Background: an optimization exercise with open tools, aiming at small area. Do not read the settings as production practice.
The RTL was checked by simulation tests, not by an equivalence proof against the original design.
The series may have gaps, and a smaller design here may also do less where the tests do not look.
Power and IR drop assume default switching activity.

$ cat design/flow/run.sh
#!/bin/bash
# synth_recipe.tcl (not shown) runs the flow's synth.tcl, then flattens the netlist and writes it again
# the make line also repeats each setting of config.mk as NAME=value (left out here)
make -C /OpenROAD-flow-scripts/flow DESIGN_CONFIG=/design/flow/config.mk WORK_HOME=/design/flow/orfs CLKGATE_MAP_FILE= SYNTH_SCRIPT=/design/flow/synth_recipe.tcl finish
$ cat design/flow/config.mk
export PLATFORM = sky130hd
export DESIGN_NAME = Triadic_ALU
export DESIGN_NICKNAME = Triadic_ALU
export VERILOG_FILES = /design/flow/design.v
export SDC_FILE = /design/flow/constraint.sdc
export NUM_CORES = 4
export LEC_CHECK = 0
export CAP_MARGIN = 20
export CORE_MARGIN = 2
export CORE_UTILIZATION = 40
export SLEW_MARGIN = 20
$ cat design/flow/constraint.sdc
create_clock -name core_clock -period 3.7 [get_ports {clock}]
set_input_delay 0.7400 -clock core_clock [delete_from_list [all_inputs] [get_ports {clock}]]
set_output_delay 0.7400 -clock core_clock [all_outputs]
set_load 0.01 [all_outputs]
$ cat design/flow/design.v
`default_nettype none
module Inverter
#(
    parameter       WORD_WIDTH         = 0
)
(
    input   wire                       invert,
    input   wire    [WORD_WIDTH-1:0]   in,
    output  reg     [WORD_WIDTH-1:0]   out
);
    always @(*) begin
        out = (invert == 1'b1) ? ~in : in;
    end
endmodule
`default_nettype none
module Addressed_Mux
#(
    parameter       WORD_WIDTH          = 0,
    parameter       ADDR_WIDTH          = 0,
    parameter       INPUT_COUNT         = 0,
    parameter   TOTAL_WIDTH = WORD_WIDTH * INPUT_COUNT
)
(
    input   wire    [ADDR_WIDTH-1:0]    addr,    
    input   wire    [TOTAL_WIDTH-1:0]   in,
    output  reg     [WORD_WIDTH-1:0]    out
);
    integer i;
    always @(*) begin
        out = {WORD_WIDTH{1'b0}};
        for (i = 0; i < INPUT_COUNT; i = i + 1) begin
            if (addr == i[ADDR_WIDTH-1:0]) begin
                out = in[(i * WORD_WIDTH) +: WORD_WIDTH];
            end
        end
    end
endmodule
`default_nettype none
module Bitwise_2to1_Mux
#(
    parameter WORD_WIDTH = 0
)
(
    input   wire    [WORD_WIDTH-1:0]    select_mask,
    input   wire    [WORD_WIDTH-1:0]    in1,
    input   wire    [WORD_WIDTH-1:0]    in2,
    output  wire    [WORD_WIDTH-1:0]    out
);
    generate
        genvar j;
        for(j = 0; j < WORD_WIDTH; j = j+1) begin: per_bit
            Addressed_Mux
            #(
                .WORD_WIDTH     (1),
                .ADDR_WIDTH     (1),
                .INPUT_COUNT    (2)
            )
            Mux
            (
                .addr           (select_mask[j]),    
                .in             ({in2[j],in1[j]}),
                .out            (out[j])
            );
        end
    endgenerate
endmodule
`default_nettype none
module Dyadic_Boolean_Operator
#(
    parameter WORD_WIDTH                        = 0
)
(
    input   wire    [4-1:0]    op,
    input   wire    [WORD_WIDTH-1:0]            a,
    input   wire    [WORD_WIDTH-1:0]            b,
    output  wire    [WORD_WIDTH-1:0]            o
);
    generate
        genvar i;
        for(i = 0; i < WORD_WIDTH; i = i+1) begin: per_bit
            Addressed_Mux
            #(
                .WORD_WIDTH     (1),
                .ADDR_WIDTH     (2),
                .INPUT_COUNT    (4)
            )
            Operator
            (
                .addr           ({a[i],b[i]}),    
                .in             (op),
                .out            (o[i])
            );
        end
    endgenerate
endmodule
`default_nettype none
module Carryin_Calculator
#(
    parameter WORD_WIDTH = 0
)
(
    input   wire    [WORD_WIDTH-1:0]    A,
    input   wire    [WORD_WIDTH-1:0]    B,
    input   wire    [WORD_WIDTH-1:0]    S,
    output  reg     [WORD_WIDTH-1:0]    Cin
);
    always @(*) begin
        Cin = A ^ B ^ S;
    end
endmodule
`default_nettype none
module AddSub_Ripple_Carry_NoCarry
#(
    parameter               WORD_WIDTH          = 0
)
(
    input   wire    signed  [WORD_WIDTH-1:0]    A,
    input   wire                                A_negative,
    input   wire    signed  [WORD_WIDTH-1:0]    B,
    input   wire                                B_negative,
    output  reg     signed  [WORD_WIDTH-1:0]    sum,
    output  reg                                 carry_out,
    output  reg                                 overflow
);
    localparam ZERO = {WORD_WIDTH{1'b0}};
    wire [WORD_WIDTH-1:0] A_signed;
    wire [WORD_WIDTH-1:0] B_signed;
    Inverter
    #(
        .WORD_WIDTH (WORD_WIDTH)
    )
    A_inv
    (
        .invert     (A_negative),
        .in         (A),
        .out        (A_signed)
    );
    Inverter
    #(
        .WORD_WIDTH (WORD_WIDTH)
    )
    B_inv
    (
        .invert     (B_negative),
        .in         (B),
        .out        (B_signed)
    );
    reg [WORD_WIDTH-1:0] A_negative_ext;
    reg [WORD_WIDTH-1:0] B_negative_ext;
    always @(*) begin
        A_negative_ext = {{WORD_WIDTH-1{1'b0}},A_negative};
        B_negative_ext = {{WORD_WIDTH-1{1'b0}},B_negative};
    end
    always @(*) begin
        {carry_out,sum} = A_signed + B_signed + A_negative_ext + B_negative_ext;
    end
    wire carry_in;
    Carryin_Calculator
    #(
        .WORD_WIDTH (1)
    )
    MSB_Cin
    (
        .A          (A_signed[WORD_WIDTH-1]),
        .B          (B_signed[WORD_WIDTH-1]),
        .S          (sum     [WORD_WIDTH-1]),
        .Cin        (carry_in)
    );
    always @(*) begin
        overflow = carry_in ^ carry_out;  
    end
endmodule
`default_nettype none
module Delay_Line 
#(
    parameter       DEPTH           = 0, 
    parameter       WIDTH           = 0
) 
(
    /*verilator lint_off UNUSED*/
    input   wire                    clock,
    /*verilator lint_on UNUSED*/
    input   wire    [WIDTH-1:0]     in,
    output  reg     [WIDTH-1:0]     out
);
    localparam ZERO = {WIDTH{1'b0}};
    generate
        if (DEPTH == 0) begin
            always @(*) begin
                out = in;
            end
        end
        else begin
            integer i;
            reg [WIDTH-1:0] stage [DEPTH-1:0];
            always @(posedge clock) begin
                stage[0] <= in;
                for(i = 1; i < DEPTH; i = i + 1) begin
                    stage[i] <= stage[i-1];
                end
            end
            always @(*) begin
                out = stage[DEPTH-1];
            end
        end
    endgenerate
endmodule
`default_nettype none
module UpDown_Counter
#(
    parameter WORD_WIDTH      = 0,
    parameter INITIAL_COUNT   = 0   
)
(
    input   wire                        clock,
    input   wire                        up_down,         
    input   wire                        run,             
    input   wire                        wren,            
    input   wire    [WORD_WIDTH-1:0]    write_data,
    output  reg     [WORD_WIDTH-1:0]    count,
    output  reg     [WORD_WIDTH-1:0]    next_count       
);
    localparam ZERO         = {WORD_WIDTH{1'b0}};
    localparam ONE          = {{WORD_WIDTH-1{1'b0}},1'b1};
    localparam MINUS_ONE    = ~ZERO;
    reg [WORD_WIDTH-1:0] increment;
    always @(*) begin
        increment   = (up_down == 1'b1) ? ONE : MINUS_ONE;
        next_count  = (wren    == 1'b1) ? write_data : (count + increment);
    end
    always @(posedge clock) begin
        count <= ((run == 1'b1) || (wren == 1'b1)) ? next_count : count;
    end
endmodule
`default_nettype none
module Thread_Number
#(
    parameter   INITIAL_THREAD                  = 0,
    parameter   THREAD_COUNT                    = 0,
    parameter   THREAD_COUNT_WIDTH              = 0  
)
(
    input   wire                                clock,
    output  wire    [THREAD_COUNT_WIDTH-1:0]    current_thread,
    output  wire    [THREAD_COUNT_WIDTH-1:0]    next_thread
);
    localparam ZERO        = {THREAD_COUNT_WIDTH{1'b0}};
    localparam LAST_THREAD = THREAD_COUNT - 1;
    reg last_thread;
    always @(*) begin
        last_thread = (current_thread == LAST_THREAD [THREAD_COUNT_WIDTH-1:0]);
    end
    UpDown_Counter
    #(
        .WORD_WIDTH     (THREAD_COUNT_WIDTH),
        .INITIAL_COUNT  (INITIAL_THREAD)
    )
    Thread
    (
        .clock          (clock),
        .up_down        (1'b1),          
        .run            (1'b1),          
        .wren           (last_thread),   
        .write_data     (ZERO),
        .count          (current_thread),
        .next_count     (next_thread)
    );
endmodule
`default_nettype none
module RAM_SDP 
#(
    parameter       WORD_WIDTH          = 0,
    parameter       ADDR_WIDTH          = 0,
    parameter       DEPTH               = 0,
    parameter       RAMSTYLE            = "",
    parameter       READ_NEW_DATA       = 0,
    parameter       USE_INIT_FILE       = 0,
    parameter       INIT_FILE           = ""
)
(
    input  wire                         clock,
    input  wire                         wren,
    input  wire     [ADDR_WIDTH-1:0]    write_addr,
    input  wire     [WORD_WIDTH-1:0]    write_data,
    input  wire                         rden,
    input  wire     [ADDR_WIDTH-1:0]    read_addr, 
    output reg      [WORD_WIDTH-1:0]    read_data
);
    localparam ZERO = {WORD_WIDTH{1'b0}};
    reg [WORD_WIDTH-1:0] ram [DEPTH-1:0];
    generate
        if (READ_NEW_DATA == 0) begin
            always @(posedge clock) begin
                if(wren == 1'b1) begin
                    ram[write_addr] <= write_data;
                end
                if(rden == 1'b1) begin
                    read_data <= ram[read_addr];
                end
            end
        end
        /*verilator lint_off BLKSEQ*/
        else begin
            always @(posedge clock) begin
                if(wren == 1'b1) begin
                    ram[write_addr] = write_data;
                end
                if(rden == 1'b1) begin
                    read_data = ram[read_addr];
                end
            end
        end
        /*verilator lint_on BLKSEQ*/
    endgenerate
endmodule
`default_nettype none
module Address_Range_Decoder_Static
#(
    parameter       ADDR_WIDTH          = 0,
    parameter       ADDR_BASE           = 0,
    parameter       ADDR_BOUND          = 0
)
(
    input   wire                        enable,
    input   wire    [ADDR_WIDTH-1:0]    addr,
    output  reg                         hit 
);
    localparam ADDR_COUNT = ADDR_BOUND - ADDR_BASE + 1;
    localparam COUNT_ZERO = {ADDR_COUNT{1'b0}};
    integer                     i;
    reg     [ADDR_COUNT-1:0]    per_addr_match;
    always @(*) begin
        for(i = ADDR_BASE; i <= ADDR_BOUND; i = i + 1) begin : addr_decode
            per_addr_match[i-ADDR_BASE] = (addr == i[ADDR_WIDTH-1:0]);
        end
    end
    reg hit_raw;
    always @(*) begin : is_hit
        hit_raw = | per_addr_match;
        hit     = hit_raw & enable;
    end 
endmodule
`default_nettype none
module R_Flags
#(
    parameter WORD_WIDTH = 0
)
(
    input   wire  [WORD_WIDTH-1:0]  R,
    output  reg                     R_zero,
    output  reg                     R_negative
);
    always @(*) begin
        R_zero     = ~|R;
        R_negative = R[WORD_WIDTH-1];
    end
endmodule
`default_nettype none
module Triadic_ALU_Forward_Path
#(
    parameter       WORD_WIDTH                      = 0
)
(
    input   wire                                    clock,
    input   wire    [20-1:0]   control,     
    input   wire    [WORD_WIDTH-1:0]                A,           
    input   wire    [WORD_WIDTH-1:0]                B,           
    input   wire    [WORD_WIDTH-1:0]                R,           
    input   wire                                    R_zero,      
    input   wire                                    R_negative,  
    input   wire    [WORD_WIDTH-1:0]                S,           
    output  reg     [WORD_WIDTH-1:0]                Ra,          
    output  reg     [WORD_WIDTH-1:0]                Rb,          
    output  wire                                    carry_out,   
    output  wire                                    overflow     
);
    localparam PIPELINE_STAGES              = 4;
    localparam DYADIC_CTRL_WIDTH            = 4;
    localparam R_SELECTOR_CTRL_WIDTH        = 2;
    localparam R_SELECTOR_INPUT_COUNT       = 2**R_SELECTOR_CTRL_WIDTH;
    localparam ADD_SUB_CTRL_WIDTH           = 2;
    localparam ADD_SUB_PIPE_DEPTH           = 2;
    localparam SHIFT_SELECTOR_CTRL_WIDTH    = 2;
    localparam SHIFT_SELECTOR_INPUT_COUNT   = 2**SHIFT_SELECTOR_CTRL_WIDTH;
    localparam SPLIT_SELECTOR_CTRL_WIDTH    = 1;
    localparam SPLIT_SELECTOR_INPUT_COUNT   = 2**SPLIT_SELECTOR_CTRL_WIDTH;
    localparam TRIADIC_DUAL_WIDTH           = 1;
    integer i;
    reg [20-1:0] control_pipeline [PIPELINE_STAGES-1:0];
    always @(*) begin
        control_pipeline[0] = control;
    end
    always @(posedge clock) begin
        for(i = 1; i < PIPELINE_STAGES; i = i+1) begin
            control_pipeline[i] <= control_pipeline[i-1];
        end
    end
    reg [R_SELECTOR_CTRL_WIDTH-1:0]     R_selector      [PIPELINE_STAGES-1:0];
    reg [SPLIT_SELECTOR_CTRL_WIDTH-1:0] split_selector  [PIPELINE_STAGES-1:0];
    reg [SHIFT_SELECTOR_CTRL_WIDTH-1:0] shift_selector  [PIPELINE_STAGES-1:0];
    reg [DYADIC_CTRL_WIDTH-1:0]         dyadic_1        [PIPELINE_STAGES-1:0];
    reg [DYADIC_CTRL_WIDTH-1:0]         dyadic_2        [PIPELINE_STAGES-1:0];
    reg [DYADIC_CTRL_WIDTH-1:0]         dyadic_3        [PIPELINE_STAGES-1:0];
    reg [ADD_SUB_CTRL_WIDTH-1:0]        add_sub         [PIPELINE_STAGES-1:0];
    reg [TRIADIC_DUAL_WIDTH-1:0]        triadic_dual    [PIPELINE_STAGES-1:0];
    always @(*) begin
        for(i = 0; i < PIPELINE_STAGES; i = i+1) begin
            {split_selector[i],shift_selector[i],dyadic_3[i],add_sub[i],triadic_dual[i],dyadic_2[i],dyadic_1[i],R_selector[i]} = control_pipeline[i];
        end
    end
    reg [WORD_WIDTH-1:0] R_zero_mask;
    reg [WORD_WIDTH-1:0] R_negative_mask;
    always @(*) begin
        R_zero_mask     = {WORD_WIDTH{R_zero}};
        R_negative_mask = {WORD_WIDTH{R_negative}};
    end
    wire [WORD_WIDTH-1:0] selected_R_raw;
    Addressed_Mux
    #(
        .WORD_WIDTH     (WORD_WIDTH),
        .ADDR_WIDTH     (R_SELECTOR_CTRL_WIDTH),
        .INPUT_COUNT    (R_SELECTOR_INPUT_COUNT)
    )
    Select_R
    (
        .addr           (R_selector[0]),    
        .in             ({S,R_negative_mask,R_zero_mask,R}),
        .out            (selected_R_raw)
    );
    reg [WORD_WIDTH-1:0] selected_R;
    always @(posedge clock) begin
        selected_R <= selected_R_raw;
    end
    wire [WORD_WIDTH-1:0] D1_raw;
    Dyadic_Boolean_Operator
    #(
        .WORD_WIDTH     (WORD_WIDTH)
    )
    D1
    (
        .op             (dyadic_1[0]),
        .a              (A),
        .b              (B),
        .o              (D1_raw)
    );
    reg [WORD_WIDTH-1:0] D1_out;
    always @(posedge clock) begin
        D1_out <= D1_raw;
    end
    wire [WORD_WIDTH-1:0] D2_raw;
    Dyadic_Boolean_Operator
    #(
        .WORD_WIDTH     (WORD_WIDTH)
    )
    D2
    (
        .op             (dyadic_2[0]),
        .a              (A),
        .b              (B),
        .o              (D2_raw)
    );
    reg [WORD_WIDTH-1:0] D2_out;
    always @(posedge clock) begin
        D2_out <= D2_raw;
    end
    wire [WORD_WIDTH-1:0]   sum_raw;
    wire                    carry_out_raw;
    wire                    overflow_raw;
    AddSub_Ripple_Carry_NoCarry
    #(
        .WORD_WIDTH      (WORD_WIDTH)
    )
    AddSub
    (
        .A              (A),
        .A_negative     (add_sub[0][0]),
        .B              (B),
        .B_negative     (add_sub[0][1]),
        .sum            (sum_raw),
        .carry_out      (carry_out_raw),
        .overflow       (overflow_raw)
    );
    wire [WORD_WIDTH-1:0] sum;
    Delay_Line 
    #(
        .DEPTH  (ADD_SUB_PIPE_DEPTH), 
        .WIDTH  (WORD_WIDTH)
    ) 
    AddSub_pipeline
    (
        .clock  (clock),
        .in     (sum_raw),
        .out    (sum)
    );
    Delay_Line 
    #(
        .DEPTH  (PIPELINE_STAGES), 
        .WIDTH  (2)
    ) 
    Predicates_pipeline
    (
        .clock  (clock),
        .in     ({carry_out_raw,overflow_raw}),
        .out    ({carry_out,overflow})
    );
    wire [WORD_WIDTH-1:0] selected_dyadic_1_raw;
    Bitwise_2to1_Mux
    #(
        .WORD_WIDTH     (WORD_WIDTH)
    )
    SD1
    (
        .select_mask     (selected_R),
        .in1             (D1_out),
        .in2             (D2_out), 
        .out             (selected_dyadic_1_raw)
    );
    reg [WORD_WIDTH-1:0] selected_dyadic_1;
    always @(posedge clock) begin
        selected_dyadic_1 <= selected_dyadic_1_raw;
    end
    wire [WORD_WIDTH-1:0] selected_R_inverted;
    Inverter
    #(
        .WORD_WIDTH     (WORD_WIDTH)
    )
    Triadic_Mode
    (
        .invert (triadic_dual[1]),
        .in     (selected_R),
        .out    (selected_R_inverted)
    );
    wire [WORD_WIDTH-1:0] selected_dyadic_2_raw;
    Bitwise_2to1_Mux
    #(
        .WORD_WIDTH     (WORD_WIDTH)
    )
    SD2
    (
        .select_mask     (selected_R_inverted),
        .in1             (D1_out),
        .in2             (D2_out), 
        .out             (selected_dyadic_2_raw)
    );
    reg [WORD_WIDTH-1:0] selected_dyadic_2;
    always @(posedge clock) begin
        selected_dyadic_2 <= selected_dyadic_2_raw;
    end
    wire [WORD_WIDTH-1:0] D3_raw;
    Dyadic_Boolean_Operator
    #(
        .WORD_WIDTH     (WORD_WIDTH)
    )
    D3
    (
        .op             (dyadic_3[2]),
        .a              (selected_dyadic_2),
        .b              (sum),
        .o              (D3_raw)
    );
    reg [WORD_WIDTH-1:0] D3_out;
    always @(posedge clock) begin
        D3_out <= D3_raw;
    end
    reg [WORD_WIDTH-1:0] selected_dyadic_1_2;
    always @(posedge clock) begin
        selected_dyadic_1_2 <= selected_dyadic_1;
    end
    wire [WORD_WIDTH-1:0] D3_shifted;
    Addressed_Mux
    #(
        .WORD_WIDTH     (WORD_WIDTH),
        .ADDR_WIDTH     (SHIFT_SELECTOR_CTRL_WIDTH),
        .INPUT_COUNT    (SHIFT_SELECTOR_INPUT_COUNT)
    )
    Shift
    (
        .addr           (shift_selector[3]),    
        .in             ({D3_out << 1, $signed(D3_out) >>> 1, $unsigned(D3_out) >>> 1, D3_out}),
        .out            (D3_shifted)
    );
    always @(posedge clock) begin
        Rb <= D3_shifted;
    end
    wire [WORD_WIDTH-1:0] selected_dyadic_1_3;
    Addressed_Mux
    #(
        .WORD_WIDTH     (WORD_WIDTH),
        .ADDR_WIDTH     (SPLIT_SELECTOR_CTRL_WIDTH),
        .INPUT_COUNT    (SPLIT_SELECTOR_INPUT_COUNT)
    )
    Split
    (
        .addr           (split_selector[3]),    
        .in             ({selected_dyadic_1_2,D3_shifted}),
        .out            (selected_dyadic_1_3)
    );
    always @(posedge clock) begin
        Ra <= selected_dyadic_1_3;
    end
endmodule
`default_nettype none
module Triadic_ALU_Feedback_Path
#(
    parameter       WORD_WIDTH          = 0,
    parameter       ADDR_WIDTH          = 0,
    parameter       S_WRITE_ADDR        = 0,
    parameter       S_RAMSTYLE          = "",
    parameter       S_READ_NEW_DATA     = 0,
    parameter       THREAD_COUNT        = 0,
    parameter       THREAD_COUNT_WIDTH  = 0
)
(
    input   wire                        clock,
    input   wire    [WORD_WIDTH-1:0]    Ra,          
    input   wire    [WORD_WIDTH-1:0]    Rb,          
    input   wire    [ADDR_WIDTH-1:0]    DB,          
    input   wire                        IO_Ready,
    input   wire                        Cancel,
    output  wire    [WORD_WIDTH-1:0]    R,           
    output  wire                        R_zero,      
    output  wire                        R_negative,  
    output  wire    [WORD_WIDTH-1:0]    S            
);
    localparam INPUT_SYNC_DEPTH  = 2;
    localparam INPUT_SYNC_WIDTH  = 1 + 1 + ADDR_WIDTH + WORD_WIDTH + WORD_WIDTH;
    localparam OUTPUT_SYNC_DEPTH = 1;
    localparam OUTPUT_SYNC_WIDTH = 1 + 1 + WORD_WIDTH + WORD_WIDTH;
    wire                    IO_Ready_stage2;
    wire                    Cancel_stage2;
    wire [ADDR_WIDTH-1:0]   DB_stage2;
    wire [WORD_WIDTH-1:0]   Ra_stage2;
    wire [WORD_WIDTH-1:0]   Rb_stage2;
    Delay_Line 
    #(
        .DEPTH  (INPUT_SYNC_DEPTH-1), 
        .WIDTH  (INPUT_SYNC_WIDTH)
    ) 
    Input_Sync_Stage3
    (
        .clock  (clock),
        .in     ({IO_Ready,          Cancel,         DB,         Ra,         Rb}),
        .out    ({IO_Ready_stage2,   Cancel_stage2,  DB_stage2,  Ra_stage2,  Rb_stage2})
    );
    reg not_nop;
    always @(*) begin
        not_nop = (IO_Ready_stage2 == 1'b1) & (Cancel_stage2 == 1'b0);
    end
    wire S_wren_stage2;
    Address_Range_Decoder_Static
    #(
        .ADDR_WIDTH     (ADDR_WIDTH),
        .ADDR_BASE      (S_WRITE_ADDR),
        .ADDR_BOUND     (S_WRITE_ADDR) 
    )
    S_ADDR_MATCH
    (
        .enable         (not_nop),
        .addr           (DB_stage2),
        .hit            (S_wren_stage2)   
    );
    wire                    S_wren_stage1;
    wire [WORD_WIDTH-1:0]   Ra_stage1;
    wire [WORD_WIDTH-1:0]   Rb_stage1;
    Delay_Line 
    #(
        .DEPTH  (1), 
        .WIDTH  (WORD_WIDTH + WORD_WIDTH + 1)
    ) 
    Input_Sync_Stage2
    (
        .clock  (clock),
        .in     ({S_wren_stage2,  Ra_stage2,  Rb_stage2}),
        .out    ({S_wren_stage1,  Ra_stage1,  Rb_stage1})
    );
    wire [THREAD_COUNT_WIDTH-1:0] S_thread_write;
    wire [THREAD_COUNT_WIDTH-1:0] S_thread_read;
    Thread_Number
    #(
        .INITIAL_THREAD     (0),
        .THREAD_COUNT       (THREAD_COUNT),
        .THREAD_COUNT_WIDTH (THREAD_COUNT_WIDTH)
    )
    TN_S
    (
        .clock              (clock),
        .current_thread     (S_thread_write),
        .next_thread        (S_thread_read)
    );
    wire [WORD_WIDTH-1:0] S_stage0;
    RAM_SDP 
    #(
        .WORD_WIDTH     (WORD_WIDTH),
        .ADDR_WIDTH     (THREAD_COUNT_WIDTH),
        .DEPTH          (THREAD_COUNT),
        .RAMSTYLE       (S_RAMSTYLE),
        .READ_NEW_DATA  (S_READ_NEW_DATA),
        .USE_INIT_FILE  (0),
        .INIT_FILE      ()
    )
    S_Register
    (
        .clock          (clock),
        .wren           (S_wren_stage1),
        .write_addr     (S_thread_write),
        .write_data     (Rb_stage1),
        .rden           (1'b1),
        .read_addr      (S_thread_read), 
        .read_data      (S_stage0)
    );
    wire R_zero_raw;
    wire R_negative_raw;
    R_Flags
    #(
        .WORD_WIDTH (WORD_WIDTH)
    )
    R_Flags
    (
        .R          (Ra_stage1),
        .R_zero     (R_zero_raw),
        .R_negative (R_negative_raw)
    );
    reg  R_zero_stage0;
    reg  R_negative_stage0;
    always @(posedge clock) begin
        R_zero_stage0       <= R_zero_raw;
        R_negative_stage0   <= R_negative_raw;
    end
    reg [WORD_WIDTH-1:0] Ra_stage0;
    always @(posedge clock) begin
        Ra_stage0 <= Ra_stage1;
    end
    Delay_Line 
    #(
        .DEPTH  (OUTPUT_SYNC_DEPTH), 
        .WIDTH  (OUTPUT_SYNC_WIDTH)
    ) 
    Output_Sync
    (
        .clock  (clock),
        .in     ({Ra_stage0, R_zero_stage0,  R_negative_stage0,  S_stage0}),
        .out    ({R,         R_zero,         R_negative,         S})
    );
endmodule
`default_nettype none
module Triadic_ALU
#(
    parameter       WORD_WIDTH                      = 36,
    parameter       ADDR_WIDTH                      = 12,
    parameter       S_WRITE_ADDR                    = 3072,
    parameter       S_RAMSTYLE                      = "",
    parameter       S_READ_NEW_DATA                 = 0,
    parameter       THREAD_COUNT                    = 8,
    parameter       THREAD_COUNT_WIDTH              = 3,
    parameter       WRITE_RETIME_STAGES             = 3
)
(
    input   wire                                    clock,
    input   wire                                    IO_Ready,
    input   wire                                    Cancel,
    input   wire    [ADDR_WIDTH-1:0]                DB,          
    input   wire    [20-1:0]   control,     
    input   wire    [WORD_WIDTH-1:0]                A,           
    input   wire    [WORD_WIDTH-1:0]                B,           
    output  wire    [WORD_WIDTH-1:0]                Ra,          
    output  wire    [WORD_WIDTH-1:0]                Rb,          
    output  wire                                    carry_out,   
    output  wire                                    overflow     
);
    localparam W = WORD_WIDTH;
    wire [1:0]  R_selector   = control[1:0];
    wire [3:0]  dyadic_1     = control[5:2];
    wire [3:0]  dyadic_2     = control[9:6];
    wire        triadic_dual = control[10];
    wire [1:0]  add_sub      = control[12:11];
    wire [3:0]  dyadic_3     = control[16:13];
    wire [1:0]  shift        = control[18:17];
    wire        split        = control[19];
    reg [8*W-1:0]   Ra_line;     
    reg [7*W-1:0]   Rb_line;     
    reg [7:0]       pred_line;   
    reg [8*W-1:0]   S_ring;      
    reg [2:0]       S_addr_hit;  
    reg [2:0]       S_wren;      
    wire [W-1:0] R          = Ra_line[8*W-1:7*W];
    wire         R_zero     = ~|R;
    wire         R_negative = R[W-1];
    wire [W-1:0] S          = S_ring[8*W-1:7*W];
    reg [W-1:0] X;
    always @(*) begin
        case (R_selector)
            2'd0:      X = R;
            2'd1: X = {W{R_zero}};
            2'd2:  X = {W{R_negative}};
            default:        X = S;
        endcase
    end
    reg [W-1:0] D1, D2, T1, T2, D3;
    integer i;
    always @(*) begin
        for (i = 0; i < W; i = i + 1) begin
            D1[i] = dyadic_1[{A[i], B[i]}];
            D2[i] = dyadic_2[{A[i], B[i]}];
        end
        T1 = (D2 & X) | (D1 & ~X);
        T2 = (D2 & (X ^ {W{triadic_dual}})) | (D1 & ~(X ^ {W{triadic_dual}}));
    end
    wire [W-1:0] A_signed = A ^ {W{add_sub[0]}};
    wire [W-1:0] B_signed = B ^ {W{add_sub[1]}};
    wire [W:0]   sum_full = A_signed + B_signed + add_sub[0] + add_sub[1];
    wire [W-1:0] sum      = sum_full[W-1:0];
    wire         co       = sum_full[W];
    wire         ov       = A_signed[W-1] ^ B_signed[W-1] ^ sum[W-1] ^ co;
    always @(*) begin
        for (i = 0; i < W; i = i + 1) begin
            D3[i] = dyadic_3[{T2[i], sum[i]}];
        end
    end
    reg [W-1:0] D3_shifted;
    always @(*) begin
        case (shift)
            2'd0:         D3_shifted = D3;
            2'd1:        D3_shifted = {1'b0, D3[W-1:1]};
            2'd2: D3_shifted = {D3[W-1], D3[W-1:1]};
            default:             D3_shifted = {D3[W-2:0], 1'b0};
        endcase
    end
    wire [W-1:0] Ra_new = split ? T1 : D3_shifted;
    wire [W-1:0] Rb_new = D3_shifted;
    always @(posedge clock) begin
        Ra_line    <= {Ra_line[7*W-1:0], Ra_new};
        Rb_line    <= {Rb_line[6*W-1:0], Rb_new};
        pred_line  <= {pred_line[5:0], co, ov};
        S_addr_hit <= {S_addr_hit[1:0], DB == S_WRITE_ADDR[ADDR_WIDTH-1:0]};
        S_wren     <= {S_wren[1:0], S_addr_hit[2] & IO_Ready & ~Cancel};
        S_ring     <= {S_ring[7*W-1:0], S_wren[2] ? Rb_line[7*W-1:6*W] : S};
    end
    assign Ra                   = Ra_line[4*W-1:3*W];
    assign Rb                   = Rb_line[4*W-1:3*W];
    assign {carry_out,overflow} = pred_line[7:6];
endmodule
==> summary.txt, run 1 <==
number of distinct library cells after synthesis 76; Nets ~2800; Initial DRT Pass Iterations 5; Hold Worst Slack 0.309 ns; prevailing post-synth register cell dfxtp_1; Core Area around 69000 sq um; DP HPWL approximately 51000 um; Worst VDD drop around 350 uV; slew at the pin with the worst max-slew slack a little over 1 ns; area share of the leading cell type in the synthesized netlist 60.5%; gr ovfl total 0; Worst EP required 4.18 ns; number of synthesized flops with an enable pin 0; HP Start Ra_line[51]; endpoints failing hold 0; wire per inst roughly 18 um; #FFs+latches synth 842; gr usage total 18.6%; total power 25.1 mW; vias in the first global route 17657; clk buf depth 3; initial drt markers between 900 and 1000; Root Buffer clkbuf_16; CP endpoint Rb_line[34]; crit end category flip-flop; max-slew violations 0; critical-path cell list clkdlybuf4s50_1 > xor2_1 > ha_1 > ha_4 > nand4_1 > nor2_4 > nand3_1 > o221ai_2 > nor2_2 > buf_4 > o41a_1 > mux2i_1 > o2bb2a_4 > and2_1 > o32a_1; max incr delay on CP 0.49 ns; HP Class reg2reg; Crit path arrival time 4.33 ns; RSZ-0062 raised after global routing true; Synth area leaders dfxtp_1, mux4_2, mux2i_1, xor2_1, ha_1; Compound-Gate Fraction of Synth Area between 7 and 8%; drt drc 0; Critical-path top delay cell clkdlybuf4s50_1; global-route wire length before repair 101000 um; fraction of registers with async set/reset 0%; Crit path depth 15; Syn Nets between 2000 and 2500; Die Y between 200 and 300 um; combinational family with the most area after synthesis multiplexers; worst setup path startpoint B[22]; Cells after DPL between 3000 and 4000; WL final around 67000 um; PnR worst setup slack -0.152 ns; crit path max fanout 5; Setup CP Type in2reg; maximum number of pins on one net before global-route repair between 40 and 50; Die ar. 71800 sq um; Largest delay share family, worst path compound AO/OA/AOI/OAI gates; Tcrit/Tclk final 104%; XOR/XNOR Fraction of Synth Area around 4.3%; Seq/Total Area, Yosys roughly three fifths; Synth Area in Simple Gates about 6.7%; filler instances roughly 5900; layout check fault list negative setup slack; R2R Path Start Ra_line[256]; worst r2r dst Ra_line[31]; CTS sink count 842; warning count from the yosys run 1; antenna violations before repair 2; post-route ant nets 0; R2R setup slack -0.06 ns; Leak ~16 nW; area delta synth->final 32.6%; mux contribution to synthesized area a little over an eighth; CTS tree built; Pwr Density ~680 nW/um^2; CP Launch Type primary input; final-report setup violation count 27; Mean Syn Cell Area between 10 and 15 sq um; R2R depth 14; status finished with violations; H-Tree Depth 3; maxcap violations 0; dominant cell type by area after synthesis dfxtp_1; Post-Syn Instances 2220; DP Worst Slack -1.44 ns; layout cells sized above 1 roughly a third; chip width between 200 and 300 um; Fmax achieved roughly 260 MHz; post-synthesis cell area about 28000 sq um; FP Rows 96
==> run 1: per-stage QoR <==
stage	instance area, sq um	util, %
finish	36900	53.7
global route	36900	53.7
floorplan	28400	-
CTS	35900	52.3
detailed placement	32700	47.7
global placement	32700	47.7
==> run 1: worst min-delay path by stage <==
| stage | cells past startpoint | slack, ns | to |
|---|---|---|---|
| final | 0 | 0.31 | Ra_line[87] |
| after global placement | 0 | 0.31 | S_ring[74] |
| after detailed placement | 0 | 0.31 | S_ring[192] |
| after global routing | 0 | 0.31 | Ra_line[87] |
| after floorplan | 0 | 0.31 | Ra_line[100] |
| after CTS | 0 | 0.31 | Ra_line[254] |
==> run 1: where the power goes <==
group | switching [mW] | leakage, nW | internal (mW)
sequential | 0.581 | 6.99 | 10.8
combinational | 2.88 | 7.38 | 3.27
clock | 3.23 | 1.20 | 4.34
total | 6.69 | 15.6 | 18.4
==> run 1: final cells by class <==
| cell class | instances | area, sq um | share of cell area (%) |
|---|---|---|---|
| tap | 931 | 1160 | 3.15 |
| clock buffer | 99 | 2110 | 5.70 |
| timing repair buffer | 562 | 4980 | 13.5 |
| inverter | 17 | 63.8 | 0.173 |
| multi-input combinational | 1167 | 11400 | 30.8 |
| sequential | 842 | 16900 | 45.7 |
| antenna | 1 | 2.50 | 0.00678 |
| clock inverter | 35 | 367 | 0.993 |
==> run 1: cells in the mapped netlist (3+ instances only) <==
| cell type | count |
|---|---|
| clkbuf_1 | 91 |
| o211ai_1 | 9 |
| nor3_1 | 10 |
| o211a_1 | 3 |
| ha_1 | 71 |
| a21oi_1 | 73 |
| mux2_2 | 62 |
| a21bo_2 | 3 |
| a311oi_1 | 4 |
| nand2b_1 | 17 |
| nand3b_1 | 3 |
| xor2_1 | 116 |
| nor4_1 | 8 |
| buf_4 | 75 |
| a22o_1 | 3 |
| a31oi_1 | 11 |
| or3_1 | 5 |
| buf_2 | 11 |
| o21ai_0 | 47 |
| o21a_1 | 15 |
| mux2i_1 | 109 |
| mux4_2 | 89 |
| a21o_1 | 23 |
| o31ai_1 | 28 |
| o21bai_1 | 6 |
| xnor2_1 | 22 |
| and2_1 | 14 |
| nand2_1 | 133 |
| a211oi_1 | 9 |
| nand4_1 | 11 |
| nor4b_1 | 3 |
| a221oi_1 | 3 |
| nor2_1 | 89 |
| inv_1 | 16 |
| dfxtp_1 | 842 |
| nand3_1 | 49 |
| buf_1 | 15 |
| o31ai_2 | 11 |
| a22oi_1 | 7 |
| o221ai_1 | 5 |
| or2_2 | 4 |
| nor2b_1 | 40 |
| o22ai_1 | 9 |
| and3_1 | 3 |
==> run 1: cells in the final DEF, fill, tap and decap left out, drive strengths merged, types with 12 or more instances in the layout <==
master	count
clkdlybuf4s50	121
clkbuf	100
a21oi	73
buf	388
nor2	89
dlygate4sd2	23
nand2	133
o21a	15
inv	26
nand2b	17
a21o	23
nand3	49
nor2b	40
xor2	116
and2	14
dfxtp	842
mux4	89
clkinv	14
o21ai	47
a31oi	12
mux2i	109
dlymetal6s2s	23
xnor2	22
o31ai	40
ha	71
mux2	62
==> run 1: routing by layer <==
metal	vias up	track usage [%]	part of all wire [%]
met5	-	0	0
met4	0	4.59	1.7
met3	91	3.59	4.6
met2	363	29.8	46
met1	8470	25.8	48
li1	8553	-	-
==> run 1: flip-flops by register name (all words and copies together), names as in the netlist <==
signal,flops
Ra_line,288
S_ring,288
Rb_line,252
pred_line,8
S_addr_hit,3
S_wren,3
==> run 1: worst register-to-register path: stages (launching register included) <==
cell,delay [ns]
dfxtp_1,0.44
nor4b_1,0.09
buf_4,0.15
and4_4,0.19
and3_2,0.20
buf_4,0.17
buf_12,0.14
buf_4,0.15
o31ai_1,0.80
xor2_1,0.25
mux2i_1,0.24
mux4_2,0.43
buf_6,0.16
o211ai_1,0.15
a21oi_1,0.06
==> run 1: logic make-up after synthesis <==
kind of cell,Yosys count
AOI/OAI and AO/OA,302
xor gates and xnor gates,138
adders and majority gates,72
buffers and inverters,211
DFF,842
muxes,260
and+or+nand+nor,395
==> run 1: what timing repair did <==
| item | CTS | global route |
|---|---|---|
| buffers inserted | 24 | 18 |
| pin swaps | 71 | 86 |
| gates resized for setup | 143 | 179 |
| gates cloned | 1 | 1 |
| hold buffers | 0 | 0 |
| endpoints found under the setup margin | 58 | 58 |
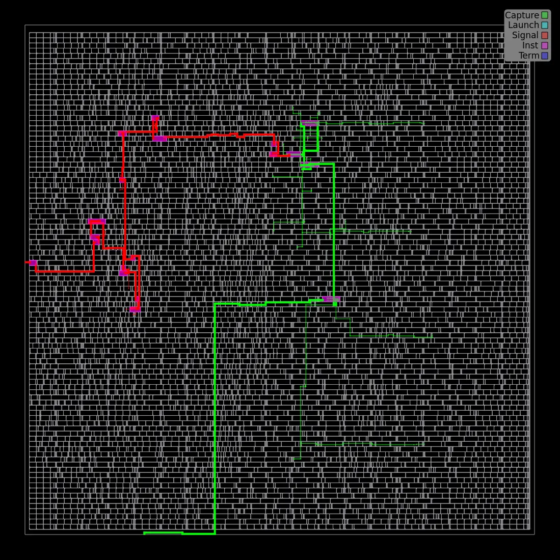
**Above:** run 1 (worst path highlighted).
final std cells w/o fill: 3654
Final min period: 3.85 ns
fin util: 53.7%
PnR worst setup slack: -0.152 ns
final setup TNS: -2.18 ns

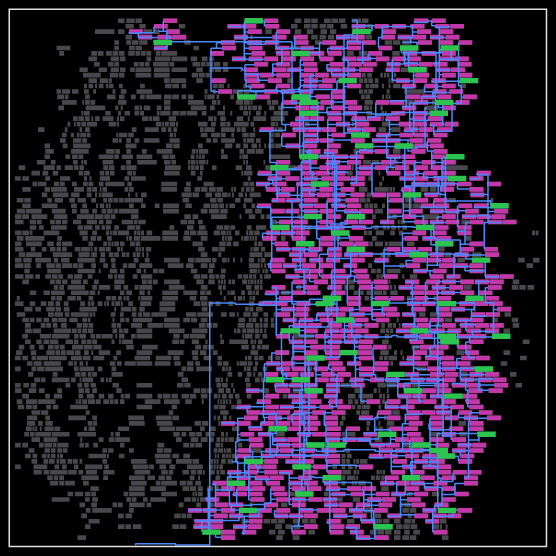
**Above:** run 1 (clock network drawn from the DEF).
(2 px per um)
- blue: clock wires (length 7860 um)
- magenta: flip-flops (count 842)
- green: cells driving clock nets (count 73)
- routed clock nets: 74
Clock group: 7.57 mW
Clk network pwr share: 30.2%
clock skew: 0.0294 ns
clock latency (worst-skew pair): 0.61 ns

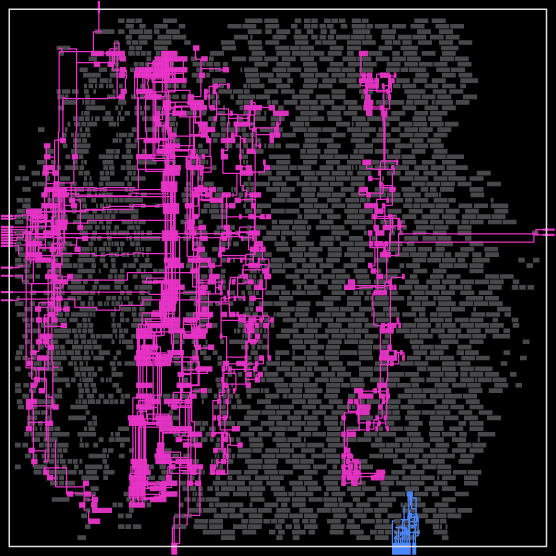
**Above:** run 1 (wires at chosen ports, followed through buffers).
(2 px per um)
- magenta: `control` (direction input; edge 14 left, 3 bottom, 2 right, 1 top; end cells 537; wire 10700 um)
- blue: `DB` (direction input; edge bottom; end cells 3; wire 244 um)
Top-Level Pins: 181
# port buffers: 180

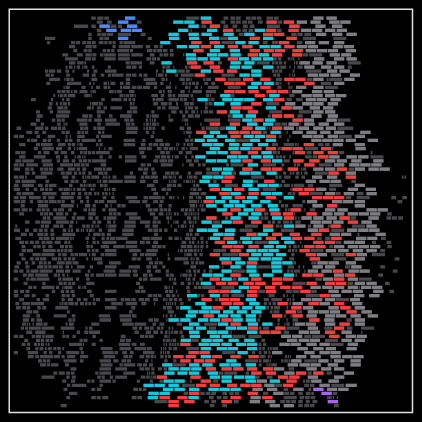
**Above:** run 1 (sequential cells coloured by netlist name).
(1.5 px per um) Other sequential cells in the stronger grey, the rest of the logic in the fainter grey.
- cyan: `Ra_line` (sequential cells 288; where a column down the middle)
- red: `Rb_line` (sequential cells 252)
- purple: `S_addr_hit` (sequential cells 3)
- blue: `pred_line` (sequential cells 8)
- not coloured: 291
Seq group: 11.4 mW
Seq area share: 45.7%

**Run 1: selected gate families**

(2 px per um)
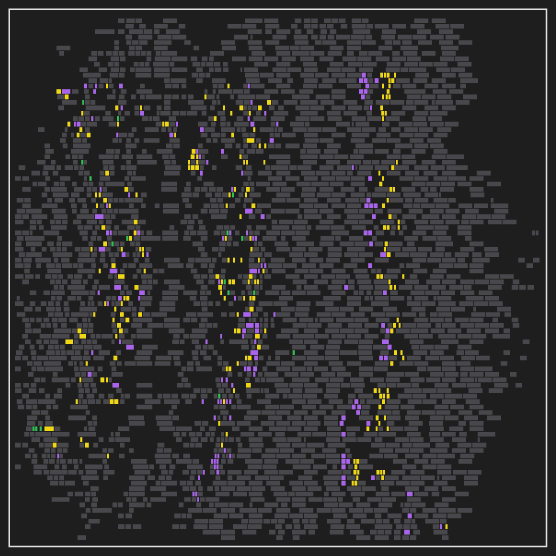

==> run 1 -> run 2 <==
--- a/design/flow/design.v
+++ b/design/flow/design.v
@@ -776,13 +776,13 @@
     wire [3:0]  dyadic_3     = control[16:13];
     wire [1:0]  shift        = control[18:17];
     wire        split        = control[19];
-    reg [8*W-1:0]   Ra_line;     
-    reg [7*W-1:0]   Rb_line;     
+    reg [7*W-1:0]   Ra_line;     
+    reg [6*W-1:0]   Rb_line;     
     reg [7:0]       pred_line;   
     reg [8*W-1:0]   S_ring;      
     reg [2:0]       S_addr_hit;  
     reg [2:0]       S_wren;      
-    wire [W-1:0] R          = Ra_line[8*W-1:7*W];
+    wire [W-1:0] R          = Ra_line[7*W-1:6*W];
     wire         R_zero     = ~|R;
     wire         R_negative = R[W-1];
     wire [W-1:0] S          = S_ring[8*W-1:7*W];
@@ -816,26 +816,32 @@
             D3[i] = dyadic_3[{T2[i], sum[i]}];
         end
     end
-    reg [W-1:0] D3_shifted;
+    reg [W-1:0] Ra_1, Rb_1;
+    reg [1:0]   shift_1;
+    reg         split_1;
+    reg [W-1:0] Rb_shifted;
     always @(*) begin
-        case (shift)
-            2'd0:         D3_shifted = D3;
-            2'd1:        D3_shifted = {1'b0, D3[W-1:1]};
-            2'd2: D3_shifted = {D3[W-1], D3[W-1:1]};
-            default:             D3_shifted = {D3[W-2:0], 1'b0};
+        case (shift_1)
+            2'd0:         Rb_shifted = Rb_1;
+            2'd1:        Rb_shifted = {1'b0, Rb_1[W-1:1]};
+            2'd2: Rb_shifted = {Rb_1[W-1], Rb_1[W-1:1]};
+            default:             Rb_shifted = {Rb_1[W-2:0], 1'b0};
         endcase
     end
-    wire [W-1:0] Ra_new = split ? T1 : D3_shifted;
-    wire [W-1:0] Rb_new = D3_shifted;
+    wire [W-1:0] Ra_2 = split_1 ? Ra_1 : Rb_shifted;
     always @(posedge clock) begin
-        Ra_line    <= {Ra_line[7*W-1:0], Ra_new};
-        Rb_line    <= {Rb_line[6*W-1:0], Rb_new};
+        Ra_1       <= T1;
+        Rb_1       <= D3;
+        shift_1    <= shift;
+        split_1    <= split;
+        Ra_line    <= {Ra_line[6*W-1:0], Ra_2};
+        Rb_line    <= {Rb_line[5*W-1:0], Rb_shifted};
         pred_line  <= {pred_line[5:0], co, ov};
         S_addr_hit <= {S_addr_hit[1:0], DB == S_WRITE_ADDR[ADDR_WIDTH-1:0]};
         S_wren     <= {S_wren[1:0], S_addr_hit[2] & IO_Ready & ~Cancel};
-        S_ring     <= {S_ring[7*W-1:0], S_wren[2] ? Rb_line[7*W-1:6*W] : S};
+        S_ring     <= {S_ring[7*W-1:0], S_wren[2] ? Rb_line[6*W-1:5*W] : S};
     end
-    assign Ra                   = Ra_line[4*W-1:3*W];
-    assign Rb                   = Rb_line[4*W-1:3*W];
+    assign Ra                   = Ra_line[3*W-1:2*W];
+    assign Rb                   = Rb_line[3*W-1:2*W];
     assign {carry_out,overflow} = pred_line[7:6];
 endmodule
==> design/flow/flow/run.sh (new file) <==
#!/bin/bash
# The standard layout (standard.sh) with these changes, set through ORFS's
# own variables: input and output ports buffered with buf_1 instead of the
# default delay cell, and clock tree synthesis without dummy loads and with
# larger sink clusters. Each tool's output goes to orfs/logs; make's own output
# goes to make.log here.
set -euo pipefail
source flow/knobs.sh
bash standard.sh > make.log 2>&1
==> design/flow/flow/knobs.sh (new file) <==
export BUFFER_PORTS_ARGS="-buffer_cell sky130_fd_sc_hd__buf_1"
export CTS_ARGS="-sink_clustering_enable -repair_clock_nets -dont_use_dummy_load -sink_clustering_size 32 -sink_clustering_max_diameter 100"
==> design/flow/standard.sh (new file) <==
#!/bin/bash
# synth_recipe.tcl (not shown) runs the flow's synth.tcl, then flattens the netlist and writes it again
# the make line also repeats each setting of config.mk as NAME=value (left out here)
make -C /OpenROAD-flow-scripts/flow DESIGN_CONFIG=/design/flow/config.mk WORK_HOME=/design/flow/orfs CLKGATE_MAP_FILE= SYNTH_SCRIPT=/design/flow/synth_recipe.tcl "${@:-finish}"
--- a/design/flow/config.mk
+++ b/design/flow/config.mk
@@ -7,5 +7,6 @@
 export LEC_CHECK = 0
 export CAP_MARGIN = 20
 export CORE_MARGIN = 2
-export CORE_UTILIZATION = 40
+export CORE_UTILIZATION = 60
+export PLACE_DENSITY = 0.75
 export SLEW_MARGIN = 20
removed: design/flow/run.sh
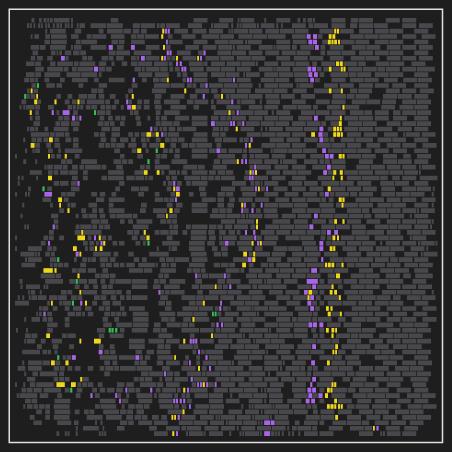
**Above:** run 2 (selected gate families).
(2 px per um)
- yellow: NAND gates (cells 165; where spread over the die)
- purple: NOR gates (cells 158)
- green: inverters (cells 17)

==> run 2 against run 1 <==
Effect of this change: now clean on timing, DRC and antenna; worst hold slack worse by 0.030 ns; synthesized area is 3.3% lower; sequential cell count is 3 higher; clock skew is 0.066 ns higher; combinational power is 32% lower; die area is 35% lower; clock-buffer cell count is 65 lower; global-route usage is 6.9 points higher; clock power is 45% lower; cell count is 20% lower; sequential share of layout area is 10 points higher; synthesized cell count is 6.9% lower; critical path type unchanged.
==> summary.txt, run 2 <==
status timing/DRC/antenna clean; Design Area, Final 30400 sq um (-18%); cell with the most instances after synthesis dfxtp_1; max incr delay on CP 0.52 ns (+0.03 ns); area delta synth->final 12.9%; Mean Syn Cell Area 13.0 sq um (+3.9%); FP Rows 77 (-20%); slew at the pin with the worst max-slew slack 1.04 ns (+0.0255 ns); H-Tree Depth 2 (-1); via count approximately 16000; most common cell after layout, fill and taps aside dfxtp_1; Die ar. 46600 sq um (-35%); Fmax achieved 275 MHz (+6.1%); Critical-path top delay cell o41a_4; Leak 12.7 nW (-18%); HP Start control[19]; R2R setup slack 0.65 ns (+0.71 ns); warning count from the yosys run 1 (unchanged); cts-stage hold buffer count 0 (unchanged); clock skew 0.0955 ns (+0.0660 ns); layout cells sized above 1 21.5% (-11 points); chip width 216 um (-19%); maximum number of pins on one net before global-route repair 72 (+53%); initial drt markers 865 (-4.4%); Largest register FFs about 290; #FFs+latches synth 845 (+0.36%); CTS sink count 845 (+0.36%); routability congestion estimate roughly 0.90; Worst EP required 4.06 ns (-0.12 ns); max-slew violations 0 (unchanged); Largest regs S_ring: 288 flops, Ra_line: 252 flops, Rb_line: 216 flops; Root Buffer clkbuf_16; number of synthesized flops with an enable pin 0 (unchanged); fraction of registers with async set/reset 0% (unchanged); CTS tree built; Worst VDD drop 634 uV (+79%); gr ovfl total 0 (unchanged); Post-synth top cells dfxtp_1, xor2_1, nand2_1, nor2_1, mux4_2; drt drc 0 (unchanged); total CTS buffers 34; R2R Path Start Ra_line[237]; Hold Worst Slack 0.279 ns (-0.0299 ns); post-route ant nets 0 (unchanged); worst setup path startpoint control[12]; crit path max fanout 8 (+3); clock latency (worst-skew pair) 0.59 ns (-0.02 ns); wire per inst 20.4 um (+11%); Pwr Density 663 nW/um^2 (-2.5%); # port buffers 180 (unchanged); Clock transition at path regs approximately 0.10 ns; critical-path cell list buf_6 > buf_12 > buf_12 > buf_4 > xor2_1 > ha_1 > ha_1 > a21oi_1 > o21a_1 > o22ai_2 > a211o_4 > a31oi_4 > o41a_4 > xnor2_4 > mux4_2; initial core utilization roughly three fifths; DP Area 29300 sq um (-11%); final-report setup violation count 0 (-100%); CP endpoint Rb_1[35]; clk buf depth 3 (unchanged); crit end category flip-flop; vias in the first global route 15547 (-12%); global-route wire length before repair 90200 um (-11%); Syn Nets 2246 (-6.4%); Setup CP Type in2reg; Post-Syn Instances 2067 (-6.9%); number of distinct library cells after synthesis 62 (-18%); total power 20.2 mW (-20%); Crit path arrival time 4.00 ns (-0.33 ns); Core Area 44300 sq um (-35%); commonest non-fill, non-tap cells in the layout dfxtp_1, buf_4, buf_1, xor2_1, nand2_1; DP Worst Slack -0.469 ns (+0.973 ns); Seq/Total Area, Yosys 62.8% (+2.3 points); Die Y 216 um (-19%); WP buf/inv 4; Crit path depth 15 (unchanged); HP Class in2reg; DP HPWL 44700 um (-13%); Largest delay share family, worst path compound AO/OA/AOI/OAI gates; worst r2r dst Rb_1[21]; WL final 59900 um (-11%); R2R depth 11 (-3); Top-Level Pins 181 (unchanged); gr usage total 25.5% (+6.9 points); maxcap violations 0 (unchanged); Initial DRT Pass Iterations 5 (unchanged); endpoints failing hold 0 (unchanged); area share of the leading cell type in the synthesized netlist 62.8% (+2.3 points); post-synthesis cell area 26900 sq um (-3.3%); vias per inst 5.32; Nets 2519 (-11%); Synth area leaders dfxtp_1, mux4_2, xor2_1, mux2_2, ha_1; Slew HR a little under a third; Reg with most FFs S_ring; prevailing post-synth register cell dfxtp_1; Tcrit/Tclk final 98.2% (-5.9 points); antenna violations before repair 4 (+2); CP Launch Type primary input; dominant cell type by area after synthesis dfxtp_1
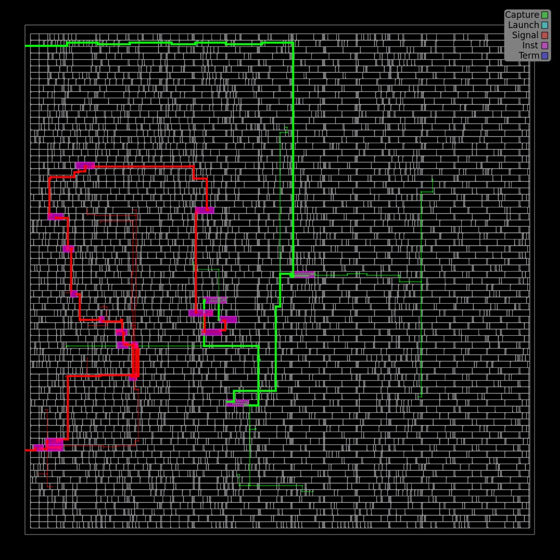
**Above:** run 2 (worst path highlighted).
PnR worst setup slack: 0.0676 ns
final std cells w/o fill: 2932
final setup TNS: 0 ns
Final min period: 3.63 ns

[run 2: cell types whose count changed in the layout (fill, tap and decap cells not counted), moves of 32 or more]
cell | previous run | this run
clkbuf_16 | 75 | 34
buf_1 | 0 | 166
mux2_2 | 51 | 83
buf_4 | 344 | 228
o31ai_1 | 19 | 68
mux2i_1 | 105 | 68
clkdlybuf4s50_1 | 121 | 0
[run 2: cells by family (layout without fill, tap and decap cells)]
family	after synthesis	in the layout	synth area share, %
compound gates	238	238	6.11
mux	238	238	13.3
other cells	0	2	0
simple gates	335	335	5.89
xor+xnor	143	143	4.77
buf+inv	196	467	3.80
fa+ha+maj	72	72	3.37
flops	845	845	62.8
[run 2: metrics by stage]
| step | std cells | util (%) |
|---|---|---|
| after detailed placement | 2886 | 66.1 |
| after floorplan | 2067 | - |
| final | 2932 | 68.6 |
| after global placement | 2886 | 66.1 |
| after CTS | 2920 | 68.1 |
| after global routing | 2930 | 68.6 |
[run 2: cell type report]
type	count	area [sq um]
Sequential cell	845	16900
Fill cell	3161	13900
Multi-Input combinational cell	1026	9280
Timing Repair Buffer	416	2560
Clock buffer	34	851
Tap cell	592	741
Inverter	17	63.8
Antenna cell	2	5.00
[run 2: worst min path at each step]
stage,endpoint,slack (ns),depth (start not counted)
after global placement,S_ring[109],0.31,0
after CTS,split_1,0.26,1
after detailed placement,S_ring[262],0.31,0
after global routing,split_1,0.26,1
final,split_1,0.28,1
after floorplan,Ra_line[100],0.31,0
[run 2: what timing repair did]
action	CTS	global route
buffers inserted	0	10
gates resized for setup	0	32
setup endpoints to repair	0	5
[run 2: where the power goes]
group	leakage, nW	internal, mW	switching [mW]
Sequential	7.01	11.0	0.773
Combinational	5.27	2.03	2.17
Clock	0.419	1.67	2.48
[run 2: layer usage]
metal  global-route usage, %  share of wire [%]
met4                    6.92                2.1
met2                    40.8                 46
met3                    3.79                4.7
met1                    36.4                 47
met5                       0              0.048
**Run 2: clock network drawn from the DEF**

(3 px per um)
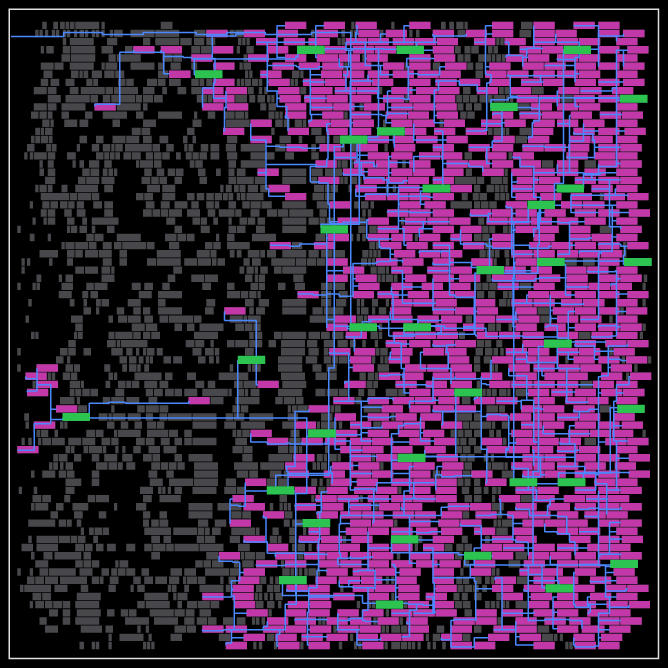

==> run 2 -> run 3 <==
--- a/design/flow/config.mk
+++ b/design/flow/config.mk
@@ -7,6 +7,5 @@
 export LEC_CHECK = 0
 export CAP_MARGIN = 20
 export CORE_MARGIN = 2
-export CORE_UTILIZATION = 60
-export PLACE_DENSITY = 0.75
+export CORE_UTILIZATION = 40
 export SLEW_MARGIN = 20
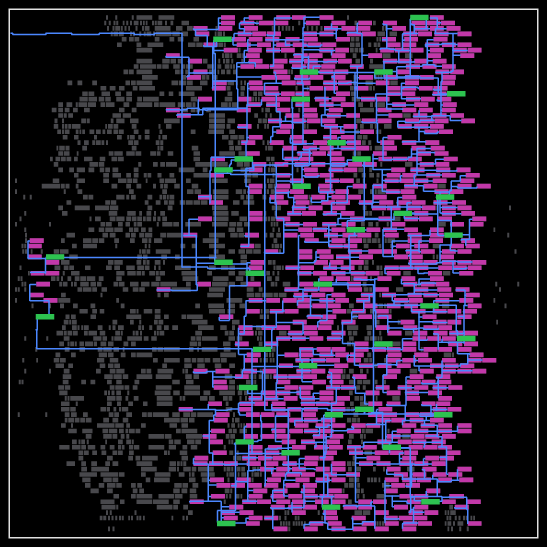
**Above:** run 3 (clock network drawn from the DEF).
(2 px per um)
- blue: clock wires (length 7430 um)
- green: cells driving clock nets (count 35)
- magenta: flip-flops (count 845)
- routed clock nets: 36
clock latency (worst-skew pair): 0.58 ns
clock skew: 0.0915 ns
Clock group: 4.23 mW
Clk network pwr share: 21.0%

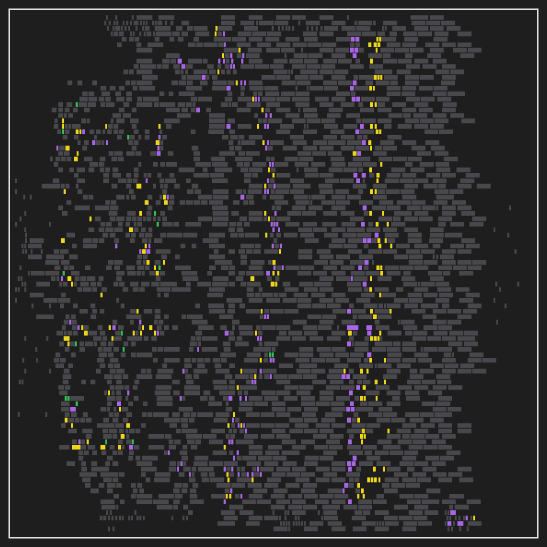
**Above:** run 3 (selected gate families).
(2 px per um)
multi-input gate share of total cell area: 30.0%
final std cells w/o fill: 3207
most common cell after layout, fill and taps aside: dfxtp_1

==> run 3 against run 2 <==
Effect of this change: first-iteration DRC count up 1.4%; sequential share of layout area down 0.36 points; die area grew 49%; worst hold slack lost 0.029 ns; sequential power barely moved; non-clock buffer count decreased by 5; combinational power about the same; sequential cell count is the same; critical path depth stayed put; critical endpoint is now Rb_1[34]; fmax up 2.0%; synthesized area did not move.
==> summary.txt, run 3 <==
status timing/DRC/antenna clean; post-route ant nets 0 (unchanged); gr ovfl total 0 (unchanged); Post-synth top cells dfxtp_1, xor2_1, nand2_1, nor2_1, mux4_2; FP Rows 95 (+23%); Synth area leaders dfxtp_1, mux4_2, xor2_1, mux2_2, ha_1; wire per inst 18.7 um (-8.6%); initial core utilization 40.3% (-21 points); total power 20.2 mW (about the same); prevailing post-synth register cell dfxtp_1; GR Util met1 24.7% (-12 points); Tcrit/Tclk final 96.3% (-1.9 points); warning count from the yosys run 1 (unchanged); worst setup path startpoint control[11]; slew at the pin with the worst max-slew slack 1.03 ns (-0.0156 ns); Crit path arrival time 3.97 ns (-0.03 ns); CTS tree built; endpoints failing hold 0 (unchanged); Top-Level Pins 181 (unchanged); Mean Syn Cell Area 13.0 sq um (unchanged); WL final 59900 um (about the same); Slew HR 31.5% (+1.0 points); Post-Syn Instances 2067 (unchanged); vias per inst 4.74 (-11%); Setup CP Type in2reg; gr usage total 17.0% (-8.5 points); Syn Nets 2246 (unchanged); max incr delay on CP 0.38 ns (-0.14 ns); global-route wire length before repair 90800 um (+0.69%); Reg with most FFs S_ring; layout cells sized above 1 20.6% (-0.91 points); HP Class reg2reg; CTS sink count 845 (unchanged); #FFs+latches synth 845 (unchanged); HP Start Ra_line[42]; vias in the first global route 15233 (-2.0%); Hold Worst Slack 0.250 ns (-0.0287 ns); # port buffers 180 (unchanged); critical-path cell list clkbuf_2 > buf_12 > xor2_1 > ha_1 > ha_1 > nor2b_2 > o2111ai_1 > nand2_1 > o41a_1 > o21a_1 > o2111a_1 > a211oi_2 > buf_4 > mux2i_1 > mux2i_1; Clock transition at path regs 0.10 ns (about the same); Nets 2515 (-0.16%); H-Tree Depth 2 (unchanged); area share of the leading cell type in the synthesized netlist 62.8% (unchanged); Pwr Density 659 nW/um^2 (-0.57%); Initial DRT Pass Iterations 7 (+2); crit path max fanout 13 (+5); Die ar. 69400 sq um (+49%); Worst EP required 4.11 ns (+0.05 ns); final-report setup violation count 0 (unchanged); cell with the most instances after synthesis dfxtp_1; Root Buffer clkbuf_16; clk buf depth 3 (unchanged); Core Area 66900 sq um (+51%); R2R Path Start Ra_line[237]; fin util 45.7% (-23 points); Final min period 3.56 ns (-0.0702 ns); fraction of registers with async set/reset 0% (unchanged); Ant. Diodes 0 (-2); DP HPWL 46600 um (+4.3%); Seq/Total Area, Yosys 62.8% (unchanged); antenna violations before repair 1 (-3); area delta synth->final 13.6%; Critical-path top delay cell o41a_1; Worst VDD drop 323 uV (-49%); cts-stage hold buffer count 0 (unchanged); max-slew violations 0 (unchanged); number of distinct library cells after synthesis 62 (unchanged); initial drt markers 877 (+1.4%); crit end category flip-flop; Fmax achieved 281 MHz (+2.0%); Cells after DPL 3169 (+9.8%); chip width 264 um (+22%); post-synthesis cell area 26900 sq um (unchanged); routability congestion estimate 0.879 (-2.6%); Largest register FFs 288 (unchanged); Die Y 264 um (+22%); drt drc 0 (unchanged); Sequential Area 16900 sq um (unchanged); met2 Use GR 26.6% (-14 points); via count 15202 (-2.6%); Multi-input gate area 9170 sq um (-1.1%); dominant cell type by area after synthesis dfxtp_1; filler instances 6060 (+92%); commonest non-fill, non-tap cells in the layout dfxtp_1, buf_4, buf_1, xor2_1, nand2_1; met3 usage 2.22% (-1.6 points); number of synthesized flops with an enable pin 0 (unchanged); maxcap violations 0 (unchanged); final setup TNS 0 ns (unchanged); CP Launch Type primary input; GRT busiest layer met2; maximum number of pins on one net before global-route repair 73 (+1.4%); Largest regs S_ring: 288 flops, Ra_line: 252 flops, Rb_line: 216 flops; total CTS buffers 35 (+2.9%); Leak 12.6 nW (-0.44%)
-- run 3: layer usage --
metal	up-vias	wire length [um]
li1	7595	-
met1	7277	30000
met2	263	26500
met3	67	1980
met4	0	1420
met5	-	0
-- run 3: stage by stage --
| step | setup slack (ns) | instance area (sq um) |
|---|---|---|
| finish | 0.138 | 30600 |
| global route | -0.00791 | 30600 |
| CTS | 0.0878 | 30500 |
| detailed placement | -0.460 | 29700 |
| global placement | -0.442 | 29700 |
| floorplan | -0.109 | 27100 |
-- run 3: cells by family after synthesis --
| group | after synthesis | synth area share [%] |
|---|---|---|
| AO/OA/AOI/OAI | 238 | 6.11 |
| AND/OR/NAND/NOR | 335 | 5.89 |
| flip-flops | 845 | 62.8 |
| adder cells (fa/ha/maj) | 72 | 3.37 |
| XOR/XNOR | 143 | 4.77 |
| multiplexers | 238 | 13.3 |
| buffers and inverters | 196 | 3.80 |
-- run 3: critical path: cells and delay by family --
family,cells,cell delay [ns]
adders and majority gates,2,0.66
xor gates and xnor gates,1,0.16
AOI/OAI and AO/OA,5,1.35
muxes,2,0.29
and+or+nand+nor,2,0.31
buffers and inverters,3,0.43
-- run 3: what timing repair did --
action,in CTS,in global routing
resized for setup,0,11
setup endpoints to repair,0,8
buffers inserted,0,3
-- run 3: layout make-up --
cell class	instances	share of cell area, %
multi-input cells	1026	30.0
clock buffers	35	2.86
repair buffers	411	8.14
flip-flops and latches	845	55.3
well taps	873	3.57
inverters	17	0.208
-- run 3: worst paths after layout --
check | to | slack [ns] | depth (start not counted)
max | Rb_1[34] | 0.14 | 15
min | Ra_line[78] | 0.25 | 0
max reg2reg | Rb_1[24] | 0.73 | 10
min reg2reg | Ra_line[78] | 0.25 | 0
-- run 3: where the power goes --
group	internal [mW]	switching, mW
clock network	1.71	2.52
logic	1.98	2.19
registers	11.0	0.739
**Run 3: sequential cells coloured by netlist name**

(1.5 px per um) Other sequential cells in the stronger grey, the rest of the logic in the fainter grey.
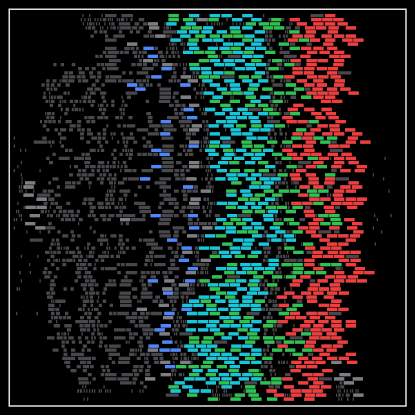

==> run 3 -> run 4 <==
==> design/flow/flow/run.sh (replaced) <==
#!/bin/bash
# The standard layout (standard.sh) with these changes:
#  - after the standard synthesis, the combinational cells are mapped again by
#    ABC for area (flip-flops, their names and the ports are kept as they are);
#  - input and output ports buffered with buf_1 instead of the default delay cell;
#  - clock tree synthesis without dummy loads and with larger sink clusters.
# Logs: make_synth.log, remap.log and make.log here; each ORFS step in orfs/logs.
set -euo pipefail
source flow/knobs.sh
R=orfs/results/sky130hd/Triadic_ALU/base
bash standard.sh synth > make_synth.log 2>&1
cp $R/1_2_yosys.v $R/1_2_yosys_standard.v
yosys -l remap.log -s flow/remap.ys > /dev/null 2>&1
mv $R/1_2_yosys_remap.v $R/1_2_yosys.v
rm -f $R/1_synth.odb $R/1_synth.sdc
bash standard.sh > make.log 2>&1
==> design/flow/flow/knobs.sh (replaced) <==
export BUFFER_PORTS_ARGS="-buffer_cell sky130_fd_sc_hd__buf_1"
export CTS_ARGS="-sink_clustering_enable -repair_clock_nets -dont_use_dummy_load -sink_clustering_size 24 -sink_clustering_max_diameter 100"
==> design/flow/flow/remap.abc (new file) <==
&get -n
&st
&synch2
&nf
&put
==> design/flow/flow/remap.ys (new file) <==
# Map the standard synthesis's combinational logic again, for area. The
# flip-flop cells stay as they are (kept as submodules, then blackboxed), so
# their instance names, cell types and connections do not change.
read_liberty -ignore_miss_func /OpenROAD-flow-scripts/flow/platforms/sky130hd/lib/sky130_fd_sc_hd__tt_025C_1v80.lib
read_verilog orfs/results/sky130hd/Triadic_ALU/base/1_2_yosys_standard.v
hierarchy -top Triadic_ALU
setattr -mod -set keep_hierarchy 1 sky130_fd_sc_hd__df*
flatten
opt_clean
abc -script flow/remap.abc -liberty /OpenROAD-flow-scripts/flow/platforms/sky130hd/lib/sky130_fd_sc_hd__tt_025C_1v80.lib -dont_use sky130_fd_sc_hd__probe_p_8 -dont_use sky130_fd_sc_hd__probec_p_8 -dont_use sky130_fd_sc_hd__lpflow_bleeder_1 -dont_use sky130_fd_sc_hd__lpflow_clkbufkapwr_1 -dont_use sky130_fd_sc_hd__lpflow_clkbufkapwr_16 -dont_use sky130_fd_sc_hd__lpflow_clkbufkapwr_2 -dont_use sky130_fd_sc_hd__lpflow_clkbufkapwr_4 -dont_use sky130_fd_sc_hd__lpflow_clkbufkapwr_8 -dont_use sky130_fd_sc_hd__lpflow_clkinvkapwr_1 -dont_use sky130_fd_sc_hd__lpflow_clkinvkapwr_16 -dont_use sky130_fd_sc_hd__lpflow_clkinvkapwr_2 -dont_use sky130_fd_sc_hd__lpflow_clkinvkapwr_4 -dont_use sky130_fd_sc_hd__lpflow_clkinvkapwr_8 -dont_use sky130_fd_sc_hd__lpflow_decapkapwr_12 -dont_use sky130_fd_sc_hd__lpflow_decapkapwr_3 -dont_use sky130_fd_sc_hd__lpflow_decapkapwr_4 -dont_use sky130_fd_sc_hd__lpflow_decapkapwr_6 -dont_use sky130_fd_sc_hd__lpflow_decapkapwr_8 -dont_use sky130_fd_sc_hd__lpflow_inputiso0n_1 -dont_use sky130_fd_sc_hd__lpflow_inputiso0p_1 -dont_use sky130_fd_sc_hd__lpflow_inputiso1n_1 -dont_use sky130_fd_sc_hd__lpflow_inputiso1p_1 -dont_use sky130_fd_sc_hd__lpflow_inputisolatch_1 -dont_use sky130_fd_sc_hd__lpflow_isobufsrc_1 -dont_use sky130_fd_sc_hd__lpflow_isobufsrc_16 -dont_use sky130_fd_sc_hd__lpflow_isobufsrc_2 -dont_use sky130_fd_sc_hd__lpflow_isobufsrc_4 -dont_use sky130_fd_sc_hd__lpflow_isobufsrc_8 -dont_use sky130_fd_sc_hd__lpflow_isobufsrckapwr_16 -dont_use sky130_fd_sc_hd__lpflow_lsbuf_lh_hl_isowell_tap_1 -dont_use sky130_fd_sc_hd__lpflow_lsbuf_lh_hl_isowell_tap_2 -dont_use sky130_fd_sc_hd__lpflow_lsbuf_lh_hl_isowell_tap_4 -dont_use sky130_fd_sc_hd__lpflow_lsbuf_lh_isowell_4 -dont_use sky130_fd_sc_hd__lpflow_lsbuf_lh_isowell_tap_1 -dont_use sky130_fd_sc_hd__lpflow_lsbuf_lh_isowell_tap_2 -dont_use sky130_fd_sc_hd__lpflow_lsbuf_lh_isowell_tap_4
opt_clean -purge
hilomap -singleton -hicell sky130_fd_sc_hd__conb_1 HI -locell sky130_fd_sc_hd__conb_1 LO
blackbox sky130_fd_sc_hd__*
stat -liberty /OpenROAD-flow-scripts/flow/platforms/sky130hd/lib/sky130_fd_sc_hd__tt_025C_1v80.lib
write_verilog -noattr -noexpr -nohex -nodec orfs/results/sky130hd/Triadic_ALU/base/1_2_yosys_remap.v
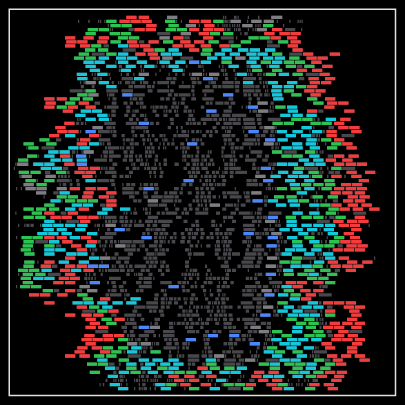
**Above:** run 4 (sequential cells coloured by netlist name).
(1.5 px per um) Other sequential cells in the stronger grey, the rest of the logic in the fainter grey.
Seq group: 11.9 mW
Seq area share: 55.3%
Sequential Area: 16900 sq um

==> run 4 against run 3 <==
Effect of this change: still clean on timing, DRC and antenna; cell count rose by 1.2%; global-route usage rose by 1.6 points; synthesized cell count fell by 7.1%; via count rose by 4.5%; fmax rose by 1.7%; sequential cell count did not move; sequential share of layout area barely moved; clock skew fell by 0.051 ns; die area fell by 5.3%; worst hold slack improved by 0.010 ns; critical endpoint is now Rb_1[31].
==> summary.txt, run 4 <==
status timing/DRC/antenna clean; WL final 61800 um (+3.1%); R2R depth 13 (+3); wire per inst 19.0 um (+2.0%); R2R Path Start Ra_line[235]; Leak 12.2 nW (-3.3%); Worst VDD drop 478 uV (+48%); maxcap violations 0 (unchanged); clk buf depth 3 (unchanged); Fmax achieved 286 MHz (+1.7%); CTS tree built; drt drc 0 (unchanged); endpoints failing hold 0 (unchanged); Core Area 63100 sq um (-5.7%); FP Rows 92 (-3.2%); Post-Syn Instances 1920 (-7.1%); gr ovfl total 0 (unchanged); PnR worst setup slack 0.198 ns (+0.0599 ns); H-Tree Depth 2 (unchanged); gr usage total 18.6% (+1.6 points); Final min period 3.50 ns (-0.0599 ns); max incr delay on CP 0.52 ns (+0.14 ns); Comb pwr share 19.4% (-1.3 points); Hold Worst Slack 0.261 ns (+0.0105 ns); via count 15880 (+4.5%); CP Launch Type primary input; Critical-path top delay cell mux4_2; Net Sw Power 5.50 mW (+1.0%); Setup CP Type in2reg; antenna violations before repair 14 (+13); crit path max fanout 18 (+5); routability congestion estimate 0.850 (-3.2%); post-route ant nets 0 (unchanged); filler instances 5753 (-5.1%); post-synthesis cell area 25500 sq um (-5.3%); HP Class in2reg; total CTS buffers 41 (+17%); Die ar. 65800 sq um (-5.3%); vias per inst 4.90 (+3.3%); Cells after DPL 3198 (+0.92%); # port buffers 180 (unchanged); worst r2r dst Rb_1[18]; Slew HR 32.0% (+0.47 points); Largest regs S_ring: 288 flops, Ra_line: 252 flops, Rb_line: 216 flops; warning count from the yosys run 1 (unchanged); clock skew 0.0406 ns (-0.0508 ns); most common cell after layout, fill and taps aside dfxtp_1; chip width 257 um (-2.7%); Pwr Density 670 nW/um^2 (+1.6%); max-slew violations 0 (unchanged); slew at the pin with the worst max-slew slack 1.02 ns (-0.00698 ns); vias in the first global route 16350 (+7.3%); initial drt markers 893 (+1.8%); Clock transition at path regs 0.09 ns (about the same); DP Worst Slack -0.596 ns (-0.137 ns); Worst EP required 4.16 ns (+0.05 ns); Largest register FFs 288 (unchanged); Tcrit/Tclk final 94.7% (-1.6 points); layout cells sized above 1 17.7% (-2.9 points); maximum number of pins on one net before global-route repair 45 (-38%); R2R setup slack 0.74 ns (about the same); CP endpoint Rb_1[31]; CTS sink count 845 (unchanged); Syn Nets 2027 (-9.8%); Die Y 257 um (-2.7%); critical-path cell list clkbuf_2 > buf_12 > buf_6 > xnor2_2 > xnor2_2 > xor2_1 > or2_0 > nor2_2 > buf_4 > clkinv_1 > o41ai_2 > buf_4 > and2_0 > a21oi_1 > xnor2_1 > mux4_2; commonest non-fill, non-tap cells in the layout dfxtp_1, buf_4, buf_1, nor2_1, xnor2_1; Initial DRT Pass Iterations 5 (-2); Root Buffer clkbuf_16; crit end category flip-flop; Switching Fraction 26.9% (-0.13 points); global-route wire length before repair 94200 um (+3.7%); DP HPWL 42500 um (-8.8%); area delta synth->final 19.9%; internal power 15.0 mW (+1.7%); worst setup path startpoint control[12]; sequential power share 58.0% (-0.4 points); final std cells w/o fill 3244 (+1.2%); Reg with most FFs S_ring; Nets 2504 (-0.44%); initial core utilization 40.4% (+0.17 points); Mean Syn Cell Area 13.3 sq um (+1.9%); Crit path arrival time 3.96 ns (about the same); final-report setup violation count 0 (unchanged); clock latency (worst-skew pair) 0.60 ns (+0.02 ns); Top-Level Pins 181 (unchanged)
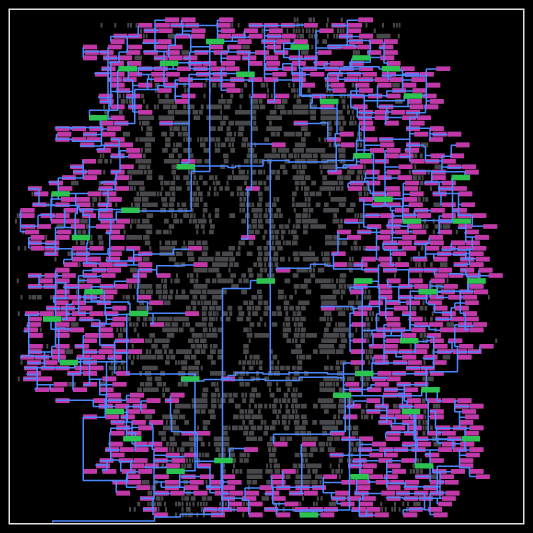
**Above:** run 4 (clock network drawn from the DEF).
(2 px per um)
- magenta: flip-flops (count 845)
- blue: clock wires (length 7940 um)
- green: cells driving clock nets (count 41)
- flops lie: spread over the die
- routed clock nets: 42
Clock group: 4.63 mW
Clk network pwr share: 22.6%

## run 4: cell count changes in the layout (fill, tap and decap cells not counted), moves of 26 or more
cell,previous run,this run
nand3_1,45,12
o31ai_1,68,35
xnor2_1,19,151
mux2_1,0,82
nand2_1,99,73
nor2b_1,47,18
a21oi_1,45,126
ha_1,67,0
xor2_1,120,44
mux2_2,83,0
nor2_1,92,162
## run 4: per-layer routing
layer	up-vias	global-route usage, %	share of wire [%]
met5	-	0	0.22
li1	7633	-	-
met4	22	6.78	3.6
met2	397	31.0	47
met3	151	4.61	6.0
met1	7677	23.4	43
## run 4: cell type report
type	count	area [sq um]	area share [%]
antenna	3	7.51	0.0245
timing repair buffer	434	2680	8.77
sequential	845	16900	55.3
multi-input combinational	1067	8860	29.0
inverter	8	30.0	0.0982
clock buffer	41	1030	3.35
tap	846	1060	3.46
## run 4: what timing repair did
item | in CTS | in global routing
setup endpoints to repair | 0 | 8
setup buffers | 0 | 1
hold buffers | 0 | 0
resized for setup | 0 | 46
## run 4: power by group through the flow
| stage | registers [mW] | clock network (mW) | logic, mW |
|---|---|---|---|
| 4_1_cts | 11.9 | 4.79 | 3.90 |
| 3_5_place_dp | 12.1 | 0 | 3.87 |
| 5_1_grt | 12.1 | 5.09 | 4.33 |
| 3_3_place_gp | 12.1 | 0 | 3.82 |
| 2_1_floorplan | 11.9 | 0 | 2.10 |
| 6_report | 11.9 | 4.63 | 3.97 |
## run 4: worst max-delay path: cells and delay by family
kind,cells,cell delay [ns]
buffers and inverters,6,0.91
and+or+nand+nor,3,0.63
AOI/OAI and AO/OA,2,0.45
xor gates and xnor gates,4,0.68
muxes,1,0.52
## run 4: how the worst min path moves through the flow
stage                            start  slack (ns)      endpoint  depth (start not counted)
after floorplan            Ra_line[64]        0.31  Ra_line[100]                          0
after global placement    Rb_line[112]        0.31  Rb_line[148]                          0
after detailed placement   Rb_line[37]        0.31   Rb_line[73]                          0
after CTS                  control[19]        0.23       split_1                          1
after global routing       control[19]        0.24       split_1                          1
final                      control[19]        0.26       split_1                          1
## run 4: metrics by stage
stage / power, mW / cell area [sq um] / setup TNS (ns) / util [%]
after detailed placement: 16.0 / 29200 / -6.24 / 46.3
after global placement: 15.9 / 29200 / -3.80 / 46.3
after global routing: 21.5 / 30600 / -0.0165 / 48.5
final: 20.5 / 30600 / 0 / 48.5
after floorplan: 14.0 / 25500 / 0 / -
after CTS: 20.6 / 30300 / 0 / 48.0
**Run 4: selected gate families**

(2 px per um)
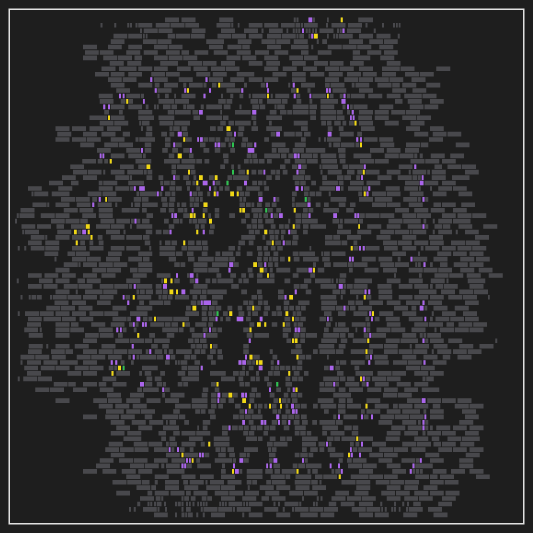

==> run 4 -> run 5 <==
--- a/design/flow/config.mk
+++ b/design/flow/config.mk
@@ -8,4 +8,6 @@
 export CAP_MARGIN = 20
 export CORE_MARGIN = 2
 export CORE_UTILIZATION = 40
+export GPL_TIMING_DRIVEN = 0
+export SETUP_SLACK_MARGIN = 0.1
 export SLEW_MARGIN = 20
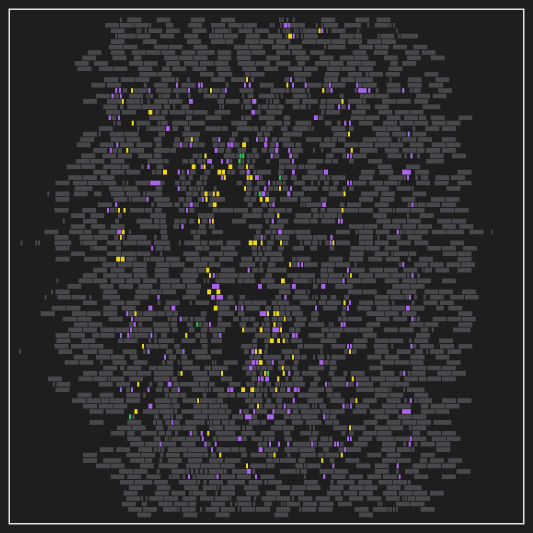
**Above:** run 5 (selected gate families).
(2 px per um)
multi-input gate share of total cell area: 31.0%
final std cells w/o fill: 3046

==> run 5 against run 4 <==
Effect of this change: register-to-register slack got worse by 0.39 ns; worst hold slack improved by 0.0075 ns; sequential cell count did not move; global-route usage fell by 0.41 points; utilization fell by 0.93 points.
==> summary.txt, run 5 <==
Clock transition at path regs 0.09 ns (about the same); Syn Nets 2027 (unchanged); Largest register FFs 288 (unchanged); met2 Use GR 30.4% (-0.60 points); filler instances 5614 (-2.4%); crit end category flip-flop; sequential power share 58.7% (+0.7 points); worst setup path startpoint control[12]; DP HPWL 43100 um (+1.4%); initial core utilization 40.4% (unchanged); maximum number of pins on one net before global-route repair 45 (unchanged); Root Buffer clkbuf_16; Worst VDD drop 316 uV (-34%); WP buf/inv 3 (-3); critical-path cell list buf_12 > buf_16 > xnor2_2 > xnor2_2 > xor2_2 > buf_4 > nor3_2 > nand3_1 > a21oi_2 > nor2_1 > o211a_1 > o31a_1 > o31ai_4 > xnor2_2 > mux2i_2; Final min period 3.54 ns (+0.0350 ns); vias in the first global route 15557 (-4.9%); CP endpoint Rb_1[35]; Clk network pwr share 23.1% (+0.5 points); CP Launch Type primary input; clock skew 0.0379 ns (-0.00278 ns); R2R depth 13 (unchanged); worst r2r dst Rb_1[14]; Design Area, Final 30000 sq um (-1.9%); max-slew violations 0 (unchanged); drt drc 0 (unchanged); commonest non-fill, non-tap cells in the layout dfxtp_1, buf_1, nor2_1, xnor2_1, a21oi_1; Mean Syn Cell Area 13.3 sq um (unchanged); clock latency (worst-skew pair) 0.58 ns (-0.02 ns); Die ar. 65800 sq um (unchanged); GRT busiest layer met2; Fmax achieved 283 MHz (-0.99%); Reg with most FFs S_ring; gr usage total 18.2% (-0.41 points); gr ovfl total 0 (unchanged); met3 usage 4.30% (-0.31 points); final-report setup violation count 0 (unchanged); status timing/DRC/antenna clean; maxcap violations 0 (unchanged); max incr delay on CP 0.39 ns (-0.13 ns); antenna violations before repair 22 (+8); Nets 2302 (-8.1%); total power 20.2 mW (-1.5%); warning count from the yosys run 1 (unchanged); WL final 60600 um (-1.9%); Critical-path top delay cell o31a_1; final setup TNS 0 ns (unchanged); wire per inst 19.9 um (+4.5%); Largest delay share family, worst path compound AO/OA/AOI/OAI gates; via count 15256 (-3.9%); endpoints failing hold 0 (unchanged); R2R setup slack 0.35 ns (-0.39 ns); DP Worst Slack -1.15 ns (-0.557 ns); Leak 11.7 nW (-4.6%); total CTS buffers 42 (+2.4%); initial drt markers 832 (-6.8%); HP Class in2reg; CTS sink count 845 (unchanged); area delta synth->final 17.6%; Switching Fraction 27.0% (+0.13 points); slew at the pin with the worst max-slew slack 0.803 ns (-0.217 ns); post-synthesis cell area 25500 sq um (unchanged); Initial DRT Pass Iterations 5 (unchanged); Post-Syn Instances 1920 (unchanged); Largest regs S_ring: 288 flops, Ra_line: 252 flops, Rb_line: 216 flops; Slew HR 46.0% (+14 points); GR Util met1 22.8% (-0.59 points); H-Tree Depth 2 (unchanged); Crit path depth 15 (-1); layout cells sized above 1 13.4% (-4.3 points); PnR worst setup slack 0.163 ns (-0.0350 ns); Setup CP Type in2reg; Pwr Density 673 nW/um^2 (+0.45%); chip width 257 um (unchanged); RSZ-0062 raised after global routing true; routability congestion estimate 0.855 (+0.54%); Top-Level Pins 181 (unchanged); most prevalent standard cell on the critical path xnor2_2; # port buffers 180 (unchanged); Die Y 257 um (unchanged); Worst EP required 4.18 ns (+0.02 ns); vias per inst 5.01 (+2.3%); most common cell after layout, fill and taps aside dfxtp_1; Net Sw Power 5.45 mW (-0.98%); clk buf depth 3 (unchanged); Core Area 63100 sq um (unchanged); global-route wire length before repair 91500 um (-2.8%); DP Area 28000 sq um (-4.4%); Tcrit/Tclk final 95.6% (+0.95 points); internal power 14.7 mW (-1.6%); crit path max fanout 19 (+1); CTS tree built; post-route ant nets 0 (unchanged); Comb pwr share 18.2% (-1.2 points); Crit path arrival time 4.01 ns (+0.05 ns); FP Rows 92 (unchanged); R2R Path Start Ra_line[235]
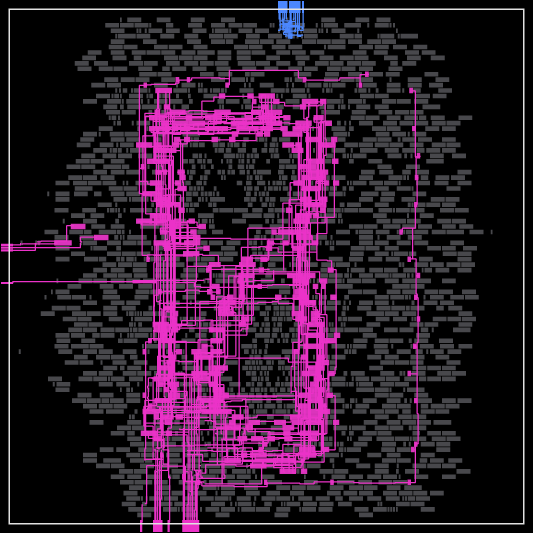
**Above:** run 5 (wires at chosen ports, followed through buffers).
(2 px per um)
- blue: `DB` (direction input; edge top; end cells 4; wire 186 um)
- magenta: `control` (direction input; edge 16 bottom, 4 left; end cells 309; wire 12700 um)

run 5: power groups by stage:
stage	Clock (mW)	Combinational, mW	Sequential [mW]
after floorplan	0	2.11	11.9
after global placement	0	3.19	12.0
after detailed placement	0	3.31	12.1
after CTS	4.81	3.48	11.9
after global routing	5.15	3.99	12.1
final	4.66	3.67	11.9
run 5: how the worst min path moves through the flow:
stage	depth (start not counted)	from	endpoint	slack (ns)
2_1_floorplan	0	Ra_line[64]	Ra_line[100]	0.31
3_3_place_gp	0	Ra_line[41]	Ra_line[77]	0.31
3_5_place_dp	0	S_ring[228]	S_ring[264]	0.31
4_1_cts	1	control[18]	shift_1[1]	0.24
5_1_grt	1	control[18]	shift_1[1]	0.24
6_report	1	control[18]	shift_1[1]	0.27
run 5: repair_timing:
action,4_1_cts,5_1_grt
buffers inserted,10,13
gates resized for setup,43,72
endpoints found under the setup margin,24,16
hold buffers,0,0
pin swaps,13,21
cloned,2,1
run 5: final cells by class:
class | count | area [sq um] | share of cell area [%]
tap | 846 | 1060 | 3.53
clock buffer | 42 | 1050 | 3.50
inverter | 8 | 30.0 | 0.100
timing repair buffer | 231 | 1630 | 5.42
antenna | 7 | 17.5 | 0.0584
multi-input combinational | 1067 | 9290 | 31.0
sequential | 845 | 16900 | 56.4
run 5: metal layers:
layer,share of wire [%],wire length [um]
met5,0.29,178
met4,3.1,1860
met3,6.0,3640
met2,48,29200
met1,43,25800
run 5: stage by stage:
stage	hold WS (ns)	util [%]	instances
floorplan	0.310	-	1920
global placement	0.310	43.2	2946
detailed placement	0.312	44.3	2971
CTS	0.235	46.6	3025
global route	0.240	47.6	3045
finish	0.268	47.6	3046
run 5: worst register-to-register path: stages (launching register included):
cell	delay (ns)
dfxtp_1	0.40
nor4_1	0.53
nand4_1	0.25
nor3_2	0.34
nor2_4	0.17
buf_16	0.21
buf_16	0.16
nor2_1	0.15
a21oi_1	0.09
xnor2_1	0.21
mux2i_1	0.36
nor2b_1	0.09
a211oi_1	0.22
a21oi_1	0.06
**Run 5: sequential cells coloured by netlist name**

(1.5 px per um) Other sequential cells in the stronger grey, the rest of the logic in the fainter grey.
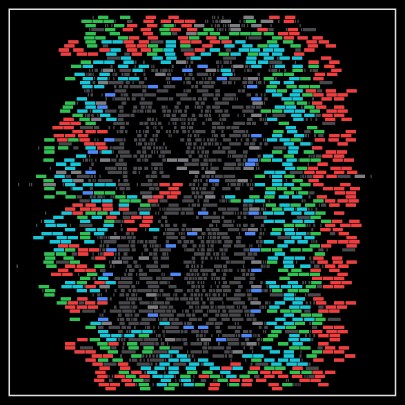

==> run 5 -> run 6 <==
==> design/flow/flow/knobs.sh (replaced) <==
export BUFFER_PORTS_ARGS="-buffer_cell sky130_fd_sc_hd__buf_1"
export CTS_ARGS="-sink_clustering_enable -repair_clock_nets -dont_use_dummy_load -sink_clustering_size 24 -sink_clustering_max_diameter 100"
export GLOBAL_PLACEMENT_ARGS="-keep_resize_below_overflow 0"
--- a/design/flow/config.mk
+++ b/design/flow/config.mk
@@ -7,7 +7,6 @@
 export LEC_CHECK = 0
 export CAP_MARGIN = 20
 export CORE_MARGIN = 2
-export CORE_UTILIZATION = 40
-export GPL_TIMING_DRIVEN = 0
-export SETUP_SLACK_MARGIN = 0.1
+export CORE_UTILIZATION = 55
+export SETUP_SLACK_MARGIN = 0.05
 export SLEW_MARGIN = 20
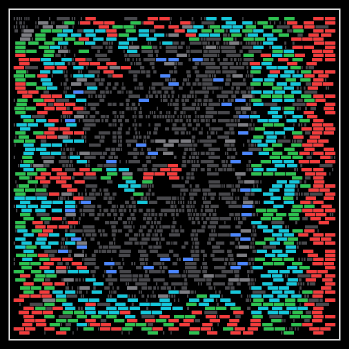
**Above:** run 6 (sequential cells coloured by netlist name).
(1.5 px per um) Other sequential cells in the stronger grey, the rest of the logic in the fainter grey.
- blue: `Rb_1` (sequential cells 36)
- green: `Rb_line` (sequential cells 216; where spread over the die)
- cyan: `Ra_line` (sequential cells 252; where spread over the die)
- red: `S_ring` (sequential cells 288; where spread over the die)
- not coloured: 53
Sequential Area: 16900 sq um
Seq area share: 58.1%
fin util: 63.9%

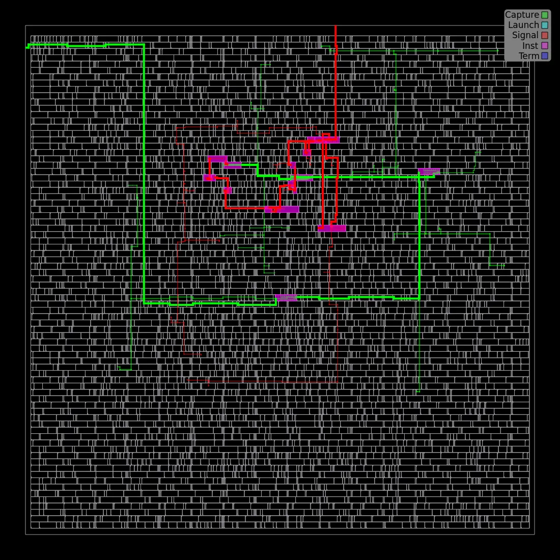
**Above:** run 6 (worst path highlighted).
Final min period: 3.55 ns
PnR worst setup slack: 0.146 ns

==> run 6 against run 5 <==
Effect of this change: combinational power is 6.3% lower; via count is 2.3% lower; largest power group unchanged; synthesized area stayed put; still clean.
==> summary.txt, run 6 <==
DP HPWL 40300 um (-6.5%); post-synthesis cell area 25500 sq um (unchanged); Hold Path Depth 1 (unchanged); chip width 219 um (-14%); Hold EP shift_1[1]; Slew HR 40.9% (-5.1 points); initial drt markers 806 (-3.1%); gr usage total 23.2% (+5.0 points); Syn Nets 2027 (unchanged); Die ar. 48100 sq um (-27%); Largest register FFs 288 (unchanged); Nets 2286 (-0.70%); Leak 11.4 nW (-2.2%); Clock transition at path regs 0.09 ns (about the same); endpoints failing hold 0 (unchanged); Mean Syn Cell Area 13.3 sq um (unchanged); Core Area 45600 sq um (-28%); Post-Syn Instances 1920 (unchanged); drt drc 0 (unchanged); Largest regs S_ring: 288 flops, Ra_line: 252 flops, Rb_line: 216 flops; maxcap violations 0 (unchanged); Fmax achieved 281 MHz (-0.46%); R2R depth 12 (-1); wire per inst 20.2 um (+1.5%); antenna violations before repair 6 (-73%); Pwr Density 683 nW/um^2 (+1.6%); Multi-input gate area 8940 sq um (-3.8%); total CTS buffers 41 (-2.4%); final-report setup violation count 0 (unchanged); vias per inst 5.36 (+7.0%); post-route ant nets 0 (unchanged); CP Launch Type primary input; HP Class in2reg; Worst VDD drop 637 uV (+100%); HP Start control[18]; slew at the pin with the worst max-slew slack 0.878 ns (+0.0753 ns); Setup CP Type in2reg; # port buffers 180 (unchanged); R2R setup slack 0.41 ns (+0.06 ns); clk buf depth 3 (unchanged); final std cells w/o fill 2781 (-8.7%); clock latency (worst-skew pair) 0.59 ns (about the same); RSZ-0062 raised after global routing true; H-Tree Depth 2 (unchanged); global-route wire length before repair 83900 um (-8.3%); max-slew violations 0 (unchanged); Top-Level Pins 181 (unchanged); Die Y 219 um (-14%); Cells after DPL 2723 (-8.3%); Initial DRT Pass Iterations 5 (unchanged); gr ovfl total 0 (unchanged); Worst EP required 4.17 ns (about the same); initial core utilization 56.0% (+16 points); via count 14899 (-2.3%); commonest non-fill, non-tap cells in the layout dfxtp_1, buf_1, nor2_1, xnor2_1, a21oi_1; warning count from the yosys run 1 (unchanged); Tcrit/Tclk final 96.0% (+0.45 points); R2R Path Start Ra_line[226]; Root Buffer clkbuf_16; Reg with most FFs S_ring; Crit path arrival time 4.03 ns (+0.02 ns); filler instances 3510 (-37%); maximum number of pins on one net before global-route repair 40 (-11%); status timing/DRC/antenna clean; crit path max fanout 20 (+1); most common cell after layout, fill and taps aside dfxtp_1; clock skew 0.0400 ns (+0.00212 ns); crit end category flip-flop; routability congestion estimate 0.894 (+4.5%); WL final 56200 um (-7.3%); CTS sink count 845 (unchanged); worst r2r dst Rb_1[0]; area delta synth->final 14.2%; CTS tree built; layout cells sized above 1 10.8% (-2.5 points); vias in the first global route 14837 (-4.6%); FP Rows 78 (-15%)
-- run 6: cell types whose count changed in the layout (fill, tap and decap cells not counted), moves of 4 or more --
cell	delta
xnor2_2	-17
xor2_2	-8
buf_4	-13
xnor2_1	+21
xor2_1	+8
xnor2_4	-4
buf_16	-4
-- run 6: how the worst max path moves through the flow --
stage / startpoint / depth (start not counted) / end / slack, ns
floorplan: A[1] / 12 / Rb_1[31] / 0.04
global placement: control[0] / 8 / Rb_1[16] / -3.48
detailed placement: control[12] / 14 / Rb_1[29] / -1.17
CTS: control[11] / 14 / Rb_1[31] / 0.05
global route: control[11] / 14 / Rb_1[31] / -0.008
finish: control[11] / 14 / Rb_1[31] / 0.15
-- run 6: final cells by class --
cell class,instances,area share [%]
Tap cell,600,2.58
Timing Repair Buffer,216,4.97
Multi-Input combinational cell,1067,30.7
Inverter,8,0.103
Sequential cell,845,58.1
Clock buffer,41,3.52
Antenna cell,4,0.0344
-- run 6: what timing repair did --
item                       CTS  global route
buffers inserted             5             6
cloned                       1             1
hold buffers                 0             0
pin swaps                    6            14
gates resized for setup     17            49
setup endpoints to repair   25            13
-- run 6: metrics by stage --
stage	TNS, ns	worst slack, ns	area, sq um	hold WS (ns)	total power, mW
after floorplan	0	0.0394	25500	0.310	14.0
final	0	0.146	29100	0.254	19.9
after detailed placement	-28.80	-1.17	27600	0.312	15.3
after global routing	-0.0117	-0.00817	29100	0.233	20.9
after global placement	-327.12	-3.48	26900	0.310	15.2
after CTS	0	0.0456	28800	0.221	20.0
-- run 6: worst max-delay path, cell delays in order --
cell and delay, ns:
buf_12 0.14, bufbuf_16 0.31, xnor2_1 0.28, xnor2_1 0.21
xor2_1 0.40, or2_0 0.23, nor2_1 0.08, a211oi_1 0.29
and3b_1 0.25, o41ai_4 0.10, and2_4 0.16, a21oi_1 0.16
xnor2_1 0.16, mux4_2 0.51
-- run 6: power breakdown --
group	total, mW	internal [mW]	switching (mW)	leakage, nW
clock network	4.58	1.99	2.59	0.505
logic	3.44	1.49	1.94	3.88
registers	11.9	11.1	0.788	7.02
total	19.9	14.6	5.32	11.4
-- run 6: metal layers --
metal	global-route usage, %	vias to the layer above	wire length, um
met4	7.95	6	1690
met3	4.49	104	3370
li1	-	7204	-
met1	30.4	7196	24700
met5	0	-	41
met2	38.5	389	26300
**Run 6: clock network drawn from the DEF**

(2 px per um)
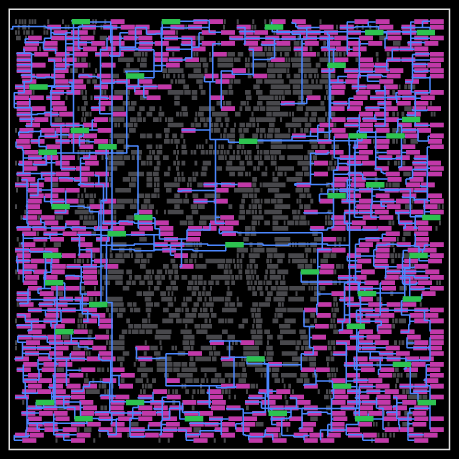

==> run 6 -> run 7 <==
==> design/flow/flow/remap.abc (replaced) <==
&get -n
&st
&dch
&nf
&st
&dch
&nf
&put
--- a/design/flow/config.mk
+++ b/design/flow/config.mk
@@ -7,6 +7,6 @@
 export LEC_CHECK = 0
 export CAP_MARGIN = 20
 export CORE_MARGIN = 2
-export CORE_UTILIZATION = 55
+export CORE_UTILIZATION = 40
 export SETUP_SLACK_MARGIN = 0.05
 export SLEW_MARGIN = 20
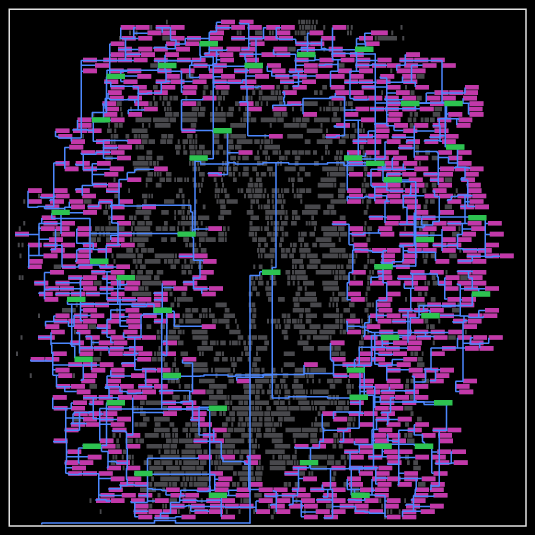
**Above:** run 7 (clock network drawn from the DEF).
(2 px per um)
Clock group: 4.65 mW
clock skew: 0.0481 ns

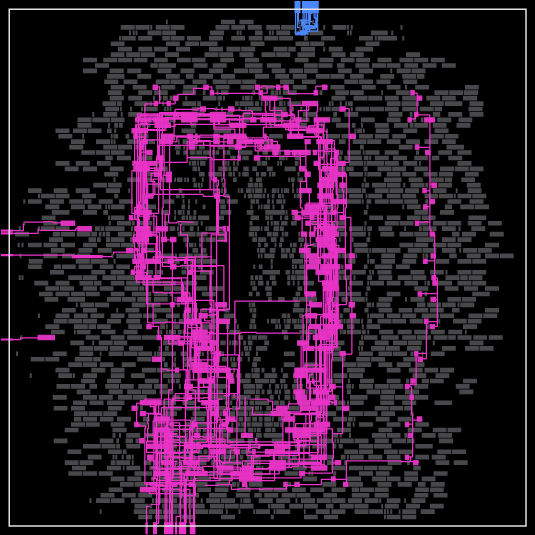
**Above:** run 7 (wires at chosen ports, followed through buffers).
(2 px per um)
- magenta: `control` (direction input; edge 16 bottom, 4 left; end cells 348; wire 12100 um)
- blue: `DB` (direction input; edge top; end cells 3; wire 164 um)

==> run 7 against run 6 <==
Effect of this change: cell count rose by 11%; sequential cell count did not move; global-route usage decreased by 5.7 points; routed wire length grew 5.6%; clock-buffer cell count grew 1; register-to-register slack worse by 0.10 ns; setup slack improved by 0.017 ns; still clean on timing, DRC and antenna.
==> summary.txt, run 7 <==
via count 15420 (+3.5%); vias in the first global route 15559 (+4.9%); commonest non-fill, non-tap cells in the layout dfxtp_1, nor2_1, buf_1, nand2_1, mux4_2; routability congestion estimate 0.871 (-2.5%); Crit path depth 16 (+2); total CTS buffers 42 (+2.4%); Largest delay share family, worst path compound AO/OA/AOI/OAI gates; R2R depth 11 (-1); Leak 11.8 nW (+3.6%); Core Area 63300 sq um (+39%); gr ovfl total 0 (unchanged); clk buf depth 3 (unchanged); total power 20.0 mW (+0.53%); HP Class in2reg; Initial DRT Pass Iterations 5 (unchanged); H-Tree Depth 2 (unchanged); Largest register FFs 288 (unchanged); Fmax achieved 283 MHz (+0.47%); crit end category flip-flop; filler instances 5657 (+61%); Slew HR 46.1% (+5.2 points); worst setup path startpoint control[11]; Crit path arrival time 4.02 ns (about the same); CTS sink count 845 (unchanged); slew at the pin with the worst max-slew slack 0.802 ns (-0.0764 ns); Syn Nets 2067 (+2.0%); endpoints failing hold 0 (unchanged); CP Launch Type primary input; Setup CP Type in2reg; status timing/DRC/antenna clean; Root Buffer clkbuf_16; Top-Level Pins 181 (unchanged); max incr delay on CP 0.37 ns (-0.14 ns); warning count from the yosys run 1 (unchanged); initial drt markers 759 (-5.8%); global-route wire length before repair 89800 um (+6.9%); final-report setup violation count 0 (unchanged); maximum number of pins on one net before global-route repair 40 (unchanged); RSZ-0062 raised after global routing true; Worst VDD drop 287 uV (-55%); max-slew violations 0 (unchanged); antenna violations before repair 21 (+15); area delta synth->final 17.2%; # port buffers 180 (unchanged); Reg with most FFs S_ring; post-synthesis cell area 25700 sq um (+0.85%); Mean Syn Cell Area 13.1 sq um (-1.2%); HP Start control[19]; PnR worst setup slack 0.163 ns (+0.0166 ns); WP buf/inv 3 (+1); cts-stage hold buffer count 0 (unchanged); Nets 2347 (+2.7%); Critical-path top delay cell a311oi_2; DP Worst Slack -1.40 ns (-0.233 ns); CP endpoint Rb_1[34]; most common cell after layout, fill and taps aside dfxtp_1; R2R Path Start Ra_line[218]; wire per inst 19.2 um (-5.1%); DP HPWL 41000 um (+1.9%); post-route ant nets 0 (unchanged); FP Rows 92 (+18%); chip width 258 um (+17%); worst r2r dst Rb_1[24]; vias per inst 4.99 (-6.9%); most prevalent standard cell on the critical path buf_16; Final min period 3.54 ns (-0.0166 ns); clock latency (worst-skew pair) 0.59 ns (about the same); CTS tree built; Clock transition at path regs 0.08 ns (about the same); layout cells sized above 1 13.6% (+2.8 points); crit path max fanout 6 (-70%); Largest regs S_ring: 288 flops, Ra_line: 252 flops, Rb_line: 216 flops; Die Y 258 um (+17%); R2R setup slack 0.31 ns (-0.10 ns); gr usage total 17.5% (-5.7 points); Post-Syn Instances 1960 (+2.1%); drt drc 0 (unchanged); maxcap violations 0 (unchanged); Tcrit/Tclk final 95.6% (-0.45 points); initial core utilization 40.6% (-15 points); final setup TNS 0 ns (unchanged); Die ar. 66300 sq um (+38%); WL final 59300 um (+5.6%); critical-path cell list buf_16 > buf_16 > xnor2_4 > xor2_2 > xnor2_2 > nor4_4 > buf_4 > a211oi_4 > o211a_1 > o21ai_2 > a311oi_2 > a211oi_2 > or2_1 > o2111ai_2 > nor2_1 > o32ai_1; Worst EP required 4.18 ns (about the same); Pwr Density 664 nW/um^2 (-2.9%)
run 7: cell types whose count changed in the layout (fill, tap and decap cells not counted), moves of 11 or more:
cell and delta:
xor2_1 +40, a21oi_1 -99, nand2_1 +21, nor2b_1 +33, nor2_1 +18, buf_4 +17
xnor2_1 -68, nor3_1 -11, o21ai_0 +55, a211oi_1 -16, o32ai_1 +12, a21o_1 +37
mux2i_1 -33
run 7: worst min-delay path by stage:
stage,end,cells past startpoint
after CTS,split_1,1
after global placement,Ra_line[78],0
after detailed placement,Rb_line[49],0
final,split_1,1
after global routing,split_1,1
after floorplan,Ra_line[100],0
run 7: metrics by stage:
step / std cells / cell area (sq um) / util [%] / hold WS (ns)
finish: 3093 / 30100 / 47.6 / 0.250
global route: 3093 / 30100 / 47.6 / 0.242
CTS: 3066 / 29500 / 46.6 / 0.220
detailed placement: 3009 / 28000 / 44.3 / 0.312
global placement: 2986 / 27500 / 43.4 / 0.310
floorplan: 1960 / 25700 / - / 0.310
run 7: area by class of cell:
cell class / instances / area [sq um] / share of cell area (%)
tap: 846 / 1060 / 3.51
timing repair buffer: 236 / 1620 / 5.39
antenna: 9 / 22.5 / 0.0747
inverter: 8 / 30.0 / 0.0996
multi-input combinational: 1107 / 9440 / 31.3
sequential: 845 / 16900 / 56.1
clock buffer: 42 / 1050 / 3.49
run 7: routing by layer:
layer | GRT usage [%] | up-vias | wire (um)
met3 | 4.50 | 149 | 3400
met1 | 22.8 | 7490 | 26400
met5 | 0 | - | 151
met2 | 28.1 | 378 | 27500
met4 | 6.37 | 24 | 1870
li1 | - | 7379 | -
run 7: repair_timing:
item / 4_1_cts / 5_1_grt
endpoints found under the setup margin: 24 / 16
setup buffers: 15 / 13
resized for setup: 52 / 76
pin swaps: 16 / 33
gates cloned: 0 / 5
run 7: power by group:
| group | total [mW] | internal (mW) | switching [mW] |
|---|---|---|---|
| Clock | 4.65 | 2.03 | 2.62 |
| Combinational | 3.60 | 1.56 | 2.03 |
| Sequential | 11.8 | 11.0 | 0.716 |
**Run 7: worst path highlighted**

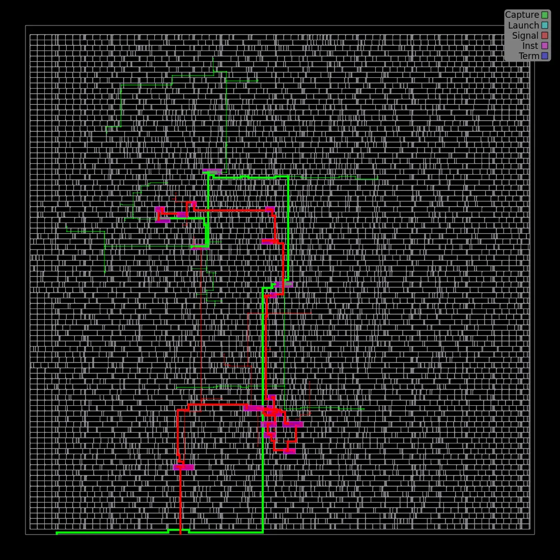

==> run 7 -> run 8 <==
==> design/flow/flow/remap.abc (replaced) <==
&get -n
&st
&synch2
&nf
&put
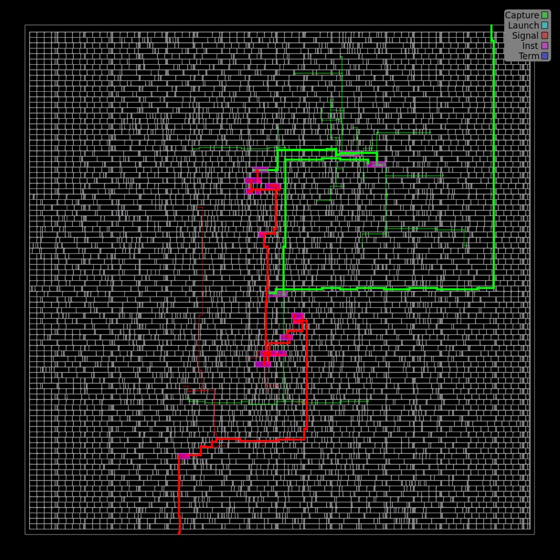
**Above:** run 8 (worst path highlighted).
final std cells w/o fill: 3026
PnR worst setup slack: 0.200 ns

==> run 8 against run 7 <==
Effect of this change: worst hold slack improved by 0.012 ns; largest cell class unchanged; still clean; synthesized cell count is 2.0% lower; via count decreased by 1.4%; sequential power about the same; register-to-register slack is essentially flat; combinational power decreased by 4%; clock skew shrank 0.0047 ns; critical path depth shrank 3; design area down 2.8%; utilization is 1.2 points lower.
==> summary.txt, run 8 <==
clock latency (worst-skew pair) 0.59 ns (about the same); initial drt markers 933 (+23%); DP HPWL 43400 um (+5.7%); Net Sw Power 5.38 mW (+0.15%); global-route wire length before repair 90400 um (+0.72%); R2R depth 13 (+2); drt drc 0 (unchanged); RSZ-0062 raised after global routing true; clk buf depth 3 (unchanged); gr ovfl total 0 (unchanged); Tcrit/Tclk final 94.6% (-1.0 points); crit end category flip-flop; internal power 14.6 mW (-0.61%); Top-Level Pins 181 (unchanged); endpoints failing hold 0 (unchanged); Root Buffer clkbuf_16; FP Rows 92 (unchanged); Design Area, Final 29300 sq um (-2.8%); gr usage total 17.9% (+0.43 points); Crit path arrival time 3.97 ns (-0.05 ns); status timing/DRC/antenna clean; DP Area 28000 sq um (-0.29%); clock skew 0.0434 ns (-0.00473 ns); chip width 257 um (-0.42%); post-synthesis cell area 25500 sq um (-0.84%); Largest regs S_ring: 288 flops, Ra_line: 252 flops, Rb_line: 216 flops; Die ar. 65800 sq um (-0.83%); most common cell after layout, fill and taps aside dfxtp_1; Post-Syn Instances 1920 (-2.0%); filler instances 5693 (+0.64%); cts-stage hold buffer count 0 (unchanged); Worst EP required 4.17 ns (about the same); antenna violations before repair 24 (+14%); vias in the first global route 15315 (-1.6%); CTS tree built; DP Worst Slack -1.06 ns (+0.347 ns); final-report setup violation count 0 (unchanged); warning count from the yosys run 1 (unchanged); wire per inst 19.7 um (+2.7%); total CTS buffers 41 (-2.4%); Nets 2281 (-2.8%); final setup TNS 0 ns (unchanged); Pwr Density 680 nW/um^2 (+2.4%); worst r2r dst Rb_1[27]; Leak 11.3 nW (-4.4%); Mean Syn Cell Area 13.3 sq um (+1.2%); Fmax achieved 286 MHz (+1.1%); Initial DRT Pass Iterations 5 (unchanged); Multi-input gate area 8800 sq um (-6.8%); Clk network pwr share 23.1% (about the same); commonest non-fill, non-tap cells in the layout dfxtp_1, xnor2_1, nor2_1, buf_1, a21oi_1; maximum number of pins on one net before global-route repair 41 (+2.5%); routability congestion estimate 0.910 (+4.4%); R2R setup slack 0.32 ns (about the same); initial core utilization 40.4% (-0.19 points); layout cells sized above 1 9.58% (-4.1 points); sequential power share 59.6% (+0.8 points); total power 19.9 mW (-0.41%); Hold EP shift_1[0]; WL final 59600 um (+0.47%); HP Class in2reg; Reg with most FFs S_ring; area delta synth->final 14.9%; Core Area 63100 sq um (-0.36%); vias per inst 5.02 (+0.78%); Sequential Area 16900 sq um (unchanged); CTS sink count 845 (unchanged); Hold Worst Slack 0.262 ns (+0.0117 ns); maxcap violations 0 (unchanged); post-route ant nets 0 (unchanged); H-Tree Depth 2 (unchanged); Final min period 3.50 ns (-0.0370 ns); HP Start control[17]; Comb pwr share 17.2% (-0.8 points); Largest register FFs 288 (unchanged); crit path max fanout 18 (+12); Die Y 257 um (-0.42%); Worst VDD drop 332 uV (+16%); Hold Path Depth 1 (unchanged); R2R Path Start Ra_line[240]; Switching Fraction 27.0% (+0.15 points); Setup CP Type in2reg; max-slew violations 0 (unchanged); Slew HR 51.2% (+5.1 points); Syn Nets 2027 (-1.9%); # port buffers 180 (unchanged); Clock transition at path regs 0.10 ns (+0.02 ns); Cells after DPL 2972 (-1.2%); CP Launch Type primary input; slew at the pin with the worst max-slew slack 0.727 ns (-0.0749 ns); via count 15203 (-1.4%)
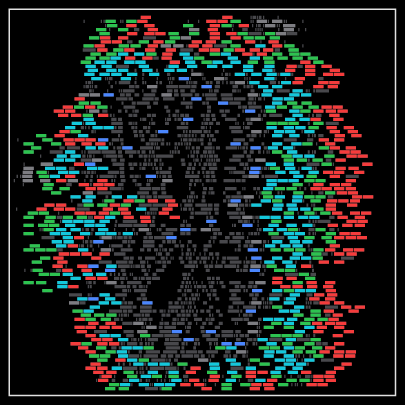
**Above:** run 8 (sequential cells coloured by netlist name).
(1.5 px per um) Other sequential cells in the stronger grey, the rest of the logic in the fainter grey.
- cyan: `Ra_line` (sequential cells 252)
- blue: `Rb_1` (sequential cells 36)
- red: `S_ring` (sequential cells 288; where spread over the die)
- green: `Rb_line` (sequential cells 216; where spread over the die)
Seq area share: 57.7%
fin util: 46.5%

## run 8: layout make-up
type | count | share of cell area, %
Sequential cell | 845 | 57.7
Multi-Input combinational cell | 1067 | 30.0
Timing Repair Buffer | 211 | 4.96
Tap cell | 846 | 3.61
Clock buffer | 41 | 3.50
Inverter | 8 | 0.102
Antenna cell | 8 | 0.0683
## run 8: per-layer routing
layer	routed length, um	track usage (%)	vias up
met4	1980	7.07	32
met3	3500	4.62	135
met5	196	0	-
met2	27800	29.2	380
met1	26100	22.7	7450
li1	-	-	7206
## run 8: power by group through the flow
| stage | Clock, mW | Combinational [mW] | Sequential [mW] |
|---|---|---|---|
| floorplan | 0 | 2.10 | 11.9 |
| global placement | 0 | 3.18 | 12.0 |
| detailed placement | 0 | 3.30 | 12.1 |
| CTS | 4.76 | 3.37 | 11.9 |
| global route | 5.08 | 3.76 | 12.1 |
| finish | 4.61 | 3.44 | 11.9 |
## run 8: worst max-delay path, stage by stage
cell	delay, ns
buf_8	0.16
xnor2_1	0.31
xnor2_2	0.19
xor2_2	0.28
o211ai_1	0.15
a31oi_2	0.30
o211ai_1	0.19
a31oi_4	0.28
o21a_2	0.25
a211oi_4	0.09
o31ai_1	0.31
xnor2_1	0.18
mux4_2	0.52
## run 8: worst max-delay path by stage
stage	from	to	slack (ns)	cells past startpoint
2_1_floorplan	A[1]	Rb_1[31]	0.04	12
3_3_place_gp	control[0]	Rb_1[9]	-3.69	9
3_5_place_dp	control[12]	Rb_1[31]	-1.06	14
4_1_cts	control[12]	Rb_1[29]	0.04	13
5_1_grt	control[11]	Rb_1[29]	-0.004	13
6_report	control[11]	Rb_1[29]	0.20	13
## run 8: repair_timing
item	CTS	global route
buffers inserted	1	2
setup endpoints to repair	17	19
endpoints found under the hold margin	0	0
gates resized for setup	15	28
cloned	1	1
pin swaps	2	9
**Run 8: selected gate families**

(2 px per um)
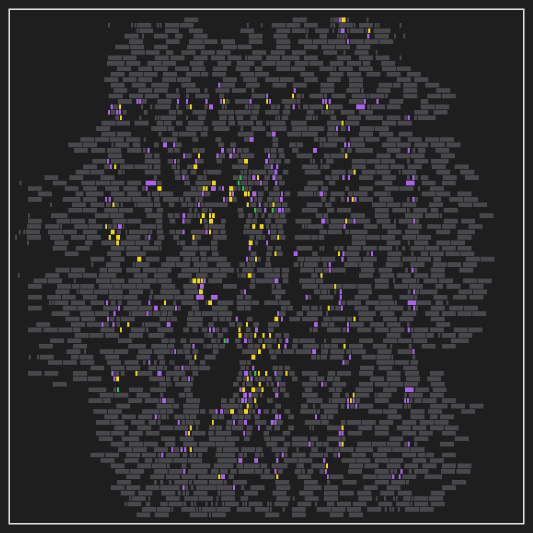

==> run 8 -> run 9 <==
--- a/design/flow/config.mk
+++ b/design/flow/config.mk
@@ -5,8 +5,8 @@
 export SDC_FILE = /design/flow/constraint.sdc
 export NUM_CORES = 4
 export LEC_CHECK = 0
-export CAP_MARGIN = 20
+export CAP_MARGIN = 0
 export CORE_MARGIN = 2
 export CORE_UTILIZATION = 40
 export SETUP_SLACK_MARGIN = 0.05
-export SLEW_MARGIN = 20
+export SLEW_MARGIN = 0
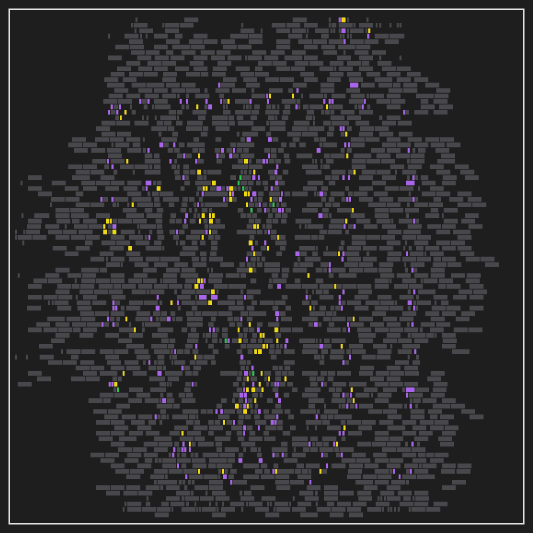
**Above:** run 9 (selected gate families).
(2 px per um)
final std cells w/o fill: 3015
multi-input gate share of total cell area: 30.6%

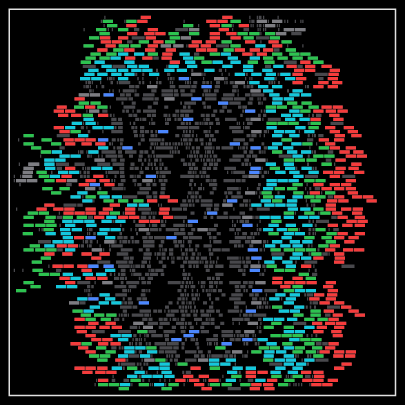
**Above:** run 9 (sequential cells coloured by netlist name).
(1.5 px per um) Other sequential cells in the stronger grey, the rest of the logic in the fainter grey.
Seq area share: 58.2%
fin util: 46.1%
Sequential Area: 16900 sq um

==> run 9 against run 8 <==
Effect of this change: worst hold slack improved by 0.0047 ns; cell count decreased by 0.36%; global-route usage decreased by 0.15 points; clock-buffer cell count increased by 1; largest power group unchanged; highest routed layer unchanged.
==> summary.txt, run 9 <==
Clock transition at path regs 0.09 ns (about the same); Crit path arrival time 3.95 ns (-0.02 ns); WL final 59700 um (+0.26%); maximum number of pins on one net before global-route repair 41 (unchanged); post-route ant nets 0 (unchanged); post-synthesis cell area 25500 sq um (unchanged); endpoints failing hold 0 (unchanged); DP Area 27500 sq um (-1.5%); Fmax achieved 283 MHz (-0.91%); Post-Syn Instances 1920 (unchanged); Reg with most FFs S_ring; FP Rows 92 (unchanged); Setup CP Type in2reg; Leak 11.2 nW (-0.77%); Largest register FFs 288 (unchanged); Final min period 3.53 ns (+0.0321 ns); Die ar. 65800 sq um (unchanged); Die Y 257 um (unchanged); CP Launch Type primary input; DP HPWL 40700 um (-6.2%); crit end category flip-flop; gr usage total 17.8% (-0.15 points); crit path max fanout 15 (-3); warning count from the yosys run 1 (unchanged); CTS sink count 845 (unchanged); RSZ-0062 raised after global routing true; Largest regs S_ring: 288 flops, Ra_line: 252 flops, Rb_line: 216 flops; maxcap violations 0 (unchanged); Core Area 63100 sq um (unchanged); Top-Level Pins 181 (unchanged); CTS tree built; H-Tree Depth 2 (unchanged); cts-stage hold buffer count 0 (unchanged); Nets 2272 (-0.39%); HP Class in2reg; Tcrit/Tclk final 95.5% (+0.87 points); clock skew 0.0573 ns (+0.0138 ns); max incr delay on CP 0.51 ns (about the same); chip width 257 um (unchanged); Mean Syn Cell Area 13.3 sq um (unchanged); clock latency (worst-skew pair) 0.59 ns (about the same); most common cell after layout, fill and taps aside dfxtp_1; status timing/DRC/antenna clean; max-slew violations 0 (unchanged); initial core utilization 40.4% (unchanged); Root Buffer clkbuf_16; vias per inst 5.01 (-0.20%); vias in the first global route 15017 (-1.9%); commonest non-fill, non-tap cells in the layout dfxtp_1, nor2_1, buf_1, xnor2_1, a21oi_1; slew at the pin with the worst max-slew slack 0.977 ns (+0.250 ns); Syn Nets 2027 (unchanged); most prevalent standard cell on the critical path xnor2_1; global-route wire length before repair 89600 um (-0.85%); antenna violations before repair 19 (-21%); layout cells sized above 1 9.75% (+0.18 points); critical-path cell list buf_8 > buf_12 > xnor2_1 > xor2_1 > xnor2_2 > o21ai_4 > a21oi_2 > o211ai_1 > a31oi_4 > o41ai_4 > and2_4 > a21oi_1 > xnor2_1 > mux4_2; area delta synth->final 14.0%; Cells after DPL 2956 (-0.54%); PnR worst setup slack 0.168 ns (-0.0321 ns); Critical-path top delay cell mux4_2; initial drt markers 806 (-14%); wire per inst 19.8 um (+0.63%); final-report setup violation count 0 (unchanged); Slew HR 34.7% (-16 points); drt drc 0 (unchanged); Worst EP required 4.11 ns (-0.06 ns); routability congestion estimate 0.910 (unchanged); # port buffers 180 (unchanged); gr ovfl total 0 (unchanged); Worst VDD drop 298 uV (-10%); via count 15117 (-0.57%); WP buf/inv 2 (+1); DP Worst Slack -0.996 ns (+0.0605 ns); Largest delay share family, worst path compound AO/OA/AOI/OAI gates; Pwr Density 687 nW/um^2 (+1.0%); Initial DRT Pass Iterations 5 (unchanged); clk buf depth 3 (unchanged); total CTS buffers 42 (+2.4%); Design Area, Final 29100 sq um (-0.84%)
==> run 9: repair_timing <==
action | CTS | global route
pin swaps | 4 | 12
setup endpoints to repair | 13 | 20
gates resized for setup | 17 | 38
buffers inserted | 1 | 6
gates cloned | 2 | 2
==> run 9: final cells by class <==
type / count / area [sq um]
antenna: 6 / 15.0
clock buffer: 42 / 1050
fill: 5764 / 34000
inverter: 8 / 30.0
multi-input combinational: 1067 / 8880
sequential: 845 / 16900
tap: 846 / 1060
timing repair buffer: 201 / 1110
==> run 9: metrics by stage <==
step / hold slack (ns) / setup TNS, ns / util [%] / total power [mW]
detailed placement: 0.312 / -18.97 / 43.6 / 15.3
global route: 0.254 / -0.0386 / 46.1 / 21.0
CTS: 0.241 / 0 / 45.5 / 20.0
global placement: 0.310 / -328.93 / 43.2 / 15.2
floorplan: 0.310 / 0 / - / 14.0
finish: 0.266 / 0 / 46.1 / 20.0
==> run 9: worst paths after layout <==
check	slack, ns	cells after the start	startpoint	endpoint
min reg2reg	0.31	0	Ra_line[208]	Ra_line[244]
max	0.17	14	control[12]	Rb_1[31]
min	0.27	1	control[19]	split_1
max reg2reg	0.36	12	Ra_line[221]	Rb_1[0]
==> run 9: routing by layer <==
layer	vias up	GRT usage [%]	share of wire, %
li1	7170	-	-
met1	7377	22.7	44
met2	410	28.8	46
met3	132	4.85	6.6
met4	28	6.52	3.0
met5	-	0	0.29
==> run 9: power breakdown <==
group | switching, mW | internal, mW
clock network | 2.64 | 2.03
logic | 1.98 | 1.44
registers | 0.776 | 11.1
==> run 9: worst register-to-register path, delay by kind of cell, from the launching register on <==
kind	cells	cell delay [ns]
XOR/XNOR	1	0.25
AND/OR/NAND/NOR	6	1.63
flip-flops	1	0.32
multiplexers	1	0.37
AO/OA/AOI/OAI	3	0.42
buffers and inverters	1	0.22

[afterwards: timing with drivers on the ports]
Ports are ideal in the flow. The routed layouts listed here were re-timed in OpenROAD.
Step 1 sets driving cells, clkbuf_16 on the clock port and buf_2 on the other inputs (assumed; they add their load-dependent delay and slew).
Step 2 also shifts input and output timing later by t, the mid clock arrival at the registers, as if the neighbouring blocks saw the same clock.
Slacks: ideal / step 1 / step 2; pairs: ideal / step 1.
run | t (ns) | setup WS [ns] | hold WS [ns] | slew at the worst register clock pin (ns)
run 1 | 0.656 | -0.152 / -0.184 / -0.840 | 0.309 / 0.309 / 0.309 | 0.07 / 0.07
run 2 | 0.603 | 0.068 / 0.099 / -0.503 | 0.279 / 0.240 / 0.295 | 0.12 / 0.12
run 3 | 0.604 | 0.138 / 0.179 / -0.425 | 0.250 / 0.215 / 0.250 | 0.12 / 0.12
run 4 | 0.637 | 0.198 / 0.228 / -0.410 | 0.261 / 0.227 / 0.308 | 0.10 / 0.10
run 5 | 0.630 | 0.163 / 0.148 / -0.482 | 0.268 / 0.244 / 0.285 | 0.09 / 0.09
run 6 | 0.635 | 0.146 / 0.140 / -0.495 | 0.254 / 0.223 / 0.291 | 0.10 / 0.10
run 7 | 0.625 | 0.163 / 0.018 / -0.607 | 0.250 / 0.212 / 0.312 | 0.09 / 0.09
run 8 | 0.629 | 0.200 / 0.186 / -0.444 | 0.262 / 0.229 / 0.294 | 0.10 / 0.10
run 9 | 0.630 | 0.168 / 0.142 / -0.488 | 0.266 / 0.224 / 0.310 | 0.10 / 0.10
Met with ideal ports but missed after step 2: setup timing in 8 of these runs. For run 7, which loses most, drivers alone change the setup slack by -0.145 ns; drivers and shift together by -0.770 ns.
